Source: an optimization exercise on an open RTL-to-GDS flow (aim: small area, a short achievable clock period and few clock cycles per item). Production flows keep margins and buffers that such runs may drop. At most, simulation tests tie the RTL to the original design; equivalence was not proved. The series may have gaps, and a smaller design here may also do less where the tests do not look. Only the layout flow was run in runs 3 to 8; the RTL was not checked for function there.

`flow/design.v`:
```
module unsigned_nonrestoring #(
    parameter int WIDTH = 32
) (
    input logic go,
    input logic[WIDTH-1:0] divisor,
    input logic[WIDTH-1:0] dividend,
    input logic clk, rst,
    output logic done,
    output logic[WIDTH-1:0] quotient,
    output logic[WIDTH-1:0] remainder,
    output logic divide_by_zero
);
typedef enum logic [1:0] {
    WAIT,
    COMPUTE,
    DONE
} state_t;
state_t next_state, state_R;
logic[WIDTH-1:0] Q_R, next_Q, quotient_R, next_quotient, remainder_R, next_remainder;
logic[WIDTH:0] A_R, next_A, B_R, next_B, B_twos_comp_R, next_B_twos_comp;
logic[$clog2(WIDTH):0] Count_R, next_Count;
logic done_R, next_done;
logic divide_by_zero_R, next_divide_by_zero;
assign done = done_R;
assign divide_by_zero = divide_by_zero_R;
assign quotient = quotient_R;
assign remainder = remainder_R;
always_ff @(posedge clk or posedge rst) begin
    if(rst) begin
        state_R <= WAIT;
        Q_R <= '0;
        A_R <= '0;
        B_R <= '0;
        B_twos_comp_R <= '0;
        Count_R <= '0;
        quotient_R <= '0;
        remainder_R <= '0;
        done_R <= 1'b0;
        divide_by_zero_R <= 1'b0;
    end
    else begin
        state_R <= next_state;
        Q_R <= next_Q;
        A_R <= next_A;
        B_R <= next_B;
        B_twos_comp_R <= next_B_twos_comp;
        Count_R <= next_Count;
        quotient_R <= next_quotient;
        remainder_R <= next_remainder;
        done_R <= next_done;
        divide_by_zero_R <= next_divide_by_zero;
    end
end 
logic[WIDTH:0] A_temp;
always_comb begin
    logic[WIDTH:0] one;
    one = 1;
    A_temp = '0;
    next_Q = Q_R;
    next_A = A_R;
    next_B = B_R;
    next_B_twos_comp = B_twos_comp_R;
    next_Count = Count_R;
    next_remainder = remainder_R;
    next_quotient = quotient_R;
    next_state = state_R;
    next_divide_by_zero = divide_by_zero_R;
    next_done = done_R;
    case(state_R)
        WAIT: begin
            if (go) begin
                if(divisor == 0) begin
                    next_state = DONE;
                    next_done = 1'b1;
                    next_divide_by_zero = 1'b1;
                end
                else begin
                    next_A = '0;
                    next_B = {1'b0,divisor};
                    next_B_twos_comp = ~next_B + one;
                    next_Q = dividend;
                    next_Count = WIDTH;
                    next_state = COMPUTE;
                end
            end
        end
        COMPUTE: begin
            if(A_R[WIDTH]) begin
                A_temp = {A_R[WIDTH-1:0], Q_R[WIDTH-1]};
                next_A = A_temp + B_R;
            end else begin
                A_temp = {A_R[WIDTH-1:0], Q_R[WIDTH-1]};
                next_A = A_temp + B_twos_comp_R;
            end
            next_Q = {Q_R[WIDTH-2:0],~next_A[WIDTH]};
            next_Count = Count_R - 1;
            if(next_Count == 0) begin 
                next_state = DONE;
                if(next_A[WIDTH]) next_remainder = next_A[WIDTH-1:0] + B_R;
                else next_remainder = next_A[WIDTH-1:0];
                next_quotient = next_Q[WIDTH-1:0];
                next_done = 1;
            end
        end
        DONE: begin
            next_done = 0;
            next_divide_by_zero = 1'b0;
            next_state = WAIT;
        end
    endcase
end
endmodule
```
`flow/run.sh`:
```
#!/bin/bash
# synth_recipe.tcl (not shown) runs the flow's synth.tcl, then flattens the netlist and writes it again
# the make line also repeats each setting of config.mk as NAME=value (left out here)
make -C /OpenROAD-flow-scripts/flow DESIGN_CONFIG=/design/flow/config.mk WORK_HOME=/design/flow/orfs CLKGATE_MAP_FILE= SYNTH_SCRIPT=/design/flow/synth_recipe.tcl finish
```
`flow/config.mk`:
```
export PLATFORM = sky130hd
export DESIGN_NAME = unsigned_nonrestoring
export DESIGN_NICKNAME = unsigned_nonrestoring
export VERILOG_FILES = /design/flow/design.v
export SDC_FILE = /design/flow/constraint.sdc
export NUM_CORES = 4
export LEC_CHECK = 0
export CAP_MARGIN = 20
export CORE_MARGIN = 2
export CORE_UTILIZATION = 40
export SLEW_MARGIN = 20
```
`flow/constraint.sdc`:
```
create_clock -name core_clock -period 6.0 [get_ports {clk}]
set_input_delay 1.2000 -clock core_clock [delete_from_list [all_inputs] [get_ports {clk}]]
set_output_delay 1.2000 -clock core_clock [all_outputs]
set_load 0.01 [all_outputs]
```
Run 1, routed metal per tile:
(2 px per micron) 36 x 36 tiles, from dark purple (low) to yellow (high), scaled to the fullest tile. Values are wire area over tile area, all layers added.
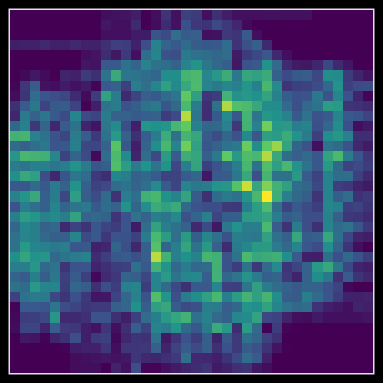
- mean over tiles: 0.17
- nearly empty tiles: 13%
- emptiest ninth of the die: top left
- fullest tile: 0.60
- tiles over half the peak: 14%

Run 1, routed metal, one colour a layer:
(4 px per micron) Only two layers are drawn.
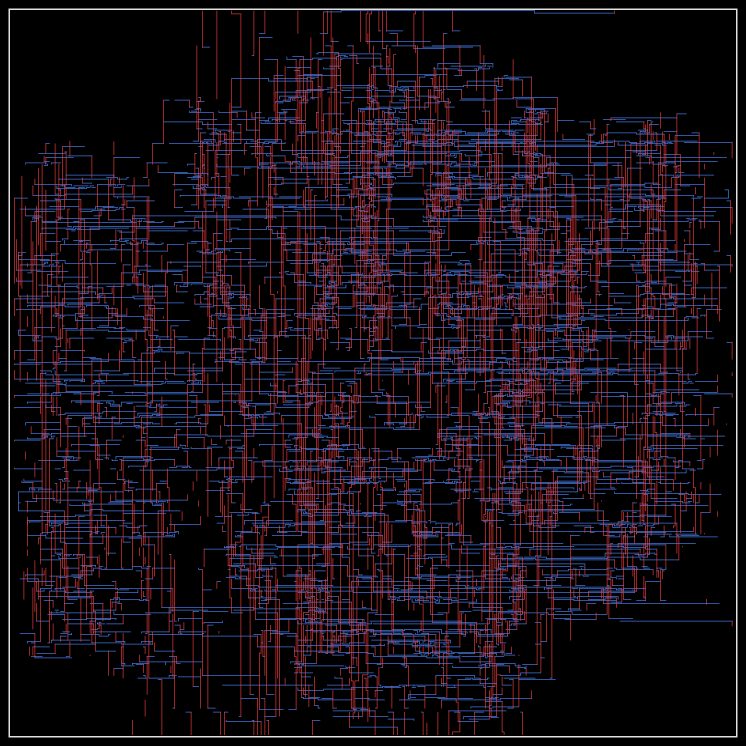
- metal 2: red (wire length 15000 microns)
- metal 1: blue (wire length 15600 microns)

Run 1, signal wires on met3:
(4 px per micron)
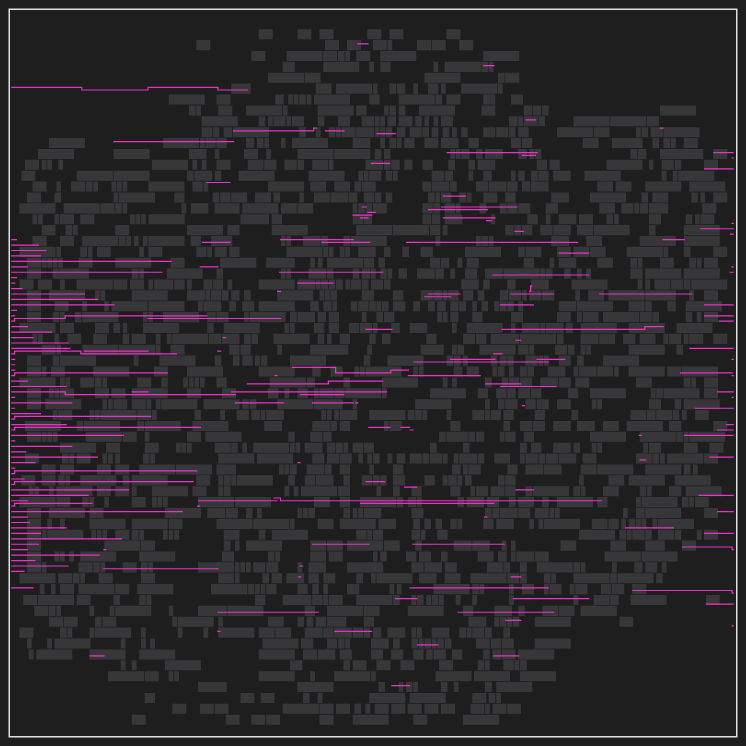
- wire length on this layer: 2280 microns
- main direction: horizontal
- longest straight run: 80.3 microns
- share of all routed wire: 6.7%
- nets with wire on the layer: 148

Run 1, routing congestion:
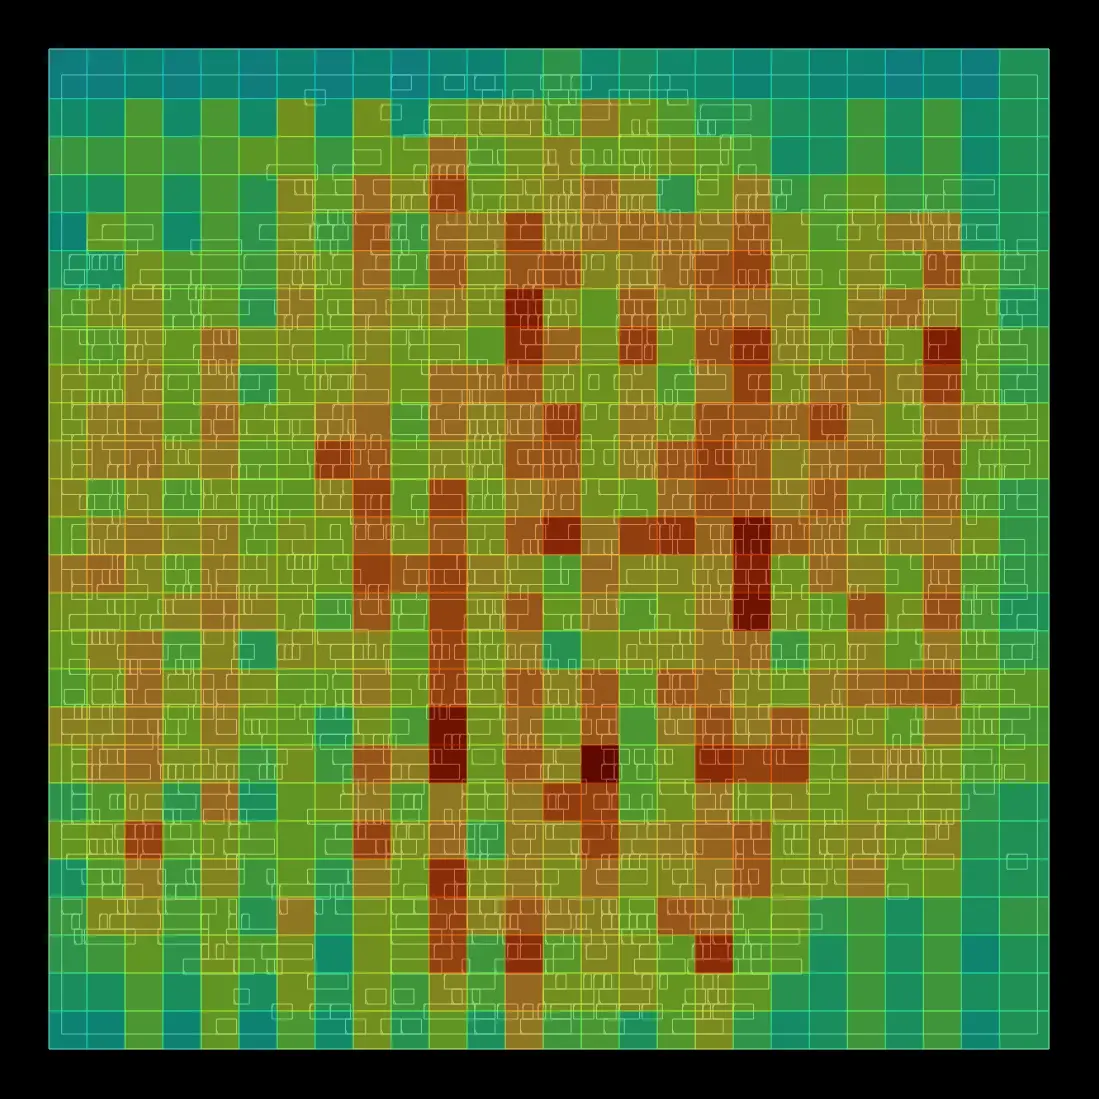
gr usage total: 20.7%
met3 Use GR: 5.07%
routed length per instance: 17.6 microns
busiest grt layer: met2

==> results.txt, run 1 <==
GP Congestion between 0.8 and 0.9; Slew HR between 20% and 30%; layout cell share with drive strength beyond 1 a little under a tenth; Multi-input gate area 7140 sq um; ys flop type dfrtp_1; drt pass-1 iters 5; Final Slew Violations 0; pre-CTS setup slack 0.490 ns; H-tree depth 1; Hold Vio Cnt, Final 0; register area share after synthesis 40.3%; CP peak stage delay 0.47 ns; Top Family by Delay on Critical Path compound AO/OA/AOI/OAI gates; num ports around 130; dominant cells by area after synthesis dfrtp_1 40%, nand2_1 9.1%, ha_1 7.4%; Hold-fix buffers, CTS 0; # Taps roughly 400; Clock transition at path regs approximately 0.06 ns; fmax 180 MHz; DP Cell Count around 1900; Area Growth Syn to Fin 20.6%; Starting Density roughly two fifths; Worst setup EP type flop; Adder-Cell Fraction of Synth Area under 10%; CP Depth 24; final instance area 15200 sq um; cell count after synthesis 1395; Post-CTS Setup Bufs 0; Final period util between 90 and 100%; Netlist cell types 64; post-synthesis mux area share ~10%; synth cell count leaders 306 x nand2_1, 203 x dfrtp_1, 129 x o21ai_0, 75 x ha_1, 69 x a21oi_1; clock-cell share of area under 10%; filler instances between 2000 and 3000; Inverters 35; WL final between 30000 and 40000 microns; Remaining DRCs 0; type of origin of the critical path flop; Max clock buf depth 3; status timing/DRC/antenna clean; ANT cells 0; Required @ worst endpoint approximately 6.4 ns; leading cell types in the layout, fill and taps excluded 305 x nand2_1, 203 x dfrtp_1, 132 x clkdlybuf4s50_1; Root Buffer clkbuf_16; post-synth top area cell dfrtp_1; most common cell in the netlist nand2_1; First DRT Iteration DRCs ~480; Layout non-clock buf frac between 10% and 20%; via count of the first global-routing pass roughly 10000; final core utilization approximately half; final setup vio count 0; RSZ-0062 raised after global routing no
Testbench counts for the RTL of run 1, summed over its fixed seeds: cycles 108,792, divisions 3,200.
## run 1: path summary, 6_finish.rpt
check	start	to	slack, ns
max in group asynchronous	rst	B_R[24]	4.07
max	A_R[32]	remainder_R[29]	0.43
min in group asynchronous	rst	quotient_R[8]	1.06
min reg2reg	quotient_R[9]	quotient_R[9]	0.47
min	quotient_R[9]	quotient_R[9]	0.47
max reg2reg	A_R[32]	remainder_R[29]	0.43
## run 1: metal layers
metal | wire length, microns | part of all wire (%) | global-route usage, % | vias up
met5 | 0 | 0 | 0 | -
met4 | 1010 | 3.0 | 5.89 | 0
met3 | 2280 | 6.7 | 5.07 | 54
met2 | 15000 | 44 | 33.1 | 245
met1 | 15600 | 46 | 27.9 | 4896
li1 | - | - | - | 5127
## run 1: sequential cells by signal (all words and copies together), names as in the netlist, 2 cells and up
signal         flops
B_R               31
Count_R            6
remainder_R       32
Q_R               32
B_twos_comp_R     33
state_R            2
A_R               33
quotient_R        32
Run 1, I/O pins on the die edge:
(2 px per micron) Pins as bars across the die edge, other pins in grey.
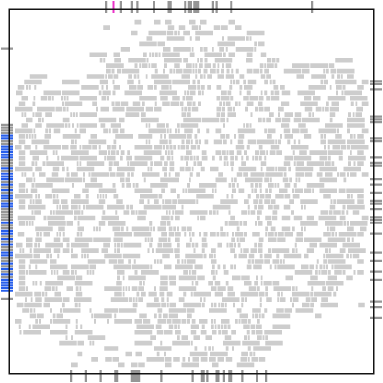

--- run 2 (diff from run 1) ---
==> flow/design.v (replaced) <==
module unsigned_nonrestoring #(
    parameter int WIDTH = 32
) (
    input logic go,
    input logic[WIDTH-1:0] divisor,
    input logic[WIDTH-1:0] dividend,
    input logic clk, rst,
    output logic done,
    output logic[WIDTH-1:0] quotient,
    output logic[WIDTH-1:0] remainder,
    output logic divide_by_zero
);
logic align_R, iter_R, done_R, dbz_R;
logic [3:0] cnt_R;
logic [31:0] Q_R, A_R, B_R;
logic [33:0] B3_R;
assign done = done_R;
assign divide_by_zero = dbz_R;
assign quotient = Q_R;
assign remainder = A_R;
function automatic logic [5:0] lzc32(input logic [31:0] x);
    lzc32 = 6'd32;
    for (int i = 0; i < 32; i++)
        if (x[i]) lzc32 = 6'(31 - i);
endfunction
logic [5:0] lza, lzb;
logic [6:0] kdiff;       
logic [4:0] ndig;        
logic [5:0] sh;          
logic [63:0] shifted;
logic bzero;
always_comb begin
    lza = lzc32(Q_R);
    lzb = lzc32(B_R);
    bzero = (B_R == 32'd0);
    kdiff = {1'b0, lzb} - {1'b0, lza} + 7'd1;
    if (kdiff[6] || kdiff == 7'd0) ndig = 5'd0;
    else ndig = 5'((kdiff + 7'd1) >> 1);
    sh = 6'd32 - {ndig, 1'b0};
    shifted = {32'd0, Q_R} << sh;
end
logic [33:0] W;
logic [34:0] d1, d3;
logic [33:0] d2;
logic [1:0] qd;
logic [31:0] A_next;
always_comb begin
    W = {A_R, Q_R[31:30]};
    d1 = {1'b0, W} - {3'b0, B_R};
    d2 = {W[33:1] - {1'b0, B_R}, W[0]};
    d3 = {1'b0, W} - {1'b0, B3_R};
    if (!d3[34]) begin
        qd = 2'd3; A_next = d3[31:0];
    end else if (!d2[33]) begin
        qd = 2'd2; A_next = d2[31:0];
    end else if (!d1[34]) begin
        qd = 2'd1; A_next = d1[31:0];
    end else begin
        qd = 2'd0; A_next = W[31:0];
    end
end
always_ff @(posedge clk or posedge rst) begin
    if (rst) begin
        align_R <= 1'b0;
        iter_R <= 1'b0;
        done_R <= 1'b0;
        dbz_R <= 1'b0;
    end else begin
        done_R <= 1'b0;
        if (align_R) begin
            align_R <= 1'b0;
            dbz_R <= bzero;
            if (bzero || ndig == 5'd0) done_R <= 1'b1;
            else iter_R <= 1'b1;
        end else if (iter_R) begin
            if (cnt_R == 4'd0) begin
                iter_R <= 1'b0;
                done_R <= 1'b1;
            end
        end else if (go) begin
            align_R <= 1'b1;
        end
    end
end
always_ff @(posedge clk) begin
    if (align_R) begin
        {A_R, Q_R} <= shifted;
        B3_R <= {2'b0, B_R} + {1'b0, B_R, 1'b0};
        cnt_R <= 4'(ndig - 5'd1);
    end else if (iter_R) begin
        A_R <= A_next;
        Q_R <= {Q_R[29:0], qd};
        cnt_R <= cnt_R - 4'd1;
    end else begin
        Q_R <= dividend;
        B_R <= divisor;
    end
end
endmodule
Run 2, I/O pins on the die edge:
(2 px per micron) Pins as bars across the die edge, other pins in grey.
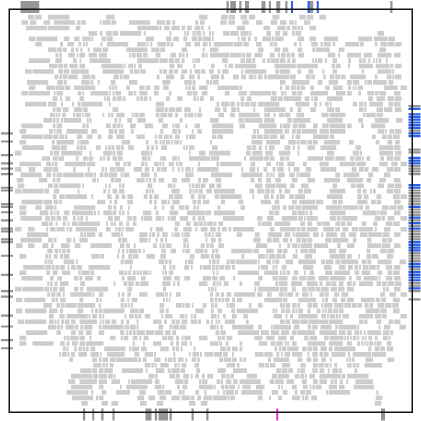
- go: magenta (pins 1; direction input; edge bottom)
- dividend: blue (pins 32; direction input; edge 29 right, 3 top)
Die X: 201 microns
Die H: 201 microns
number of port buffers: 132

Run 2, routed metal, one colour a layer:
(3 px per micron) Only two layers are drawn.
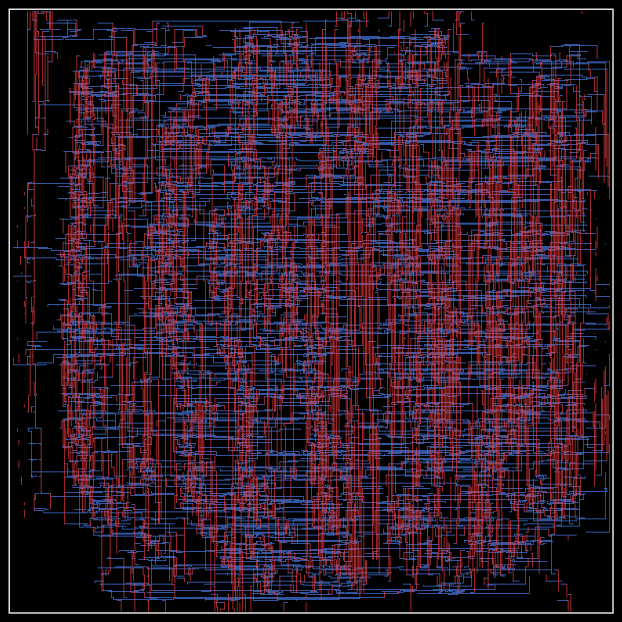
- metal 1: blue (wire length 27.1 mm)
- metal 2: red (wire length 30.3 mm)

==> results.txt, run 2 <==
Starting Density 40.2% (was 40.9%); num ports 133 (unchanged); register with the most flip-flops B3_R; GP Congestion 0.990 (was 0.883); H-tree depth 4 (was 1); Max clock buf depth 2 (was 3); violated checks negative setup slack; ANT cells 0 (unchanged); setup ws final -0.0186 ns (was 0.435 ns); dominant cells by area after synthesis edfxtp_1 20%, ha_1 13%, a21oi_1 5.5% (was dfrtp_1 40%, nand2_1 9.1%, ha_1 7.4%); Remaining DRCs 0 (unchanged); fmax 166 MHz (was 180 MHz); status failed layout checks (was timing/DRC/antenna clean); Final period util 100% (was 92.8%); launch point of the worst reg-to-reg path B_R[1] (was A_R[32]); final setup vio count 3 (was 0); via count of the first global-routing pass 15880 (was 10278); RSZ-0062 raised after global routing yes (was no); Inverters 115 (was 35); pre-CTS setup slack -0.660 ns (was 0.490 ns); filler instances 3621 (was 2916); register area share after synthesis 24.6% (was 40.3%); First DRT Iteration DRCs 1237 (was 478); Layout non-clock buf frac 16.4% (was 10.1%); # Taps 518 (was 396); DP Cell Count 2659 (was 1881); final core utilization 54.1% (was 49.3%); Slew HR 30.5% (was 24.4%); hold endpoint dbz_R (was quotient_R[9]); Final Slew Violations 0 (unchanged); clock-cell share of area 2.85% (was 5.39%); cell count after synthesis 1853 (was 1395); ys flop type edfxtp_1 (was dfrtp_1); final instance area 20800 sq um (was 15200 sq um); Clock transition at path regs 0.06 ns (about the same); Hold-fix buffers, CTS 0 (unchanged); Multi-input gate area 11900 sq um (was 7140 sq um)
Testbench counts for the RTL of run 2, summed over its fixed seeds: cycles 20,152, divisions 3,200.
Run 2, routed metal per tile:
(2 px per micron) 20 x 20 tiles, from dark purple (low) to yellow (high), scaled to the fullest tile. Values are wire area over tile area, all layers added.
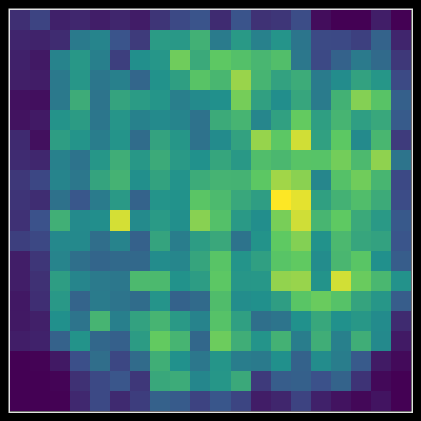
- emptiest ninth of the die: bottom left
- nearly empty tiles: 3.3%
- mean over tiles: 0.25
- densest ninth of the die: right middle
routed length per instance: 23.2 microns
gr usage total: 30.6%
WL final: 63200 microns
vias: 16388

Run 2, signal routing as the flow saved it:
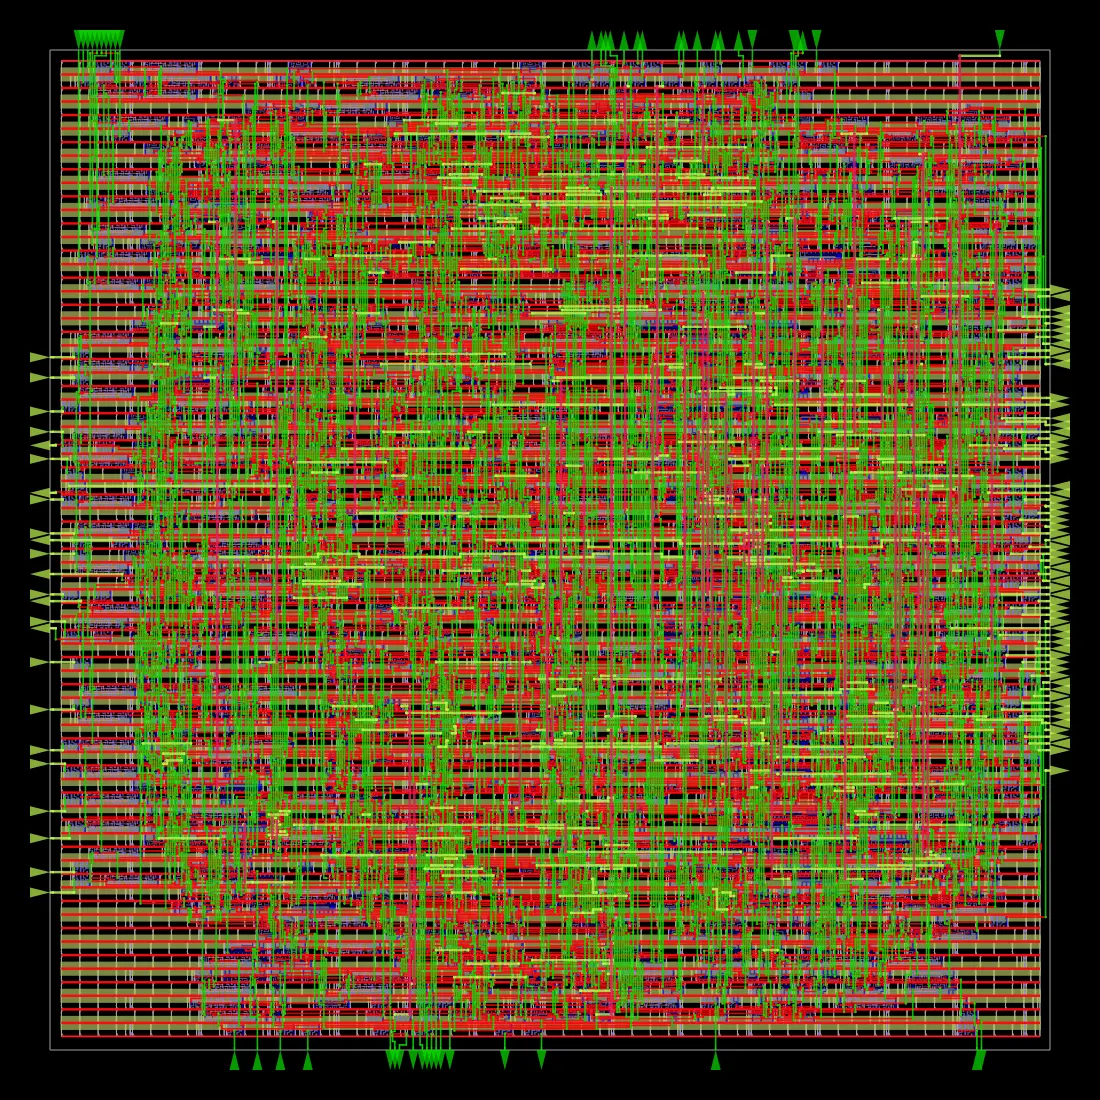
Met3 Wirelength: 3040 microns
met2 wire len: 30300 microns

run 2: cell types whose count changed after synthesis, sizes merged, moves of 56 or more:
cell,delta
dfrtp,-199
ha,+89
nor2,+91
a21oi,+99
edfxtp,+102
mux2,-56
inv,+80
nand2,-141
run 2: logic make-up (layout without fill, tap and decap cells):
family	Yosys count	in the layout	share of synthesized area, %
adders and majority gates	169	169	13.9
and+or+nand+nor	533	533	16.1
xor gates and xnor gates	111	111	6.28
DFF	138	138	24.6
AOI/OAI and AO/OA	626	626	26.7
muxes	92	92	7.65
buffers and inverters	184	533	4.87
run 2: stage by stage:
| stage | TNS (ns) |
|---|---|
| after floorplan | 0 |
| after global placement | -23.91 |
| after detailed placement | -25.26 |
| after CTS | -2.10 |
| after global routing | -9.07 |
| final | -0.0359 |
run 2: layer usage:
metal	vias up	global-route usage (%)	wire (microns)
li1	7695	-	-
met1	7961	38.3	27100
met2	599	52.8	30300
met3	133	3.78	3040
met4	0	13.7	2760
met5	-	0	0
Run 2, routing congestion:
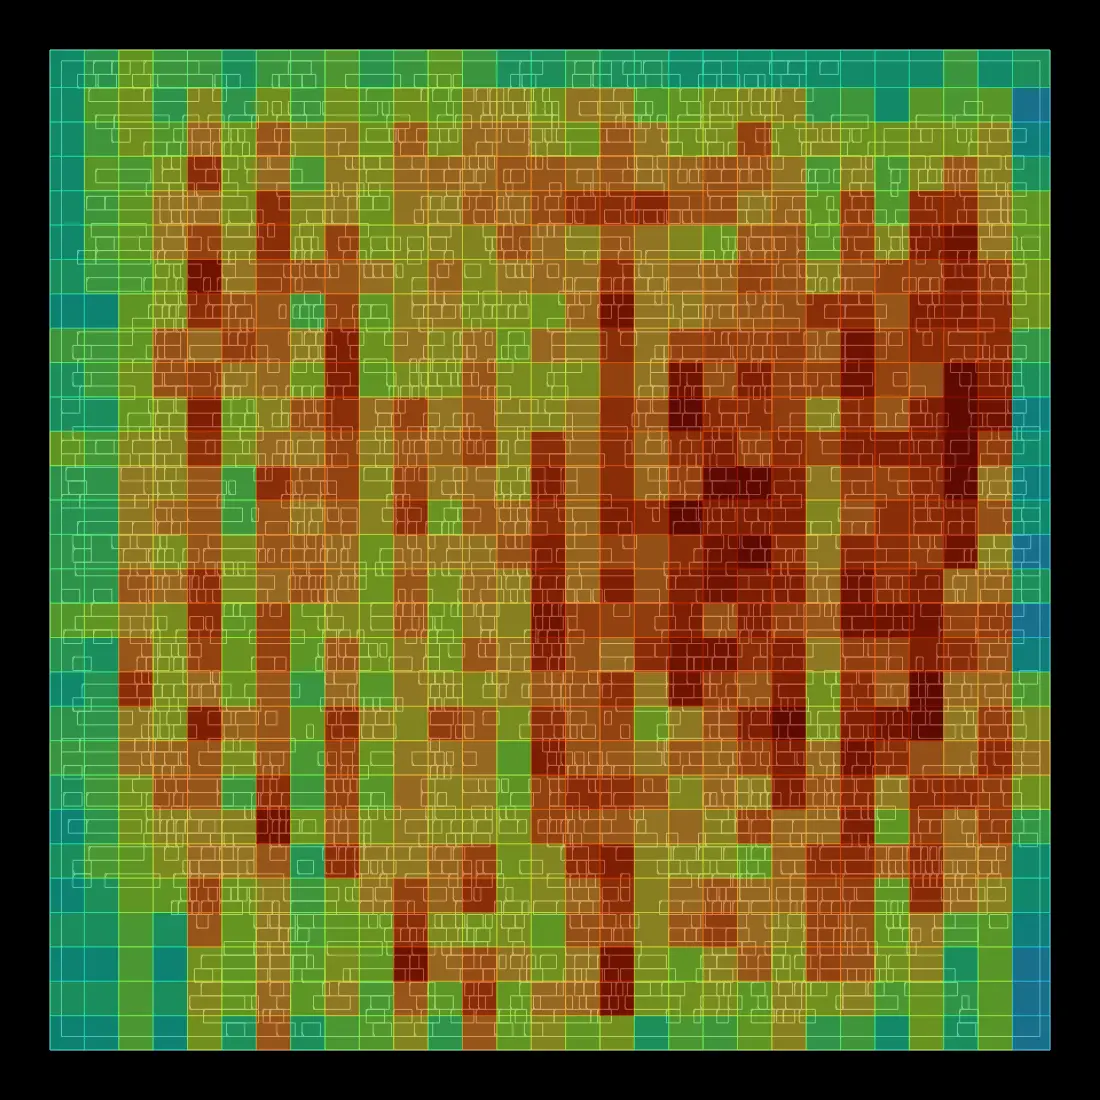

--- run 3 (diff from run 2) ---
--- a/flow/design.v
+++ b/flow/design.v
@@ -16,2 +16,3 @@
 logic [33:0] B3_R;
+logic [5:0] lza_R, lzb_R;
 assign done = done_R;
@@ -21,21 +22,41 @@
 function automatic logic [5:0] lzc32(input logic [31:0] x);
-    lzc32 = 6'd32;
-    for (int i = 0; i < 32; i++)
-        if (x[i]) lzc32 = 6'(31 - i);
+    logic [15:0] v1; logic [15:0] c1;
+    logic [7:0] v2; logic [1:0] c2 [8];
+    logic [3:0] v3; logic [2:0] c3 [4];
+    logic [1:0] v4; logic [3:0] c4 [2];
+    for (int i = 0; i < 16; i++) begin
+        v1[i] = x[2*i+1] | x[2*i];
+        c1[i] = ~x[2*i+1];
+    end
+    for (int i = 0; i < 8; i++) begin
+        v2[i] = v1[2*i+1] | v1[2*i];
+        c2[i] = v1[2*i+1] ? {1'b0, c1[2*i+1]} : {1'b1, c1[2*i]};
+    end
+    for (int i = 0; i < 4; i++) begin
+        v3[i] = v2[2*i+1] | v2[2*i];
+        c3[i] = v2[2*i+1] ? {1'b0, c2[2*i+1]} : {1'b1, c2[2*i]};
+    end
+    for (int i = 0; i < 2; i++) begin
+        v4[i] = v3[2*i+1] | v3[2*i];
+        c4[i] = v3[2*i+1] ? {1'b0, c3[2*i+1]} : {1'b1, c3[2*i]};
+    end
+    if (v4[1]) lzc32 = {2'b00, c4[1]};
+    else if (v4[0]) lzc32 = {2'b01, c4[0]};
+    else lzc32 = 6'd32;
 endfunction
-logic [5:0] lza, lzb;
-logic [6:0] kdiff;       
-logic [4:0] ndig;        
-logic [5:0] sh;          
-logic [63:0] shifted;
+logic [6:0] t;
+logic [4:0] ndig;
+logic [31:0] rot, amask;
 logic bzero;
 always_comb begin
-    lza = lzc32(Q_R);
-    lzb = lzc32(B_R);
-    bzero = (B_R == 32'd0);
-    kdiff = {1'b0, lzb} - {1'b0, lza} + 7'd1;
-    if (kdiff[6] || kdiff == 7'd0) ndig = 5'd0;
-    else ndig = 5'((kdiff + 7'd1) >> 1);
-    sh = 6'd32 - {ndig, 1'b0};
-    shifted = {32'd0, Q_R} << sh;
+    t = {1'b0, lzb_R} - {1'b0, lza_R} + 7'd2;
+    if (t[6] || t[5:1] == 5'd0) ndig = 5'd0;
+    else ndig = t[5:1];
+    bzero = lzb_R[5];
+    rot = Q_R;
+    if (ndig[0]) rot = {rot[1:0], rot[31:2]};
+    if (ndig[1]) rot = {rot[3:0], rot[31:4]};
+    if (ndig[2]) rot = {rot[7:0], rot[31:8]};
+    if (ndig[3]) rot = {rot[15:0], rot[31:16]};
+    for (int i = 0; i < 32; i++) amask[i] = (6'(i) < 6'd32 - {ndig, 1'b0});
 end
@@ -86,13 +107,16 @@
     if (align_R) begin
-        {A_R, Q_R} <= shifted;
-        B3_R <= {2'b0, B_R} + {1'b0, B_R, 1'b0};
+        A_R <= rot & amask;
+        Q_R <= rot & ~amask;
         cnt_R <= 4'(ndig - 5'd1);
-    end else if (iter_R) begin
+    end else begin
         A_R <= A_next;
-        Q_R <= {Q_R[29:0], qd};
+        Q_R <= iter_R ? {Q_R[29:0], qd} : dividend;
         cnt_R <= cnt_R - 4'd1;
-    end else begin
-        Q_R <= dividend;
+    end
+    if (!align_R && !iter_R) begin
         B_R <= divisor;
+        lza_R <= lzc32(dividend);
+        lzb_R <= lzc32(divisor);
     end
+    if (!iter_R) B3_R <= {2'b0, B_R} + {1'b0, B_R, 1'b0};
 end
Run 3, routing congestion:
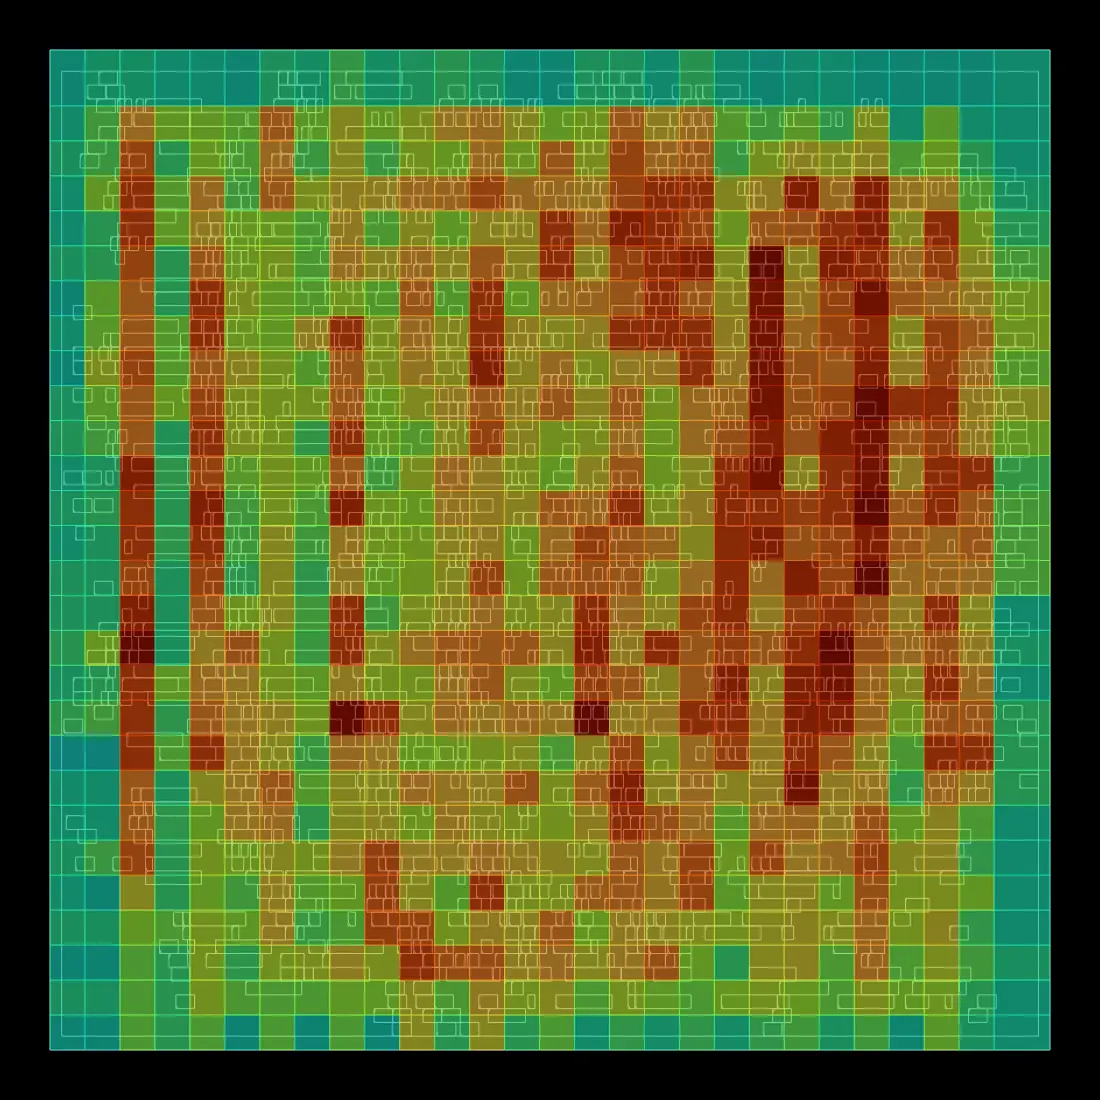
routed length per instance: 21.6 microns
met3 Use GR: 3.74%
final core utilization: 47.2%
met2 Use GR: 45.0%

Run 3, routed metal, one colour a layer:
(3 px per micron) Only two layers are drawn.
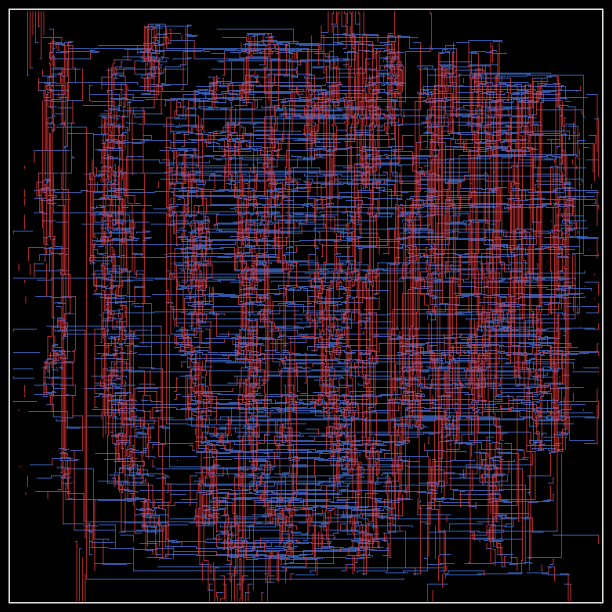
- metal 1: blue (wire length 22.7 mm)
- metal 2: red (wire length 24.1 mm)

==> results.txt, run 3 <==
status timing/DRC/antenna clean (was failed layout checks); Clock transition at path regs 0.08 ns (was 0.06 ns); vias 13975 (was 16388); Required @ worst endpoint 6.35 ns (was 6.21 ns); synth cell count leaders 145 x mux2i_1, 144 x ha_1, 142 x nand2_1, 131 x nor2_1, 127 x a21oi_1 (was 170 x a21oi_1, 165 x nand2_1, 164 x ha_1, 143 x nor2_1, 113 x inv_1); Die X 197 microns (was 201 microns); gr usage total 26.4% (was 30.6%); DP Cell Count 2332 (was 2659); pre-CTS setup slack 1.32 ns (was -0.660 ns); drt pass-1 iters 5 (unchanged); Top Family by Delay on Critical Path adder cells (was compound AO/OA/AOI/OAI gates); max reg flops 34 (unchanged); CP endpoint A_R[5] (was A_R[27]); Hold-fix buffers, CTS 0 (unchanged); number of port buffers 132 (unchanged); register area share after synthesis 25.4% (was 24.6%); RSZ-0062 raised after global routing no (was yes); Root Buffer clkbuf_16 (unchanged); Area Growth Syn to Fin 15.8% (was 34.4%); flop2flop setup slack 1.34 ns (was -0.02 ns); Netlist cell types 92 (was 86); GP Congestion 0.920 (was 0.990); setup TNS 0 ns (was -0.0359 ns); filler instances 3594 (was 3621); First DRT Iteration DRCs 900 (was 1237); Die H 197 microns (was 201 microns); # Taps 468 (was 518); Final period util 77.7% (was 100%); hold path startpoint cnt_R[0] (was dbz_R); Max clock buf depth 2 (unchanged); num ports 133 (unchanged); leading cell types in the layout, fill and taps excluded 145 x mux2i_1, 144 x ha_1, 142 x nand2_1 (was 218 x buf_4, 159 x ha_1, 144 x nand2_1); dominant cells by area after synthesis edfxtp_1 16%, ha_1 12%, mux2i_1 9.7% (was edfxtp_1 20%, ha_1 13%, a21oi_1 5.5%); Starting Density 40.7% (was 40.2%); CP peak stage delay 0.46 ns (was 0.38 ns); Hold Vio Cnt, Final 0 (unchanged); register with the most flip-flops B3_R (unchanged); final setup vio count 0 (was 3); post-synth top area cell edfxtp_1 (unchanged); Layout non-clock buf frac 8.46% (was 16.4%); Slew HR 27.7% (was 30.5%); Multi-input gate area 10400 sq um (was 11900 sq um); Final Slew Violations 0 (unchanged); Worst setup EP type flop (unchanged); clock-cell share of area 3.22% (was 2.85%); hold endpoint cnt_R[0] (was dbz_R); type of origin of the critical path flop (unchanged); via count of the first global-routing pass 13706 (was 15880)
Run 3, signal wires on met3:
(3 px per micron)
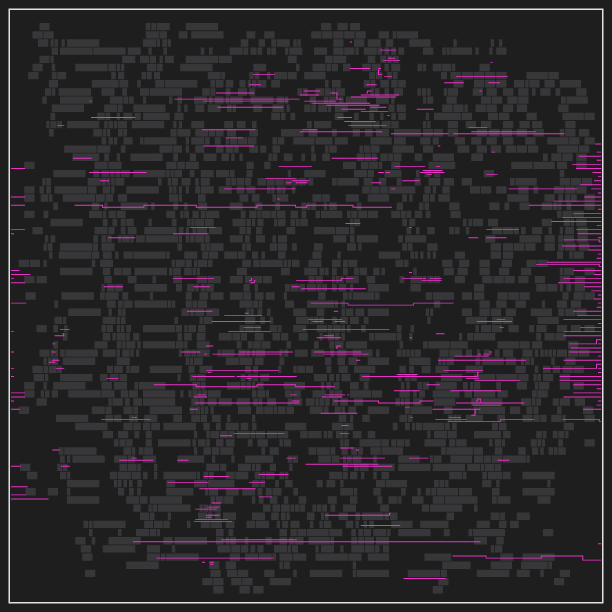
- wire length on this layer: 2740 microns
- share of all routed wire: 5.4%

Run 3, signal routing as the flow saved it:
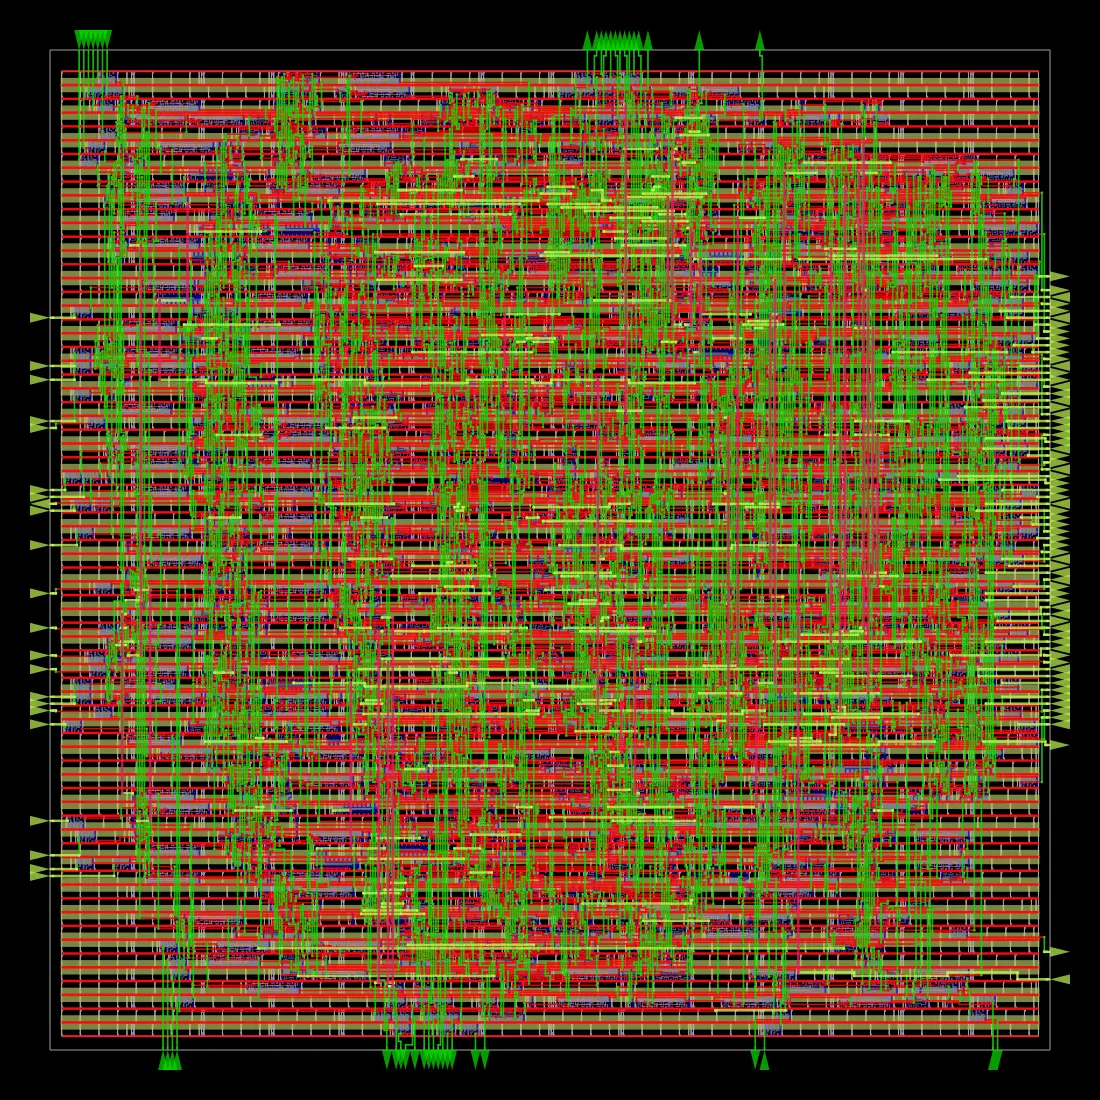
WL final: 51200 microns
metal1 wirelength: 22700 microns
top sig layer: met4
met2 wire len: 24100 microns

## run 3: layer usage
| metal | up-vias | share of wire [%] | routed length [microns] | global-route usage [%] |
|---|---|---|---|---|
| met5 | - | 0 | 0 | 0 |
| met4 | 0 | 3.2 | 1630 | 9.16 |
| met3 | 74 | 5.4 | 2740 | 3.74 |
| met2 | 473 | 47 | 24100 | 45.0 |
| met1 | 6624 | 44 | 22700 | 34.0 |
| li1 | 6804 | - | - | - |
## run 3: stage by stage
stage,utilization [%]
finish,47.2
global route,47.2
CTS,47.2
detailed placement,45.6
global placement,45.6
floorplan,-
## run 3: kinds of logic after synthesis
kind of cell	Yosys count	share of synthesized area, %
compound gates	551	24.8
simple gates	475	14.9
buf+inv	170	4.86
mux	151	10.2
flops	150	25.4
fa+ha+maj	149	12.7
xor+xnor	119	7.12
Run 3, routed metal per tile:
(2 px per micron) 39 x 39 tiles, from dark purple (low) to yellow (high), scaled to the fullest tile. Values are wire area over tile area, all layers added.
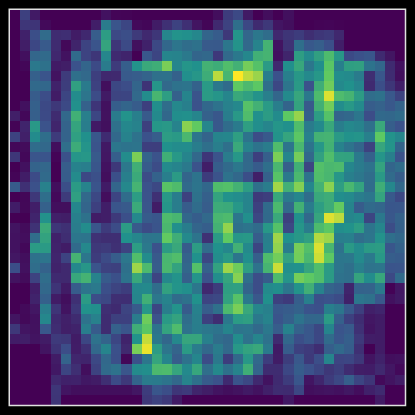

--- run 4 (diff from run 3) ---
--- a/flow/design.v
+++ b/flow/design.v
@@ -47,16 +47,14 @@
 logic [6:0] t;
-logic [4:0] ndig;
 logic [31:0] rot, amask;
-logic bzero;
+logic bzero, qzero;
 always_comb begin
     t = {1'b0, lzb_R} - {1'b0, lza_R} + 7'd2;
-    if (t[6] || t[5:1] == 5'd0) ndig = 5'd0;
-    else ndig = t[5:1];
+    qzero = t[6] || t[5:1] == 5'd0;
     bzero = lzb_R[5];
     rot = Q_R;
-    if (ndig[0]) rot = {rot[1:0], rot[31:2]};
-    if (ndig[1]) rot = {rot[3:0], rot[31:4]};
-    if (ndig[2]) rot = {rot[7:0], rot[31:8]};
-    if (ndig[3]) rot = {rot[15:0], rot[31:16]};
-    for (int i = 0; i < 32; i++) amask[i] = (6'(i) < 6'd32 - {ndig, 1'b0});
+    if (t[1]) rot = {rot[1:0], rot[31:2]};
+    if (t[2]) rot = {rot[3:0], rot[31:4]};
+    if (t[3]) rot = {rot[7:0], rot[31:8]};
+    if (t[4]) rot = {rot[15:0], rot[31:16]};
+    for (int i = 0; i < 32; i++) amask[i] = (6'(i) < 6'd32 - {t[5:1], 1'b0});
 end
@@ -93,3 +91,3 @@
             dbz_R <= bzero;
-            if (bzero || ndig == 5'd0) done_R <= 1'b1;
+            if (bzero || qzero) done_R <= 1'b1;
             else iter_R <= 1'b1;
@@ -107,5 +105,5 @@
     if (align_R) begin
-        A_R <= rot & amask;
-        Q_R <= rot & ~amask;
-        cnt_R <= 4'(ndig - 5'd1);
+        A_R <= qzero ? Q_R : rot & amask;
+        Q_R <= qzero ? 32'd0 : rot & ~amask;
+        cnt_R <= 4'(t[5:1] - 5'd1);
     end else begin
--- a/flow/config.mk
+++ b/flow/config.mk
@@ -10,2 +10,3 @@
 export CORE_UTILIZATION = 40
+export SETUP_SLACK_MARGIN = 2.5
 export SLEW_MARGIN = 20
Run 4, routed metal per tile:
(2 px per micron) 20 x 20 tiles, from dark purple (low) to yellow (high), scaled to the fullest tile. Values are wire area over tile area, all layers added.
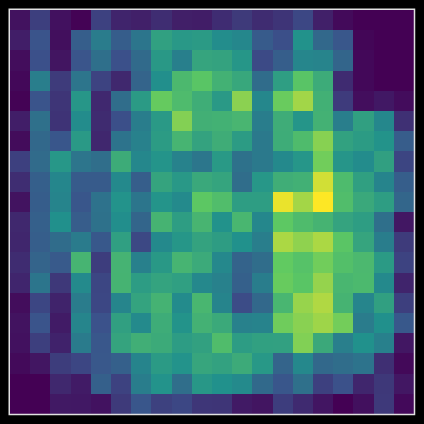
- mean over tiles: 0.25
- densest ninth of the die: right middle
- nearly empty tiles: 4.3%
- fullest tile: 0.63
- tiles over half the peak: 39%

Run 4, routed metal, one colour a layer:
(3 px per micron) Only two layers are drawn.
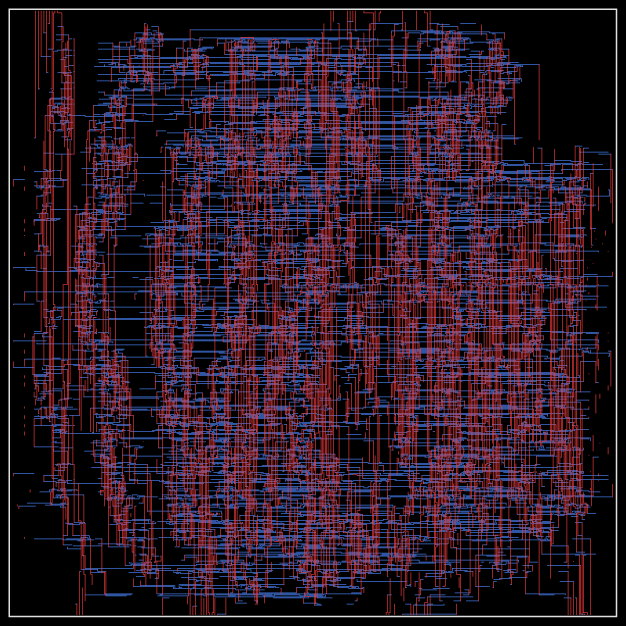
- metal 1: blue (wire length 27.1 mm)
- metal 2: red (wire length 28.3 mm)
gr usage total: 28.7%
WL final: 62100 microns
vias: 16087
routed length per instance: 23.4 microns

Run 4, I/O pins on the die edge:
(2 px per micron) Pins as bars across the die edge, other pins in grey.
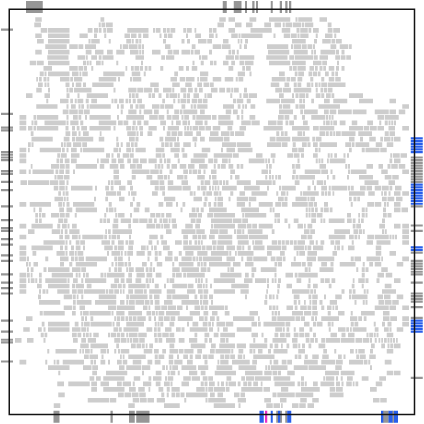
- dividend: blue (pins 32; direction input; edge 21 right, 11 bottom)
- go: magenta (pins 1; direction input; edge bottom)
- all pins by edge: 49 right, 33 bottom, 29 left, 22 top
Die H: 202 microns
Die X: 202 microns

Run 4, signal routing as the flow saved it:
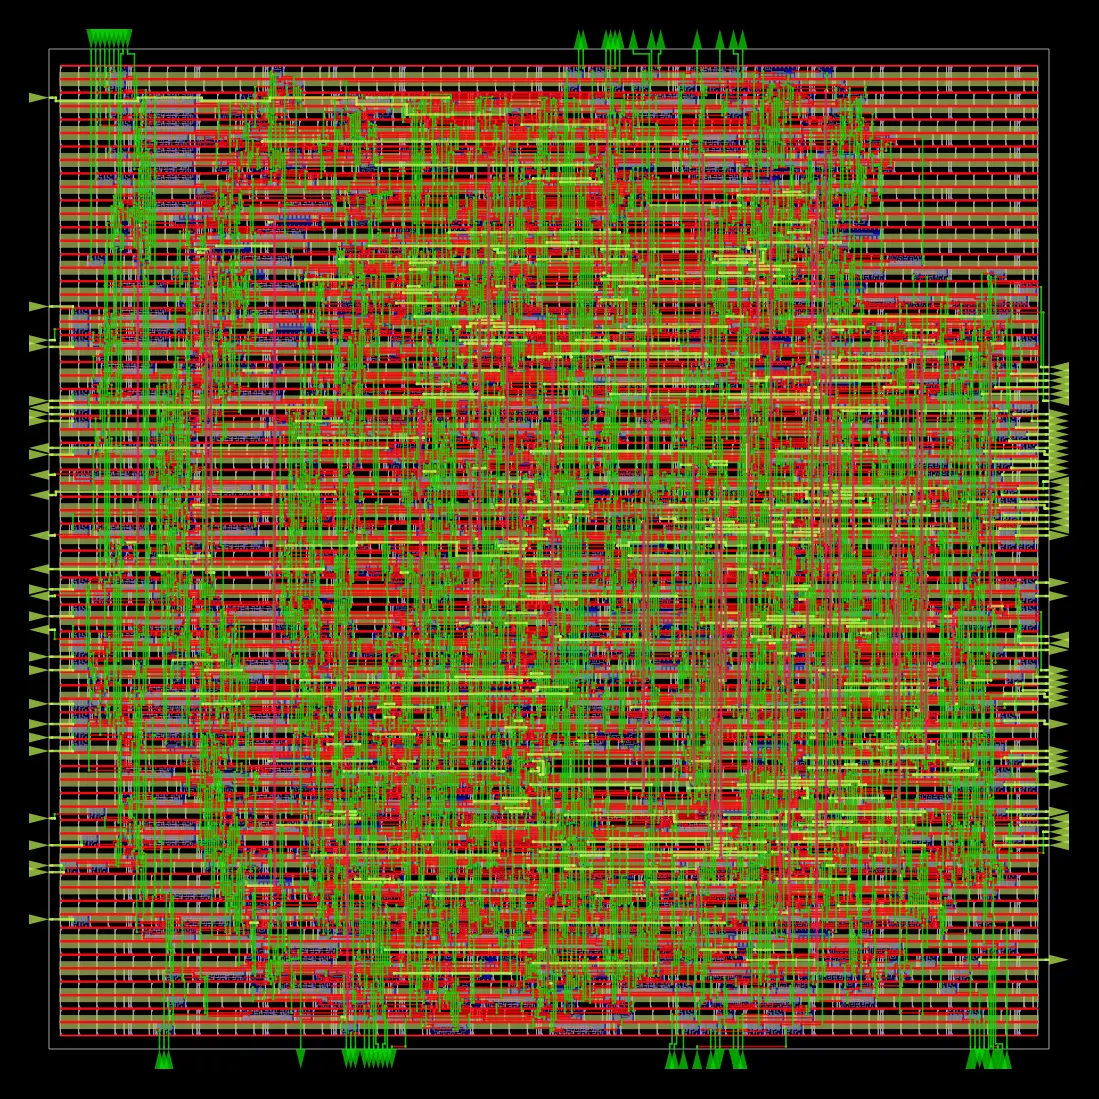
met2 wire len: 28300 microns
Met3 Wirelength: 4270 microns
metal1 wirelength: 27100 microns

==> results.txt, run 4 <==
max reg flops 34 (unchanged); fmax 281 MHz (was 214 MHz); ys flop type edfxtp_1 (unchanged); DP Cell Count 2528 (was 2332); Slew HR 25.7% (was 27.7%); CP Depth 14 (was 18); register area share after synthesis 24.3% (was 25.4%); xor/xnor cell area share of the yosys netlist 5.97% (was 7.12%); Required @ worst endpoint 6.31 ns (was 6.35 ns); status timing/DRC/antenna clean (unchanged); Clock transition at path regs 0.07 ns (was 0.08 ns); dominant cells by area after synthesis edfxtp_1 15%, ha_1 11%, dfxtp_1 8.7% (was edfxtp_1 16%, ha_1 12%, mux2i_1 9.7%); post-synth top area cell edfxtp_1 (unchanged); Synth Area in Compound Gates 27.7% (was 24.8%); Root Buffer clkbuf_16 (unchanged); type of origin of the critical path flop (unchanged); reg-to-reg endpoint A_R[3] (was A_R[5]); cell count after synthesis 1943 (was 1765); met3 Use GR 3.92% (was 3.74%); H-tree depth 4 (unchanged); GP Congestion 0.973 (was 0.920); RSZ-0062 raised after global routing yes (was no); top sig layer met4 (unchanged); num ports 133 (unchanged); flop2flop setup slack 2.44 ns (was 1.34 ns); setup TNS 0 ns (unchanged); layout cell share with drive strength beyond 1 15.6% (was 4.75%); hold endpoint cnt_R[0] (unchanged); GR Util met1 39.4% (was 34.0%); Final Slew Violations 0 (unchanged); register with the most flip-flops B3_R (unchanged)
[run 4: stage by stage]
| step | area, sq um | setup WS [ns] | hold slack (ns) |
|---|---|---|---|
| 2_1_floorplan | 15700 | 2.51 | 0.459 |
| 3_3_place_gp | 17500 | 1.31 | 0.481 |
| 3_5_place_dp | 17500 | 1.31 | 0.494 |
| 4_1_cts | 18600 | 2.44 | 0.503 |
| 5_1_grt | 19800 | 2.37 | 0.521 |
| 6_report | 19800 | 2.44 | 0.504 |
[run 4: layout make-up]
class,instances,area [sq um],share of cell area [%]
flip-flops and latches,150,3840,19.4
clock buffers,22,477,2.41
diodes,1,2.50,0.0127
clock inverters,10,92.6,0.469
multi-input cells,1584,11800,59.8
well taps,518,648,3.28
inverters,128,498,2.52
repair buffers,237,2370,12.0
[run 4: repair_timing]
item                                    4_1_cts  5_1_grt
pin swaps                                    20       56
buffers inserted                             29       49
endpoints found under the setup margin       69       48
hold buffers                                  0        0
cloned                                        3        8
gates resized for setup                      77      174
Run 4, signal wires on met3:
(3 px per micron)
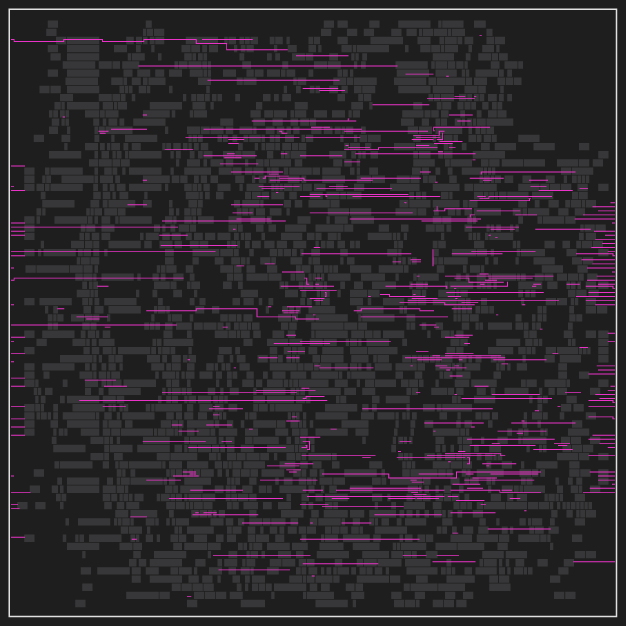

--- run 5 (diff from run 4) ---
--- a/flow/design.v
+++ b/flow/design.v
@@ -13,5 +13,4 @@
 logic align_R, iter_R, done_R, dbz_R;
-logic [3:0] cnt_R;
-logic [31:0] Q_R, A_R, B_R;
-logic [33:0] B3_R;
+logic [4:0] cnt_R;
+logic [31:0] Q_R, R_R, B_R;
 logic [5:0] lza_R, lzb_R;
@@ -20,3 +19,3 @@
 assign quotient = Q_R;
-assign remainder = A_R;
+assign remainder = R_R;
 function automatic logic [5:0] lzc32(input logic [31:0] x);
@@ -46,35 +45,16 @@
 endfunction
-logic [6:0] t;
-logic [31:0] rot, amask;
+logic [6:0] d;
+logic [31:0] bsh;
 logic bzero, qzero;
 always_comb begin
-    t = {1'b0, lzb_R} - {1'b0, lza_R} + 7'd2;
-    qzero = t[6] || t[5:1] == 5'd0;
+    d = {1'b0, lzb_R} - {1'b0, lza_R};
     bzero = lzb_R[5];
-    rot = Q_R;
-    if (t[1]) rot = {rot[1:0], rot[31:2]};
-    if (t[2]) rot = {rot[3:0], rot[31:4]};
-    if (t[3]) rot = {rot[7:0], rot[31:8]};
-    if (t[4]) rot = {rot[15:0], rot[31:16]};
-    for (int i = 0; i < 32; i++) amask[i] = (6'(i) < 6'd32 - {t[5:1], 1'b0});
+    qzero = d[6];
+    bsh = B_R << d[4:0];
 end
-logic [33:0] W;
-logic [34:0] d1, d3;
-logic [33:0] d2;
-logic [1:0] qd;
-logic [31:0] A_next;
+logic [32:0] diff;
+logic qd;
 always_comb begin
-    W = {A_R, Q_R[31:30]};
-    d1 = {1'b0, W} - {3'b0, B_R};
-    d2 = {W[33:1] - {1'b0, B_R}, W[0]};
-    d3 = {1'b0, W} - {1'b0, B3_R};
-    if (!d3[34]) begin
-        qd = 2'd3; A_next = d3[31:0];
-    end else if (!d2[33]) begin
-        qd = 2'd2; A_next = d2[31:0];
-    end else if (!d1[34]) begin
-        qd = 2'd1; A_next = d1[31:0];
-    end else begin
-        qd = 2'd0; A_next = W[31:0];
-    end
+    diff = {1'b0, R_R} - {1'b0, B_R};
+    qd = !diff[32];
 end
@@ -94,3 +74,3 @@
         end else if (iter_R) begin
-            if (cnt_R == 4'd0) begin
+            if (cnt_R == 5'd0) begin
                 iter_R <= 1'b0;
@@ -105,11 +85,12 @@
     if (align_R) begin
-        A_R <= qzero ? Q_R : rot & amask;
-        Q_R <= qzero ? 32'd0 : rot & ~amask;
-        cnt_R <= 4'(t[5:1] - 5'd1);
+        B_R <= bsh;
+        Q_R <= '0;
+        cnt_R <= d[4:0];
+    end else if (iter_R) begin
+        if (qd) R_R <= diff[31:0];
+        B_R <= {1'b0, B_R[31:1]};
+        Q_R <= {Q_R[30:0], qd};
+        cnt_R <= cnt_R - 5'd1;
     end else begin
-        A_R <= A_next;
-        Q_R <= iter_R ? {Q_R[29:0], qd} : dividend;
-        cnt_R <= cnt_R - 4'd1;
-    end
-    if (!align_R && !iter_R) begin
+        R_R <= dividend;
         B_R <= divisor;
@@ -118,3 +99,2 @@
     end
-    if (!iter_R) B3_R <= {2'b0, B_R} + {1'b0, B_R, 1'b0};
 end
--- a/flow/config.mk
+++ b/flow/config.mk
@@ -10,3 +10,2 @@
 export CORE_UTILIZATION = 40
-export SETUP_SLACK_MARGIN = 2.5
 export SLEW_MARGIN = 20
Run 5, signal wires on met3:
(4 px per micron)
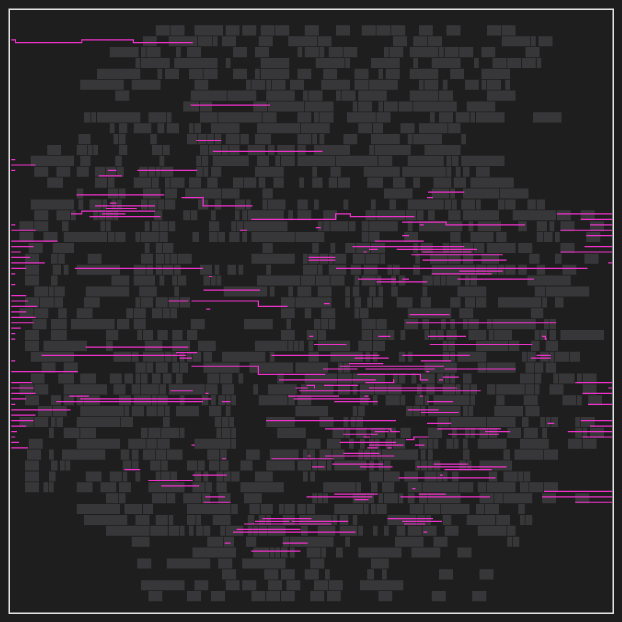
- share of all routed wire: 7.7%
- nets with wire on the layer: 166

Run 5, I/O pins on the die edge:
(3 px per micron) Pins as bars across the die edge, other pins in grey.
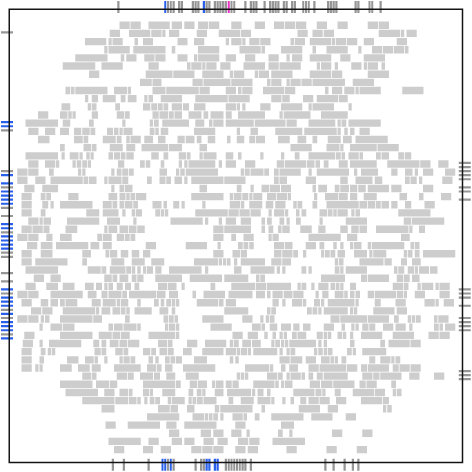
- dividend: blue (pins 32; direction input; edge 23 left, 7 bottom, 2 top)
- go: magenta (pins 1; direction input; edge top)
- all pins by edge: 47 top, 38 left, 29 bottom, 19 right

Run 5, routed metal, one colour a layer:
(4 px per micron) Only two layers are drawn.
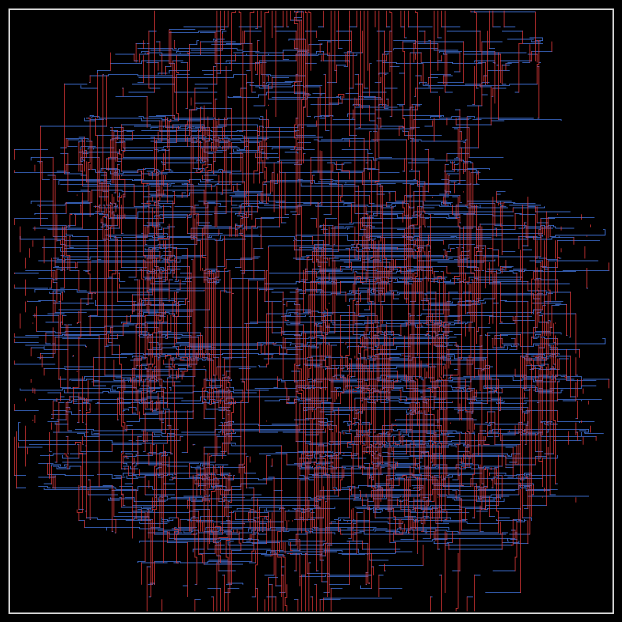
- metal 1: blue (wire length 12600 microns)
- metal 2: red (wire length 12200 microns)
routed length per instance: 19.8 microns
vias: 7938
gr usage total: 24.4%
WL final: 27400 microns

Run 5, routing congestion:
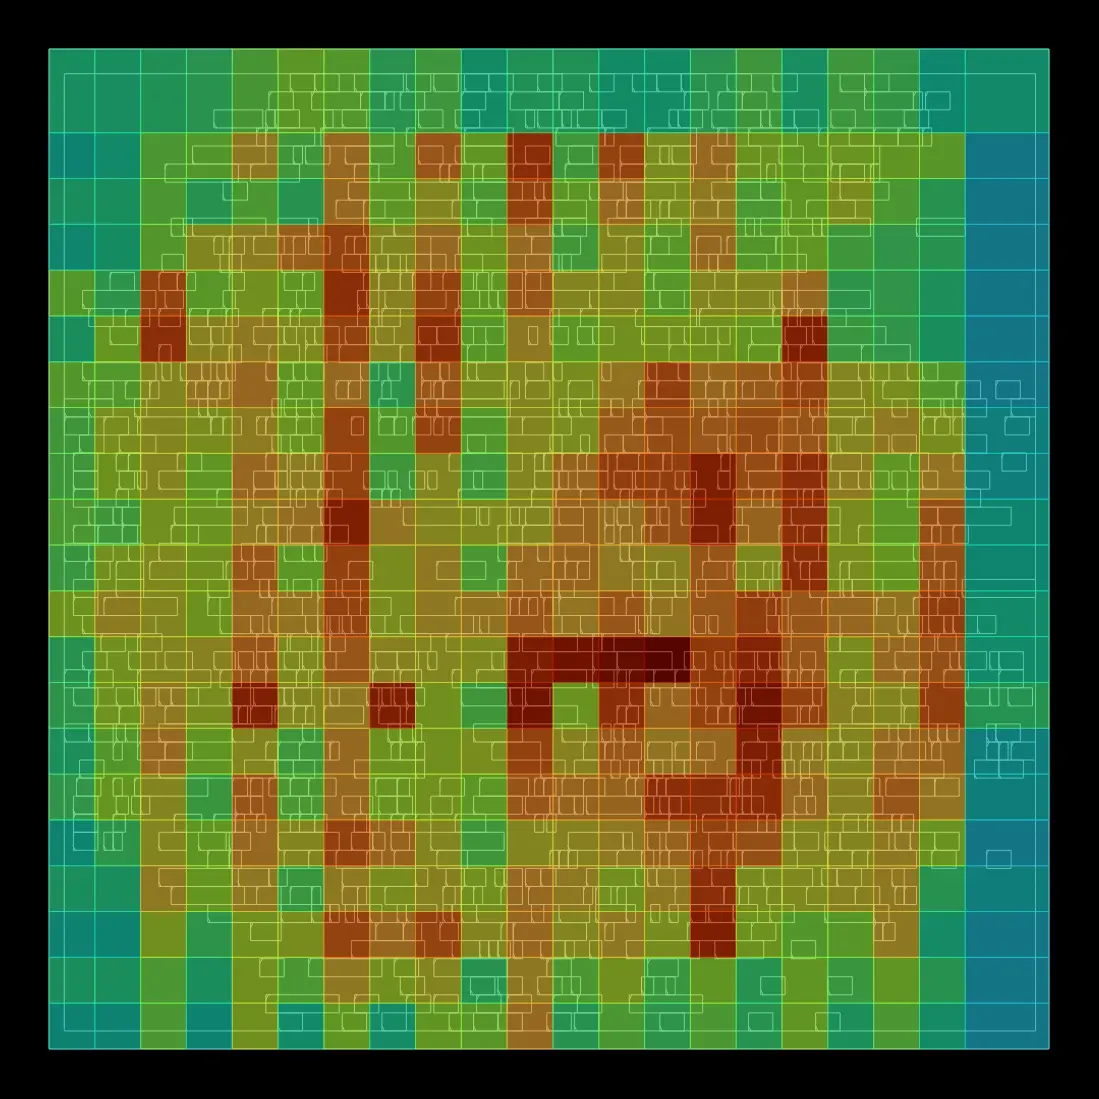
final core utilization: 51.2%
met2 Use GR: 37.5%

==> results.txt, run 5 <==
num ports 133 (unchanged); fraction of area in registers 26.7% (was 19.4%); Area Growth Syn to Fin 25.5% (was 26.1%); met3 Use GR 5.03% (was 3.92%); final instance area 10800 sq um (was 19800 sq um); layout cell share with drive strength beyond 1 9.04% (was 15.6%); most common cell in the netlist nor2_1 (was nand2_1); CP peak stage delay 0.43 ns (was 0.41 ns); Post-CTS Setup Bufs 0 (was 29); RSZ-0062 raised after global routing no (was yes); setup TNS 0 ns (unchanged); reg-to-reg endpoint R_R[0] (was A_R[3]); metal1 wirelength 12600 microns (was 27100 microns); CP Depth 11 (was 14); Die X 151 microns (was 202 microns); Multi-input gate area 5300 sq um (was 11800 sq um); Hold Vio Cnt, Final 0 (unchanged); comb_multi_in 745 (was 1584); clock-cell share of area 5.58% (was 2.88%); top flop regs B_R x32, Q_R x32, R_R x32; Non-Clock Buffer Count 144 (was 237); GP Congestion 0.906 (was 0.973); drt pass-1 iters 5 (unchanged); pre-CTS setup slack 2.40 ns (was 1.31 ns); dominant cells by area after synthesis edfxtp_1 18%, dfxtp_1 14%, mux2i_1 10% (was edfxtp_1 15%, ha_1 11%, dfxtp_1 8.7%); leading cell types in the layout, fill and taps excluded 132 x clkdlybuf4s50_1, 98 x nor2_1, 94 x nand2_1 (was 186 x nand2_1, 171 x a21oi_1, 151 x nor2_1); Final period util 59.1% (was 59.4%); fmax 282 MHz (was 281 MHz); register area share after synthesis 33.4% (was 24.3%); status timing/DRC/antenna clean (unchanged); synth cell count leaders 98 x nor2_1, 94 x nand2_1, 90 x mux2i_1, 76 x a21oi_1, 67 x inv_1 (was 189 x nand2_1, 182 x a21oi_1, 158 x nor2_1, 144 x ha_1, 132 x o21ai_0); Required @ worst endpoint 6.07 ns (was 6.31 ns); via count of the first global-routing pass 7552 (was 14849); H-tree depth 4 (unchanged); hold path startpoint Q_R[0] (was cnt_R[0]); Final Slew Violations 0 (unchanged); CP endpoint R_R[0] (was A_R[3]); final setup vio count 0 (unchanged); CLK BUF 20 (was 22); fraction of area in multi-input gates 49.1% (was 59.8%); Met3 Wirelength 2110 microns (was 4270 microns); Netlist cell types 71 (was 90)
run 5: cell types whose count changed after synthesis, sizes merged, moves of 33 or more:
| cell | change |
|---|---|
| nor3 | -35 |
| a21oi | -107 |
| ha | -104 |
| inv | -61 |
| o21ai | -108 |
| nand2 | -95 |
| xnor2 | -41 |
| o211ai | -34 |
| nor2 | -59 |
| xor2 | -33 |
run 5: per-stage QoR:
step / hold WS, ns / instances / utilization, %
floorplan: 0.511 / 980 / -
global placement: 0.472 / 1349 / 48.3
detailed placement: 0.472 / 1349 / 48.3
CTS: 0.486 / 1381 / 51.2
global route: 0.507 / 1381 / 51.2
finish: 0.483 / 1381 / 51.2
run 5: cells by family (layout without fill, tap and decap cells):
| group | after synthesis | after routing | synth area share, % |
|---|---|---|---|
| multiplexers | 127 | 127 | 17.3 |
| XOR/XNOR | 32 | 32 | 3.26 |
| AO/OA/AOI/OAI | 241 | 241 | 18.3 |
| adder cells (fa/ha/maj) | 42 | 42 | 6.29 |
| AND/OR/NAND/NOR | 303 | 303 | 16.1 |
| buffers and inverters | 118 | 244 | 5.30 |
| flip-flops | 117 | 117 | 33.4 |
Run 5, signal routing as the flow saved it:
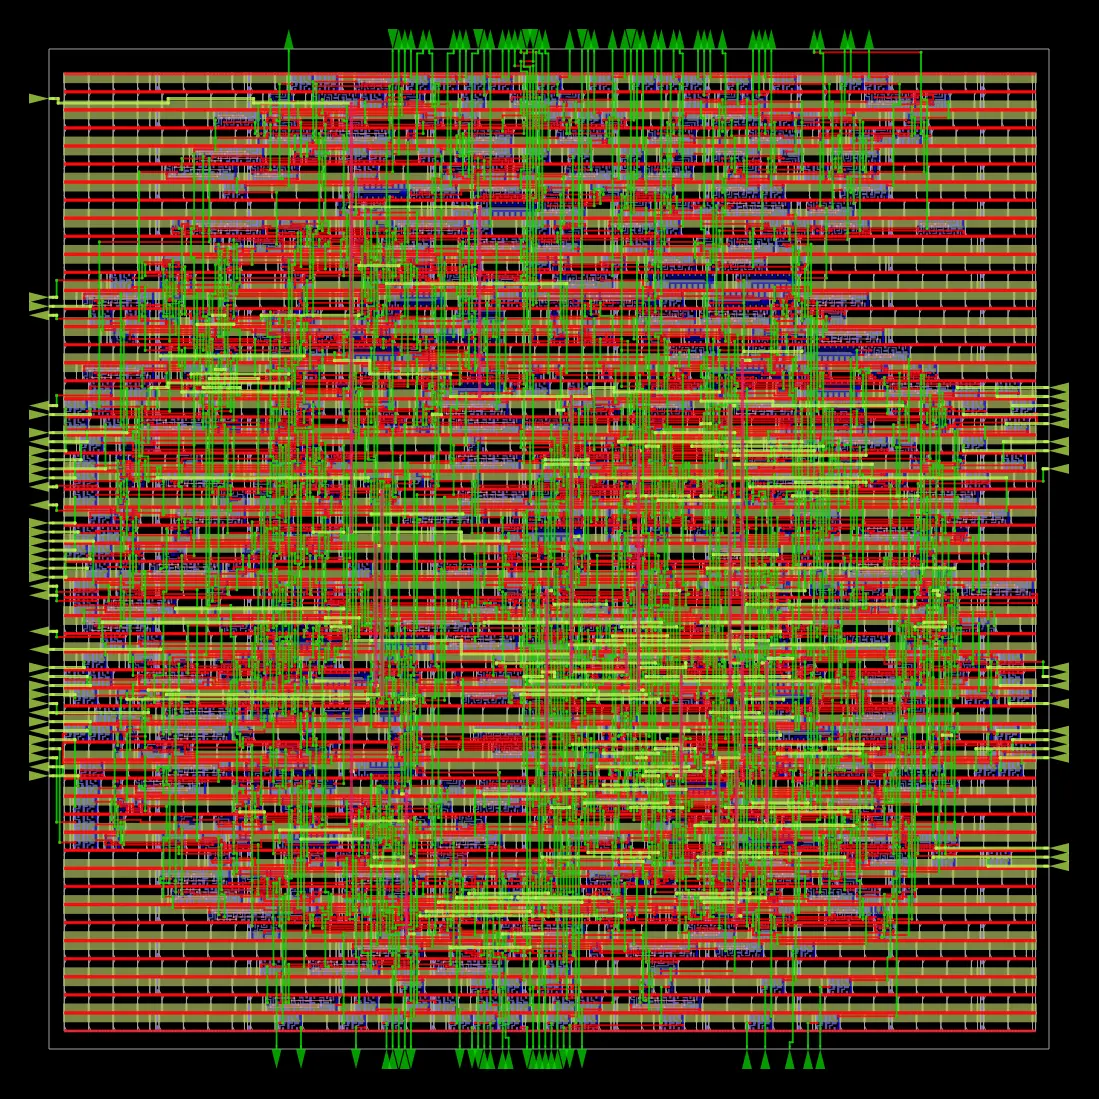

--- run 6 (diff from run 5) ---
--- a/flow/config.mk
+++ b/flow/config.mk
@@ -10,2 +10,3 @@
 export CORE_UTILIZATION = 40
+export SETUP_SLACK_MARGIN = 2.5
 export SLEW_MARGIN = 20
Run 6, signal routing as the flow saved it:
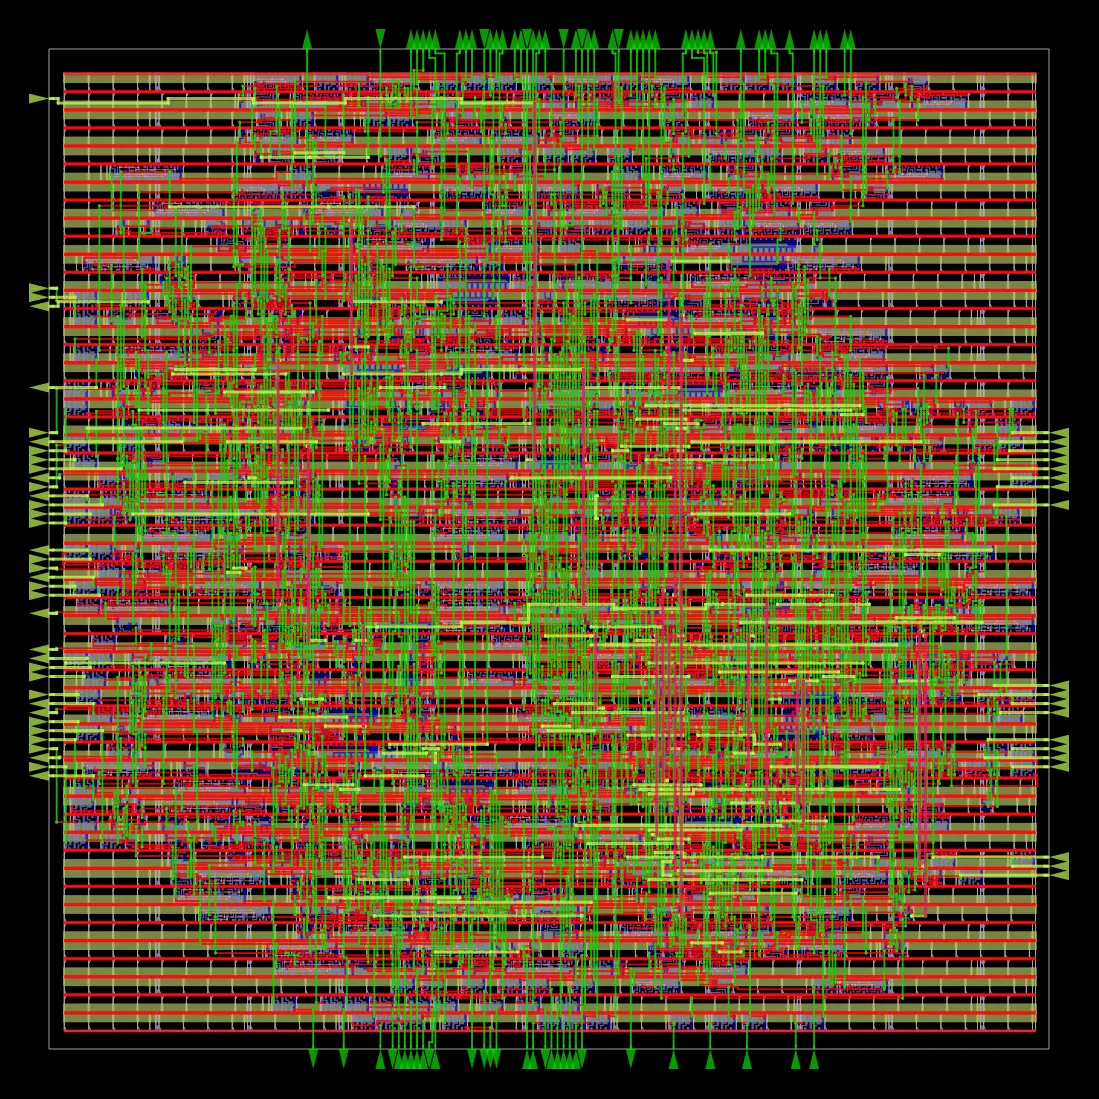
vias: 7892
gr usage total: 24.8%
WL final: 27700 microns
met2 wire len: 12700 microns

Run 6, I/O pins on the die edge:
(3 px per micron) Pins as bars across the die edge, other pins in grey.
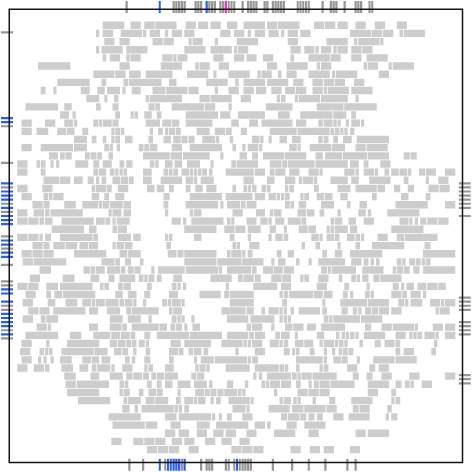
- dividend: blue (pins 32; direction input; edge 22 left, 8 bottom, 2 top)
- go: magenta (pins 1; direction input; edge top)
- all pins by edge: 47 top, 37 left, 30 bottom, 19 right

==> results.txt, run 6 <==
Met3 Wirelength 1790 microns (was 2110 microns); final core utilization 51.1% (was 51.2%); hold path startpoint Q_R[31] (was Q_R[0]); Clock transition at path regs 0.06 ns (about the same); hold endpoint Q_R[31] (was Q_R[0]); final instance area 10800 sq um (about the same); fmax 300 MHz (was 282 MHz); busiest grt layer met2 (unchanged); Final period util 55.6% (was 59.1%); Final Slew Violations 0 (unchanged); layout cell share with drive strength beyond 1 9.21% (was 9.04%); register area share after synthesis 33.4% (unchanged); Area Growth Syn to Fin 25.4% (was 25.5%); Die X 151 microns (unchanged); status timing/DRC/antenna clean (unchanged); Hold Vio Cnt, Final 0 (unchanged); Required @ worst endpoint 6.14 ns (was 6.07 ns); Root Buffer clkbuf_16 (unchanged); ys flop type dfxtp_1 (unchanged); Worst setup EP type flop (unchanged); DP Cell Count 1350 (was 1349)
Run 6, routing congestion:
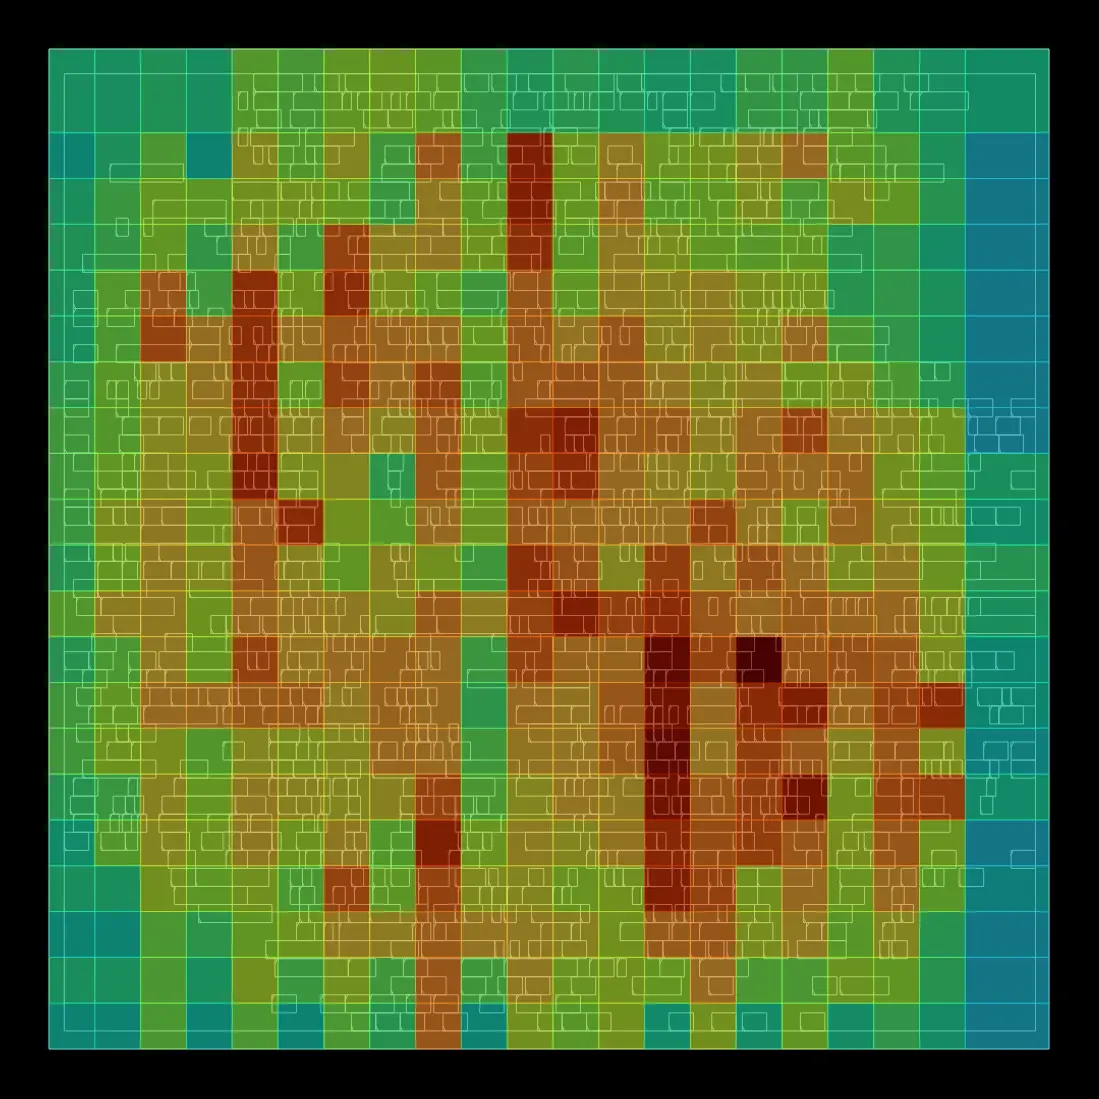
GR Util met1: 34.8%
met3 Use GR: 4.03%
routed length per instance: 20.0 microns
met2 Use GR: 38.9%

Run 6, routed metal, one colour a layer:
(4 px per micron) Only two layers are drawn.
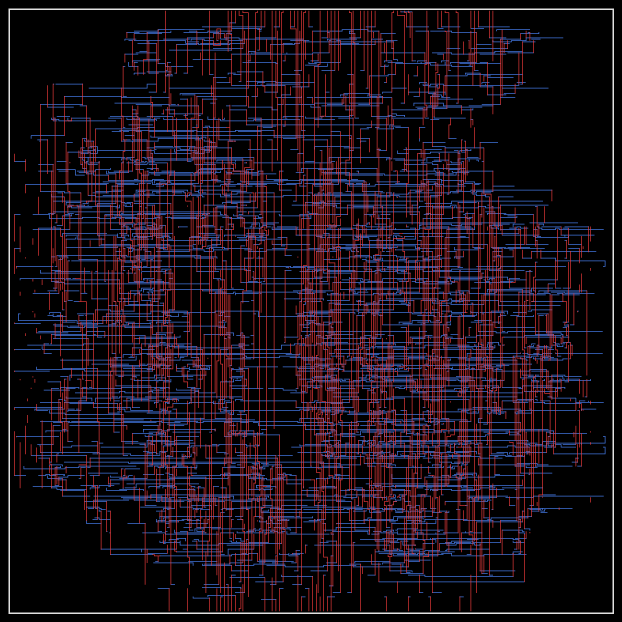
- metal 2: red (wire length 12700 microns)
- metal 1: blue (wire length 12600 microns)

-- run 6: cell counts after synthesis --
Identical to the previous run, type by type.
-- run 6: final cells by class --
class | count | area [sq um] | area share [%]
Tap cell | 275 | 344 | 3.19
Sequential cell | 117 | 2880 | 26.7
Inverter | 68 | 255 | 2.37
Clock inverter | 14 | 126 | 1.17
Multi-Input combinational cell | 745 | 5300 | 49.2
Timing Repair Buffer | 146 | 1440 | 13.3
Clock buffer | 18 | 439 | 4.07
-- run 6: cell families after synthesis --
kind of cell / share of synthesized area, %
simple gates: 16.1
compound gates: 18.3
flops: 33.4
fa+ha+maj: 6.29
xor+xnor: 3.26
buf+inv: 5.30
mux: 17.3
-- run 6: repair_timing --
item,4_1_cts,5_1_grt
resized for setup,1,4
buffers inserted,1,0
endpoints found under the setup margin,21,2
pin swaps,1,0
endpoints found under the hold margin,0,0
-- run 6: worst max path at each step --
stage,startpoint,endpoint,slack [ns],cells past startpoint
after floorplan,R_R[0],R_R[0],2.59,10
after global placement,R_R[0],R_R[26],2.46,11
after detailed placement,R_R[0],R_R[26],2.34,11
after CTS,lzb_R[0],B_R[30],2.59,13
after global routing,lzb_R[0],B_R[30],2.53,13
final,lzb_R[0],B_R[30],2.67,13
Run 6, signal wires on met3:
(4 px per micron)
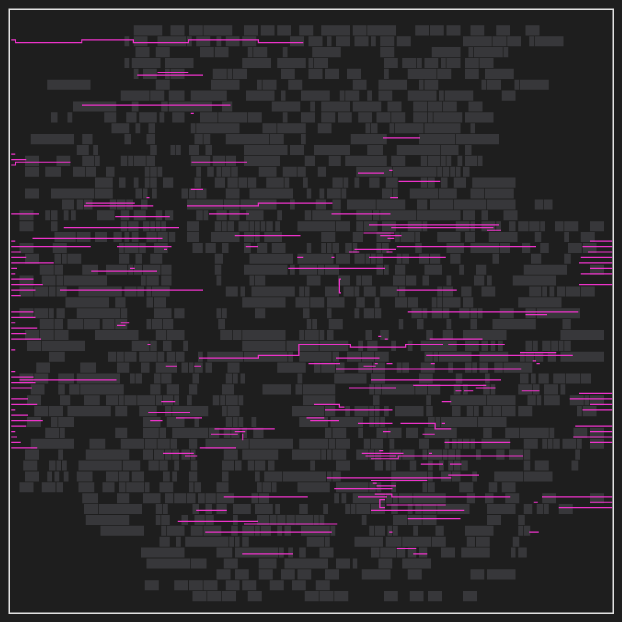

--- run 7 (diff from run 6) ---
--- a/flow/config.mk
+++ b/flow/config.mk
@@ -10,3 +10,3 @@
 export CORE_UTILIZATION = 40
-export SETUP_SLACK_MARGIN = 2.5
+export SETUP_SLACK_MARGIN = 3.5
 export SLEW_MARGIN = 20
Run 7, signal wires on met3:
(4 px per micron)
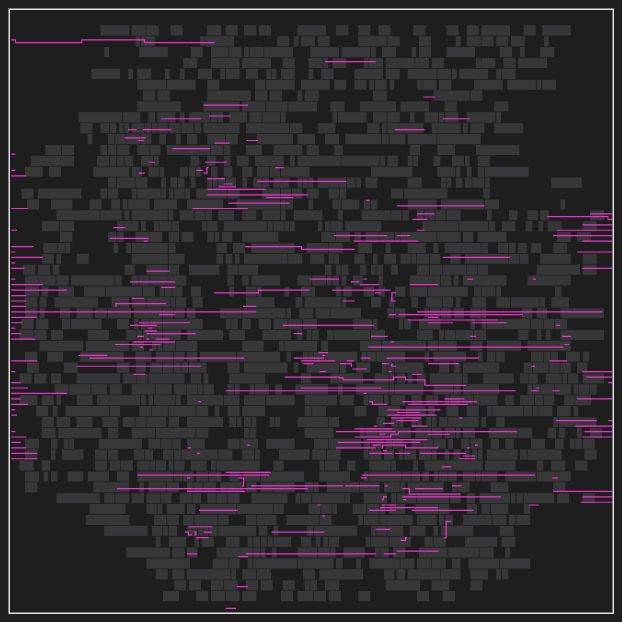
- share of all routed wire: 6.7%
- main direction: horizontal
- wire length on this layer: 2030 microns
- nets with wire on the layer: 186
vias: 8587
met3 Use GR: 5.21%

Run 7, I/O pins on the die edge:
(3 px per micron) Pins as bars across the die edge, other pins in grey.
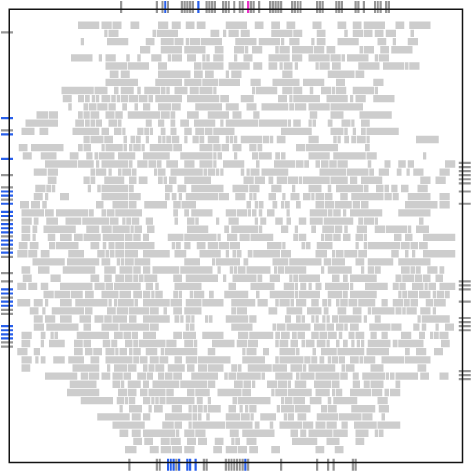
- dividend: blue (pins 32; direction input; edge 22 left, 8 bottom, 2 top)
- go: magenta (pins 1; direction input; edge top)
- all pins by edge: 48 top, 38 left, 28 bottom, 19 right

==> results.txt, run 7 <==
post-synthesis mux area share 17.3% (unchanged); met2 wire len 13900 microns (was 12700 microns); most common cell in the netlist nor2_1 (unchanged); final setup vio count 0 (unchanged); RSZ-0062 raised after global routing yes (was no); hold endpoint Q_R[31] (unchanged); Remaining DRCs 0 (unchanged); DP Cell Count 1348 (was 1350); via count of the first global-routing pass 7788 (was 7775); xor/xnor cell area share of the yosys netlist 3.26% (unchanged); Post-Layout Cell Count 1462 (was 1383); Hold Slack 0.490 ns (was 0.497 ns); setup ws final 2.97 ns (was 2.67 ns); busiest grt layer met2 (unchanged); Synth Area in Compound Gates 18.3% (unchanged); Post-Synth Simple-Gate Area 16.1% (unchanged); Netlist cell types 71 (unchanged); Final period util 50.4% (was 55.6%); Die X 151 microns (unchanged); dominant cells by area after synthesis edfxtp_1 18%, dfxtp_1 14%, mux2i_1 10% (unchanged); CP endpoint B_R[24] (was B_R[30]); Met3 Wirelength 2030 microns (was 1790 microns); Slew HR 33.0% (was 32.8%); GR Util met1 35.7% (was 34.8%); num ports 133 (unchanged); Adder-Cell Fraction of Synth Area 6.29% (unchanged); register area share after synthesis 33.4% (unchanged); Area Growth Syn to Fin 46.6% (was 25.4%); worst setup path start lzb_R[0] (unchanged); Worst setup EP type flop (unchanged); fmax 330 MHz (was 300 MHz); Final Slew Violations 0 (unchanged); setup TNS 0 ns (unchanged); leading cell types in the layout, fill and taps excluded 93 x dlygate4sd2_1, 92 x nor2_1, 84 x nand2_1 (was 132 x clkdlybuf4s50_1, 98 x nor2_1, 94 x nand2_1); Hold Vio Cnt, Final 0 (unchanged); WL final 30500 microns (was 27700 microns); GP Congestion 0.959 (was 0.887); CP peak stage delay 0.60 ns (was 0.56 ns); First DRT Iteration DRCs 797 (was 729); launch point of the worst reg-to-reg path lzb_R[0] (unchanged); Starting Density 40.8% (unchanged); Die H 151 microns (unchanged); drt pass-1 iters 6 (was 5); status timing/DRC/antenna clean (unchanged); Hold-fix buffers, CTS 0 (unchanged); Clock transition at path regs 0.06 ns (about the same)
Run 7, routed metal, one colour a layer:
(4 px per micron) Only two layers are drawn.
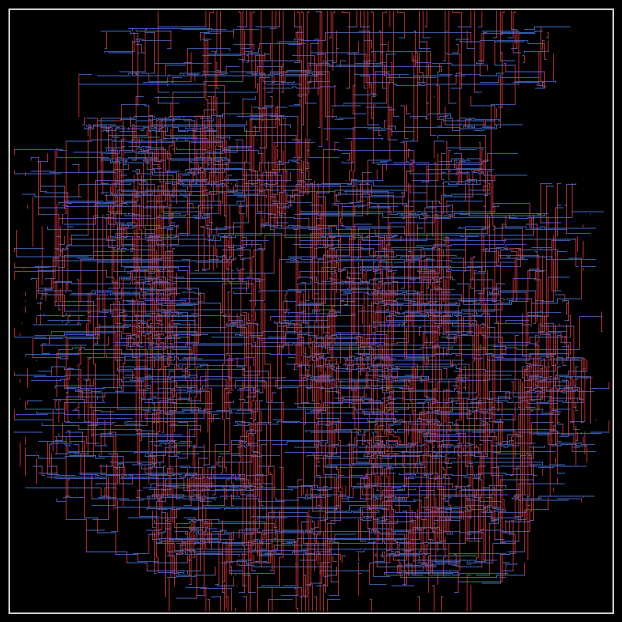
- metal 2: red (wire length 13900 microns)
- metal 1: blue (wire length 13600 microns)

Run 7, routing congestion:
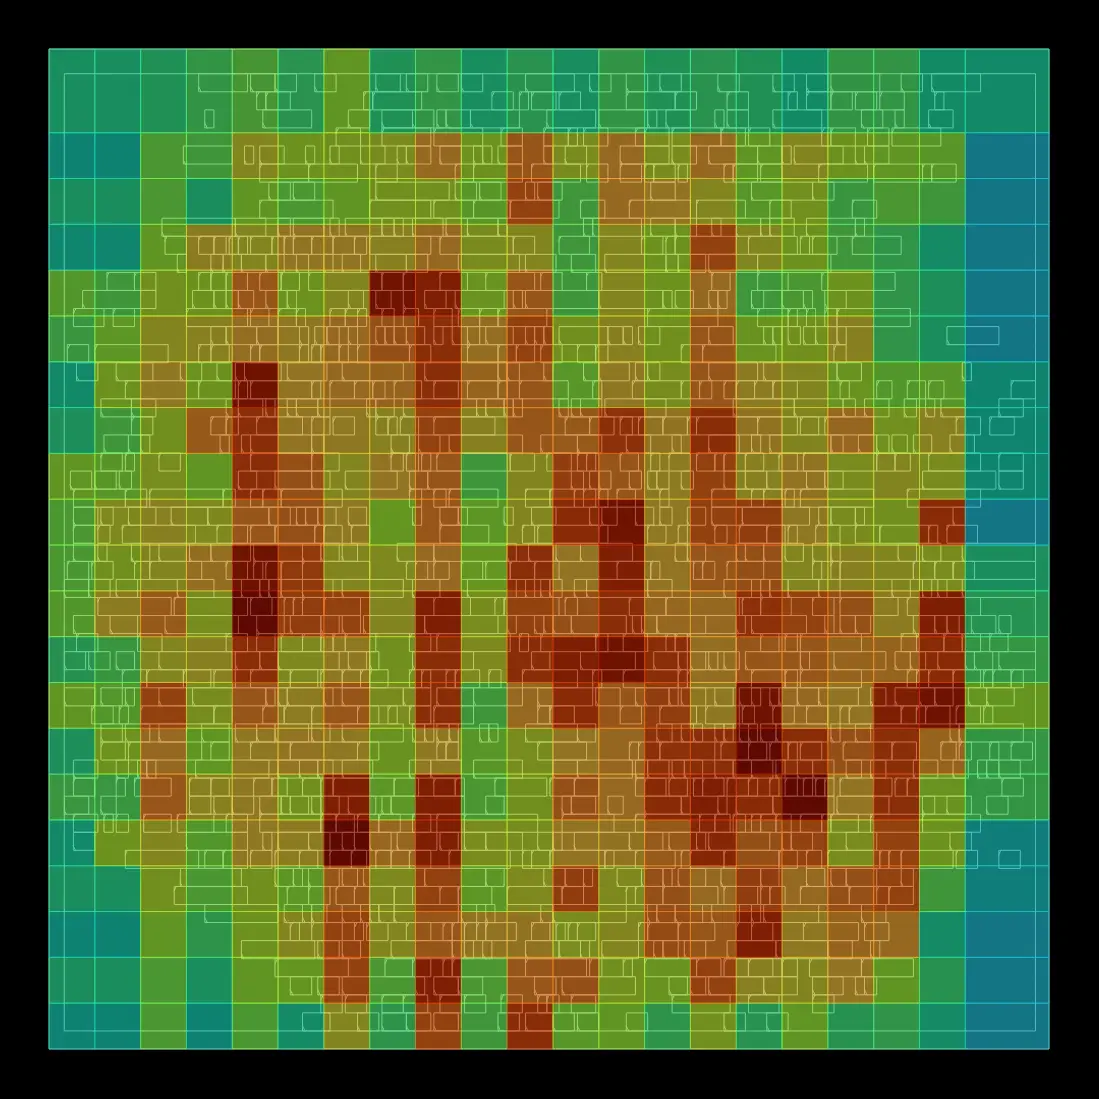
routed length per instance: 20.9 microns
gr usage total: 25.4%
final core utilization: 59.8%
met2 Use GR: 38.4%

==> run 7: cell type report <==
cell class,instances,area (sq um),area share (%)
Inverter,68,264,2.09
Antenna cell,1,2.50,0.0199
Clock buffer,19,475,3.77
Tap cell,275,344,2.73
Timing Repair Buffer,224,2170,17.2
Multi-Input combinational cell,745,6340,50.3
Sequential cell,117,2910,23.1
Clock inverter,13,108,0.854
==> run 7: stage by stage <==
stage	util, %	cell area (sq um)
after global placement	48.9	10300
after detailed placement	48.9	10300
final	59.8	12600
after CTS	54.6	11500
after global routing	59.8	12600
after floorplan	-	8780
==> run 7: critical path, delay by kind of cell, from the launching register on <==
family                   cells  cell delay, ns
multiplexers                 2            0.68
flip-flops                   1            0.38
adder cells (fa/ha/maj)      2            0.77
AND/OR/NAND/NOR              3            0.21
AO/OA/AOI/OAI                2            0.44
buffers and inverters        4            0.38
==> run 7: what timing repair did <==
action,in CTS,in global routing
pin swaps,27,76
endpoints found under the hold margin,0,0
cloned,0,6
endpoints found under the setup margin,167,97
setup buffers,32,43
gates resized for setup,227,146
Run 7, signal routing as the flow saved it:
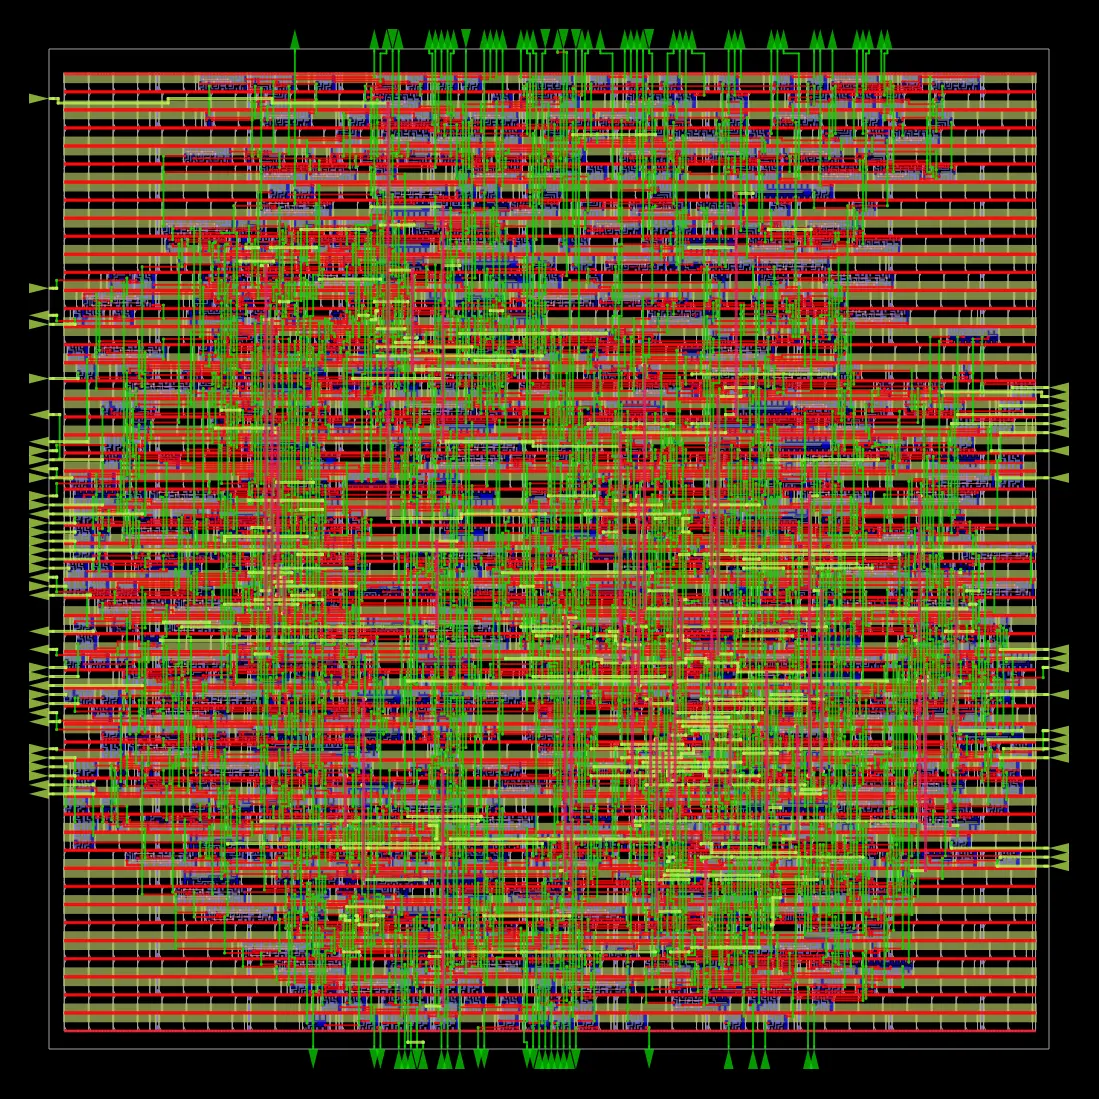

--- run 8 (diff from run 7) ---
--- a/flow/config.mk
+++ b/flow/config.mk
@@ -9,4 +9,4 @@
 export CORE_MARGIN = 2
-export CORE_UTILIZATION = 40
-export SETUP_SLACK_MARGIN = 3.5
+export CORE_UTILIZATION = 60
+export SETUP_SLACK_MARGIN = 3.0
 export SLEW_MARGIN = 20
Run 8, signal routing as the flow saved it:
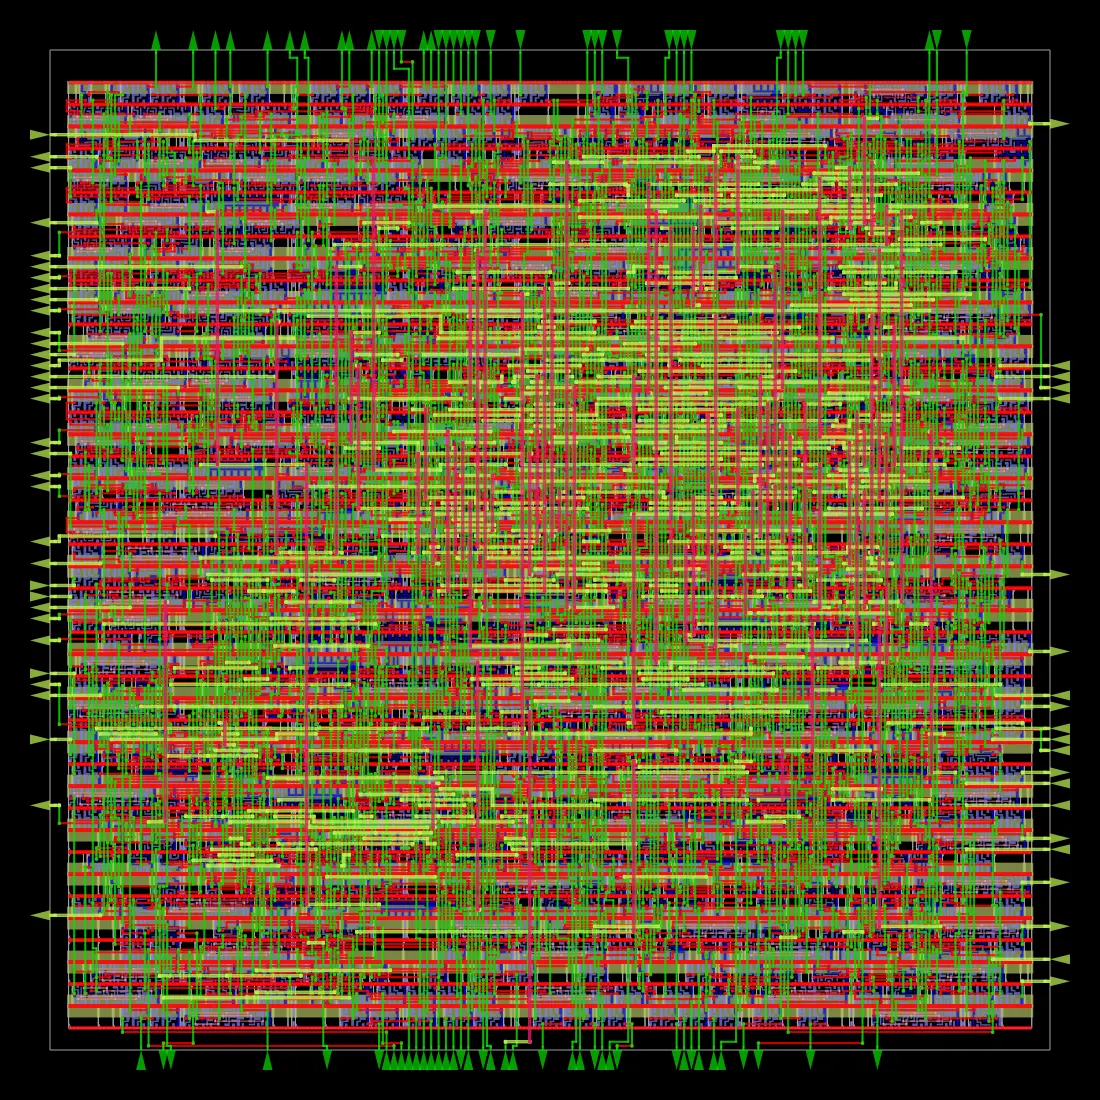
routed length per instance: 22.6 microns
metal1 wirelength: 11200 microns

Run 8, routing congestion:
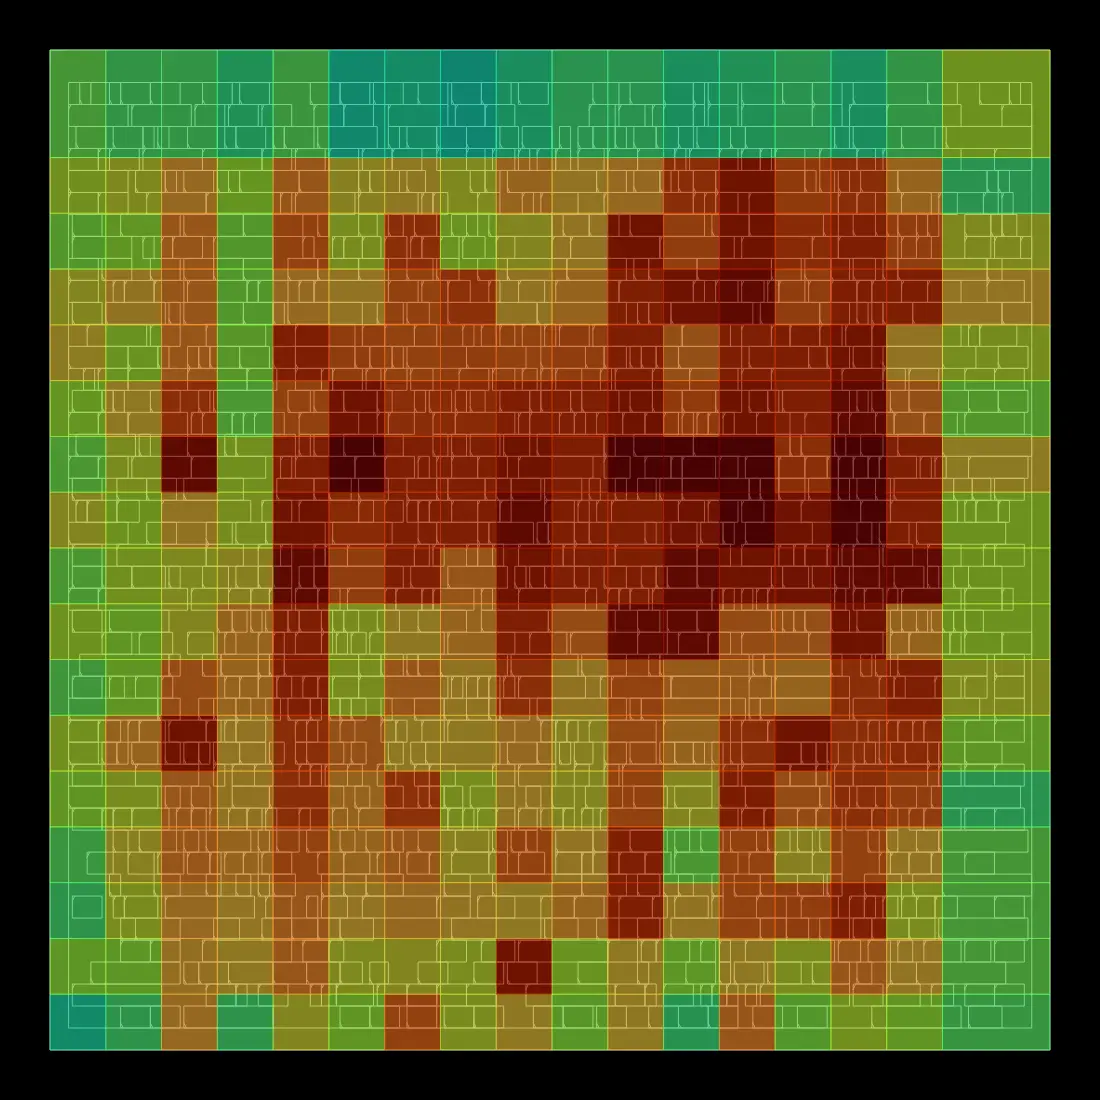
final core utilization: 82.4%
GR Util met1: 47.3%
met3 Use GR: 8.97%
gr usage total: 37.2%

Run 8, signal wires on met3:
(6 px per micron)
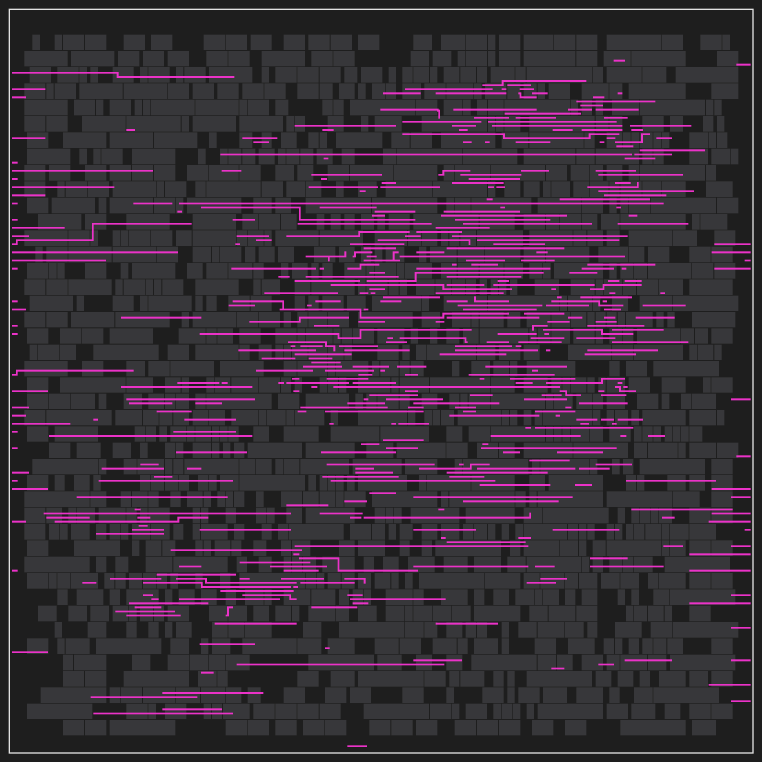
- main direction: horizontal
- share of all routed wire: 12%
- nets with wire on the layer: 282
- longest straight run: 80.5 microns
- wire length on this layer: 3630 microns
vias: 8963
WL final: 29900 microns

Run 8, routed metal per tile:
(3 px per micron) 25 x 25 tiles, from dark purple (low) to yellow (high), scaled to the fullest tile. Values are wire area over tile area, all layers added.
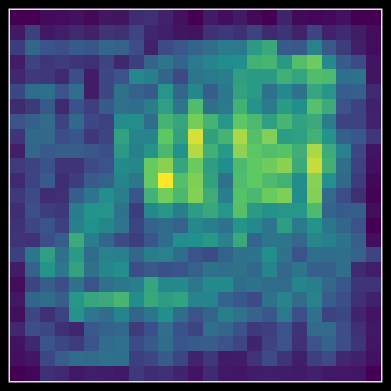
- emptiest ninth of the die: top left
- densest ninth of the die: middle
- tiles over half the peak: 20%
- fullest tile: 1.0
- nearly empty tiles: 1.9%

==> results.txt, run 8 <==
status timing/DRC/antenna clean (unchanged); placed cell areas 10100 sq um (was 10300 sq um); dominant cells by area after synthesis edfxtp_1 18%, dfxtp_1 14%, mux2i_1 10% (unchanged); Max clock buf depth 2 (unchanged); register area share after synthesis 33.4% (unchanged); fmax 311 MHz (was 330 MHz); Clock transition at path regs 0.07 ns (was 0.06 ns); Top Family by Delay on Critical Path adder cells (unchanged); drt pass-1 iters 8 (was 6); type of origin of the critical path flop (unchanged); most common cell in the netlist nor2_1 (unchanged); Final period util 53.6% (was 50.4%); Adder-Cell Fraction of Synth Area 6.29% (unchanged); num ports 133 (unchanged); Resized Gates After CTS 59 (was 227); Area Growth Syn to Fin 33.6% (was 46.6%); Post-Layout Cell Count 1322 (was 1462); cell count after synthesis 980 (unchanged); Post-CTS Setup Bufs 21 (was 32); Post-Synth Simple-Gate Area 16.1% (unchanged); met2 Use GR 58.9% (was 38.4%); Final Slew Violations 0 (unchanged); H-tree depth 4 (unchanged); DP Cell Count 1252 (was 1348); GP Congestion 0.959 (about the same); Synth Area in Compound Gates 18.3% (unchanged); final setup vio count 0 (unchanged); post-synth top area cell edfxtp_1 (unchanged); layout cell share with drive strength beyond 1 18.7% (was 29.4%); Die X 124 microns (was 151 microns); Met3 Wirelength 3630 microns (was 2030 microns); number of port buffers 132 (unchanged); setup TNS 0 ns (unchanged); ANT cells 0 (was 1); post-synthesis mux area share 17.3% (unchanged); xor/xnor cell area share of the yosys netlist 3.26% (unchanged); RSZ-0062 raised after global routing yes (unchanged); Required @ worst endpoint 6.32 ns (was 6.27 ns); setup ws final 2.78 ns (was 2.97 ns)
[run 8: area by class of cell]
cell class                      instances  area, sq um
Clock buffer                           22          507
Clock inverter                         10         85.1
Fill cell                             875         2450
Inverter                               68          259
Multi-Input combinational cell        745         5710
Sequential cell                       117         2890
Tap cell                              180          225
Timing Repair Buffer                  180         1810
[run 8: worst paths after layout]
kind / start / end / slack (ns) / cells after the start
max in group asynchronous: rst / iter_R / 4.88 / 2
min in group asynchronous: rst / iter_R / 0.95 / 2
hold / removal: Q_R[31] / Q_R[31] / 0.51 / 2
setup / recovery: lzb_R[0] / B_R[11] / 2.78 / 11
hold reg to reg: Q_R[31] / Q_R[31] / 0.51 / 2
setup reg to reg: lzb_R[0] / B_R[11] / 2.78 / 11
[run 8: stage by stage]
step / util (%) / hold WS, ns
finish: 82.4 / 0.510
global route: 82.4 / 0.554
CTS: 79.6 / 0.513
detailed placement: 72.3 / 0.497
global placement: 72.1 / 0.481
floorplan: - / 0.511

## re-timing with driven ports
The flow's constraints put no driver on any port. The routed layouts listed below were extracted and timed again, unchanged, in two steps. Step 1, drivers: a clkbuf_16 drives clk and a buf_2 each remaining input, both assumed. Step 2 times the ports against the registers' clock, not the clock port: input delays grow and output delays shrink by t, the midpoint of the rising clock arrivals with the driver on. a / b / c = no drivers / after step 1 / after step 2; a / b = the first two.
run | t (ns) | slack for setup (ns) | hold WS [ns] | clock arrival spread, ns
run 1 | 0.585 | 0.435 / 0.435 / 0.435 | 0.471 / 0.471 / 0.471 | 0.018 / 0.018
run 2 | 0.517 | -0.019 / -0.019 / -0.019 | 0.511 / 0.511 / 0.511 | 0.012 / 0.012
run 3 | 0.507 | 1.336 / 1.336 / 1.336 | 0.523 / 0.523 / 0.523 | 0.012 / 0.012
run 4 | 0.514 | 2.435 / 2.435 / 2.147 | 0.504 / 0.504 / 0.504 | 0.018 / 0.017
run 5 | 0.473 | 2.456 / 2.456 / 2.373 | 0.483 / 0.483 / 0.483 | 0.012 / 0.012
run 6 | 0.465 | 2.665 / 2.665 / 2.400 | 0.497 / 0.497 / 0.497 | 0.012 / 0.011
run 7 | 0.476 | 2.973 / 2.973 / 2.882 | 0.490 / 0.490 / 0.490 | 0.014 / 0.014
run 8 | 0.471 | 2.781 / 2.781 / 2.472 | 0.510 / 0.510 / 0.510 | 0.017 / 0.018
The setup slack of run 8, which loses most, moves by 0.000 ns with the drivers and by -0.309 ns with both steps.
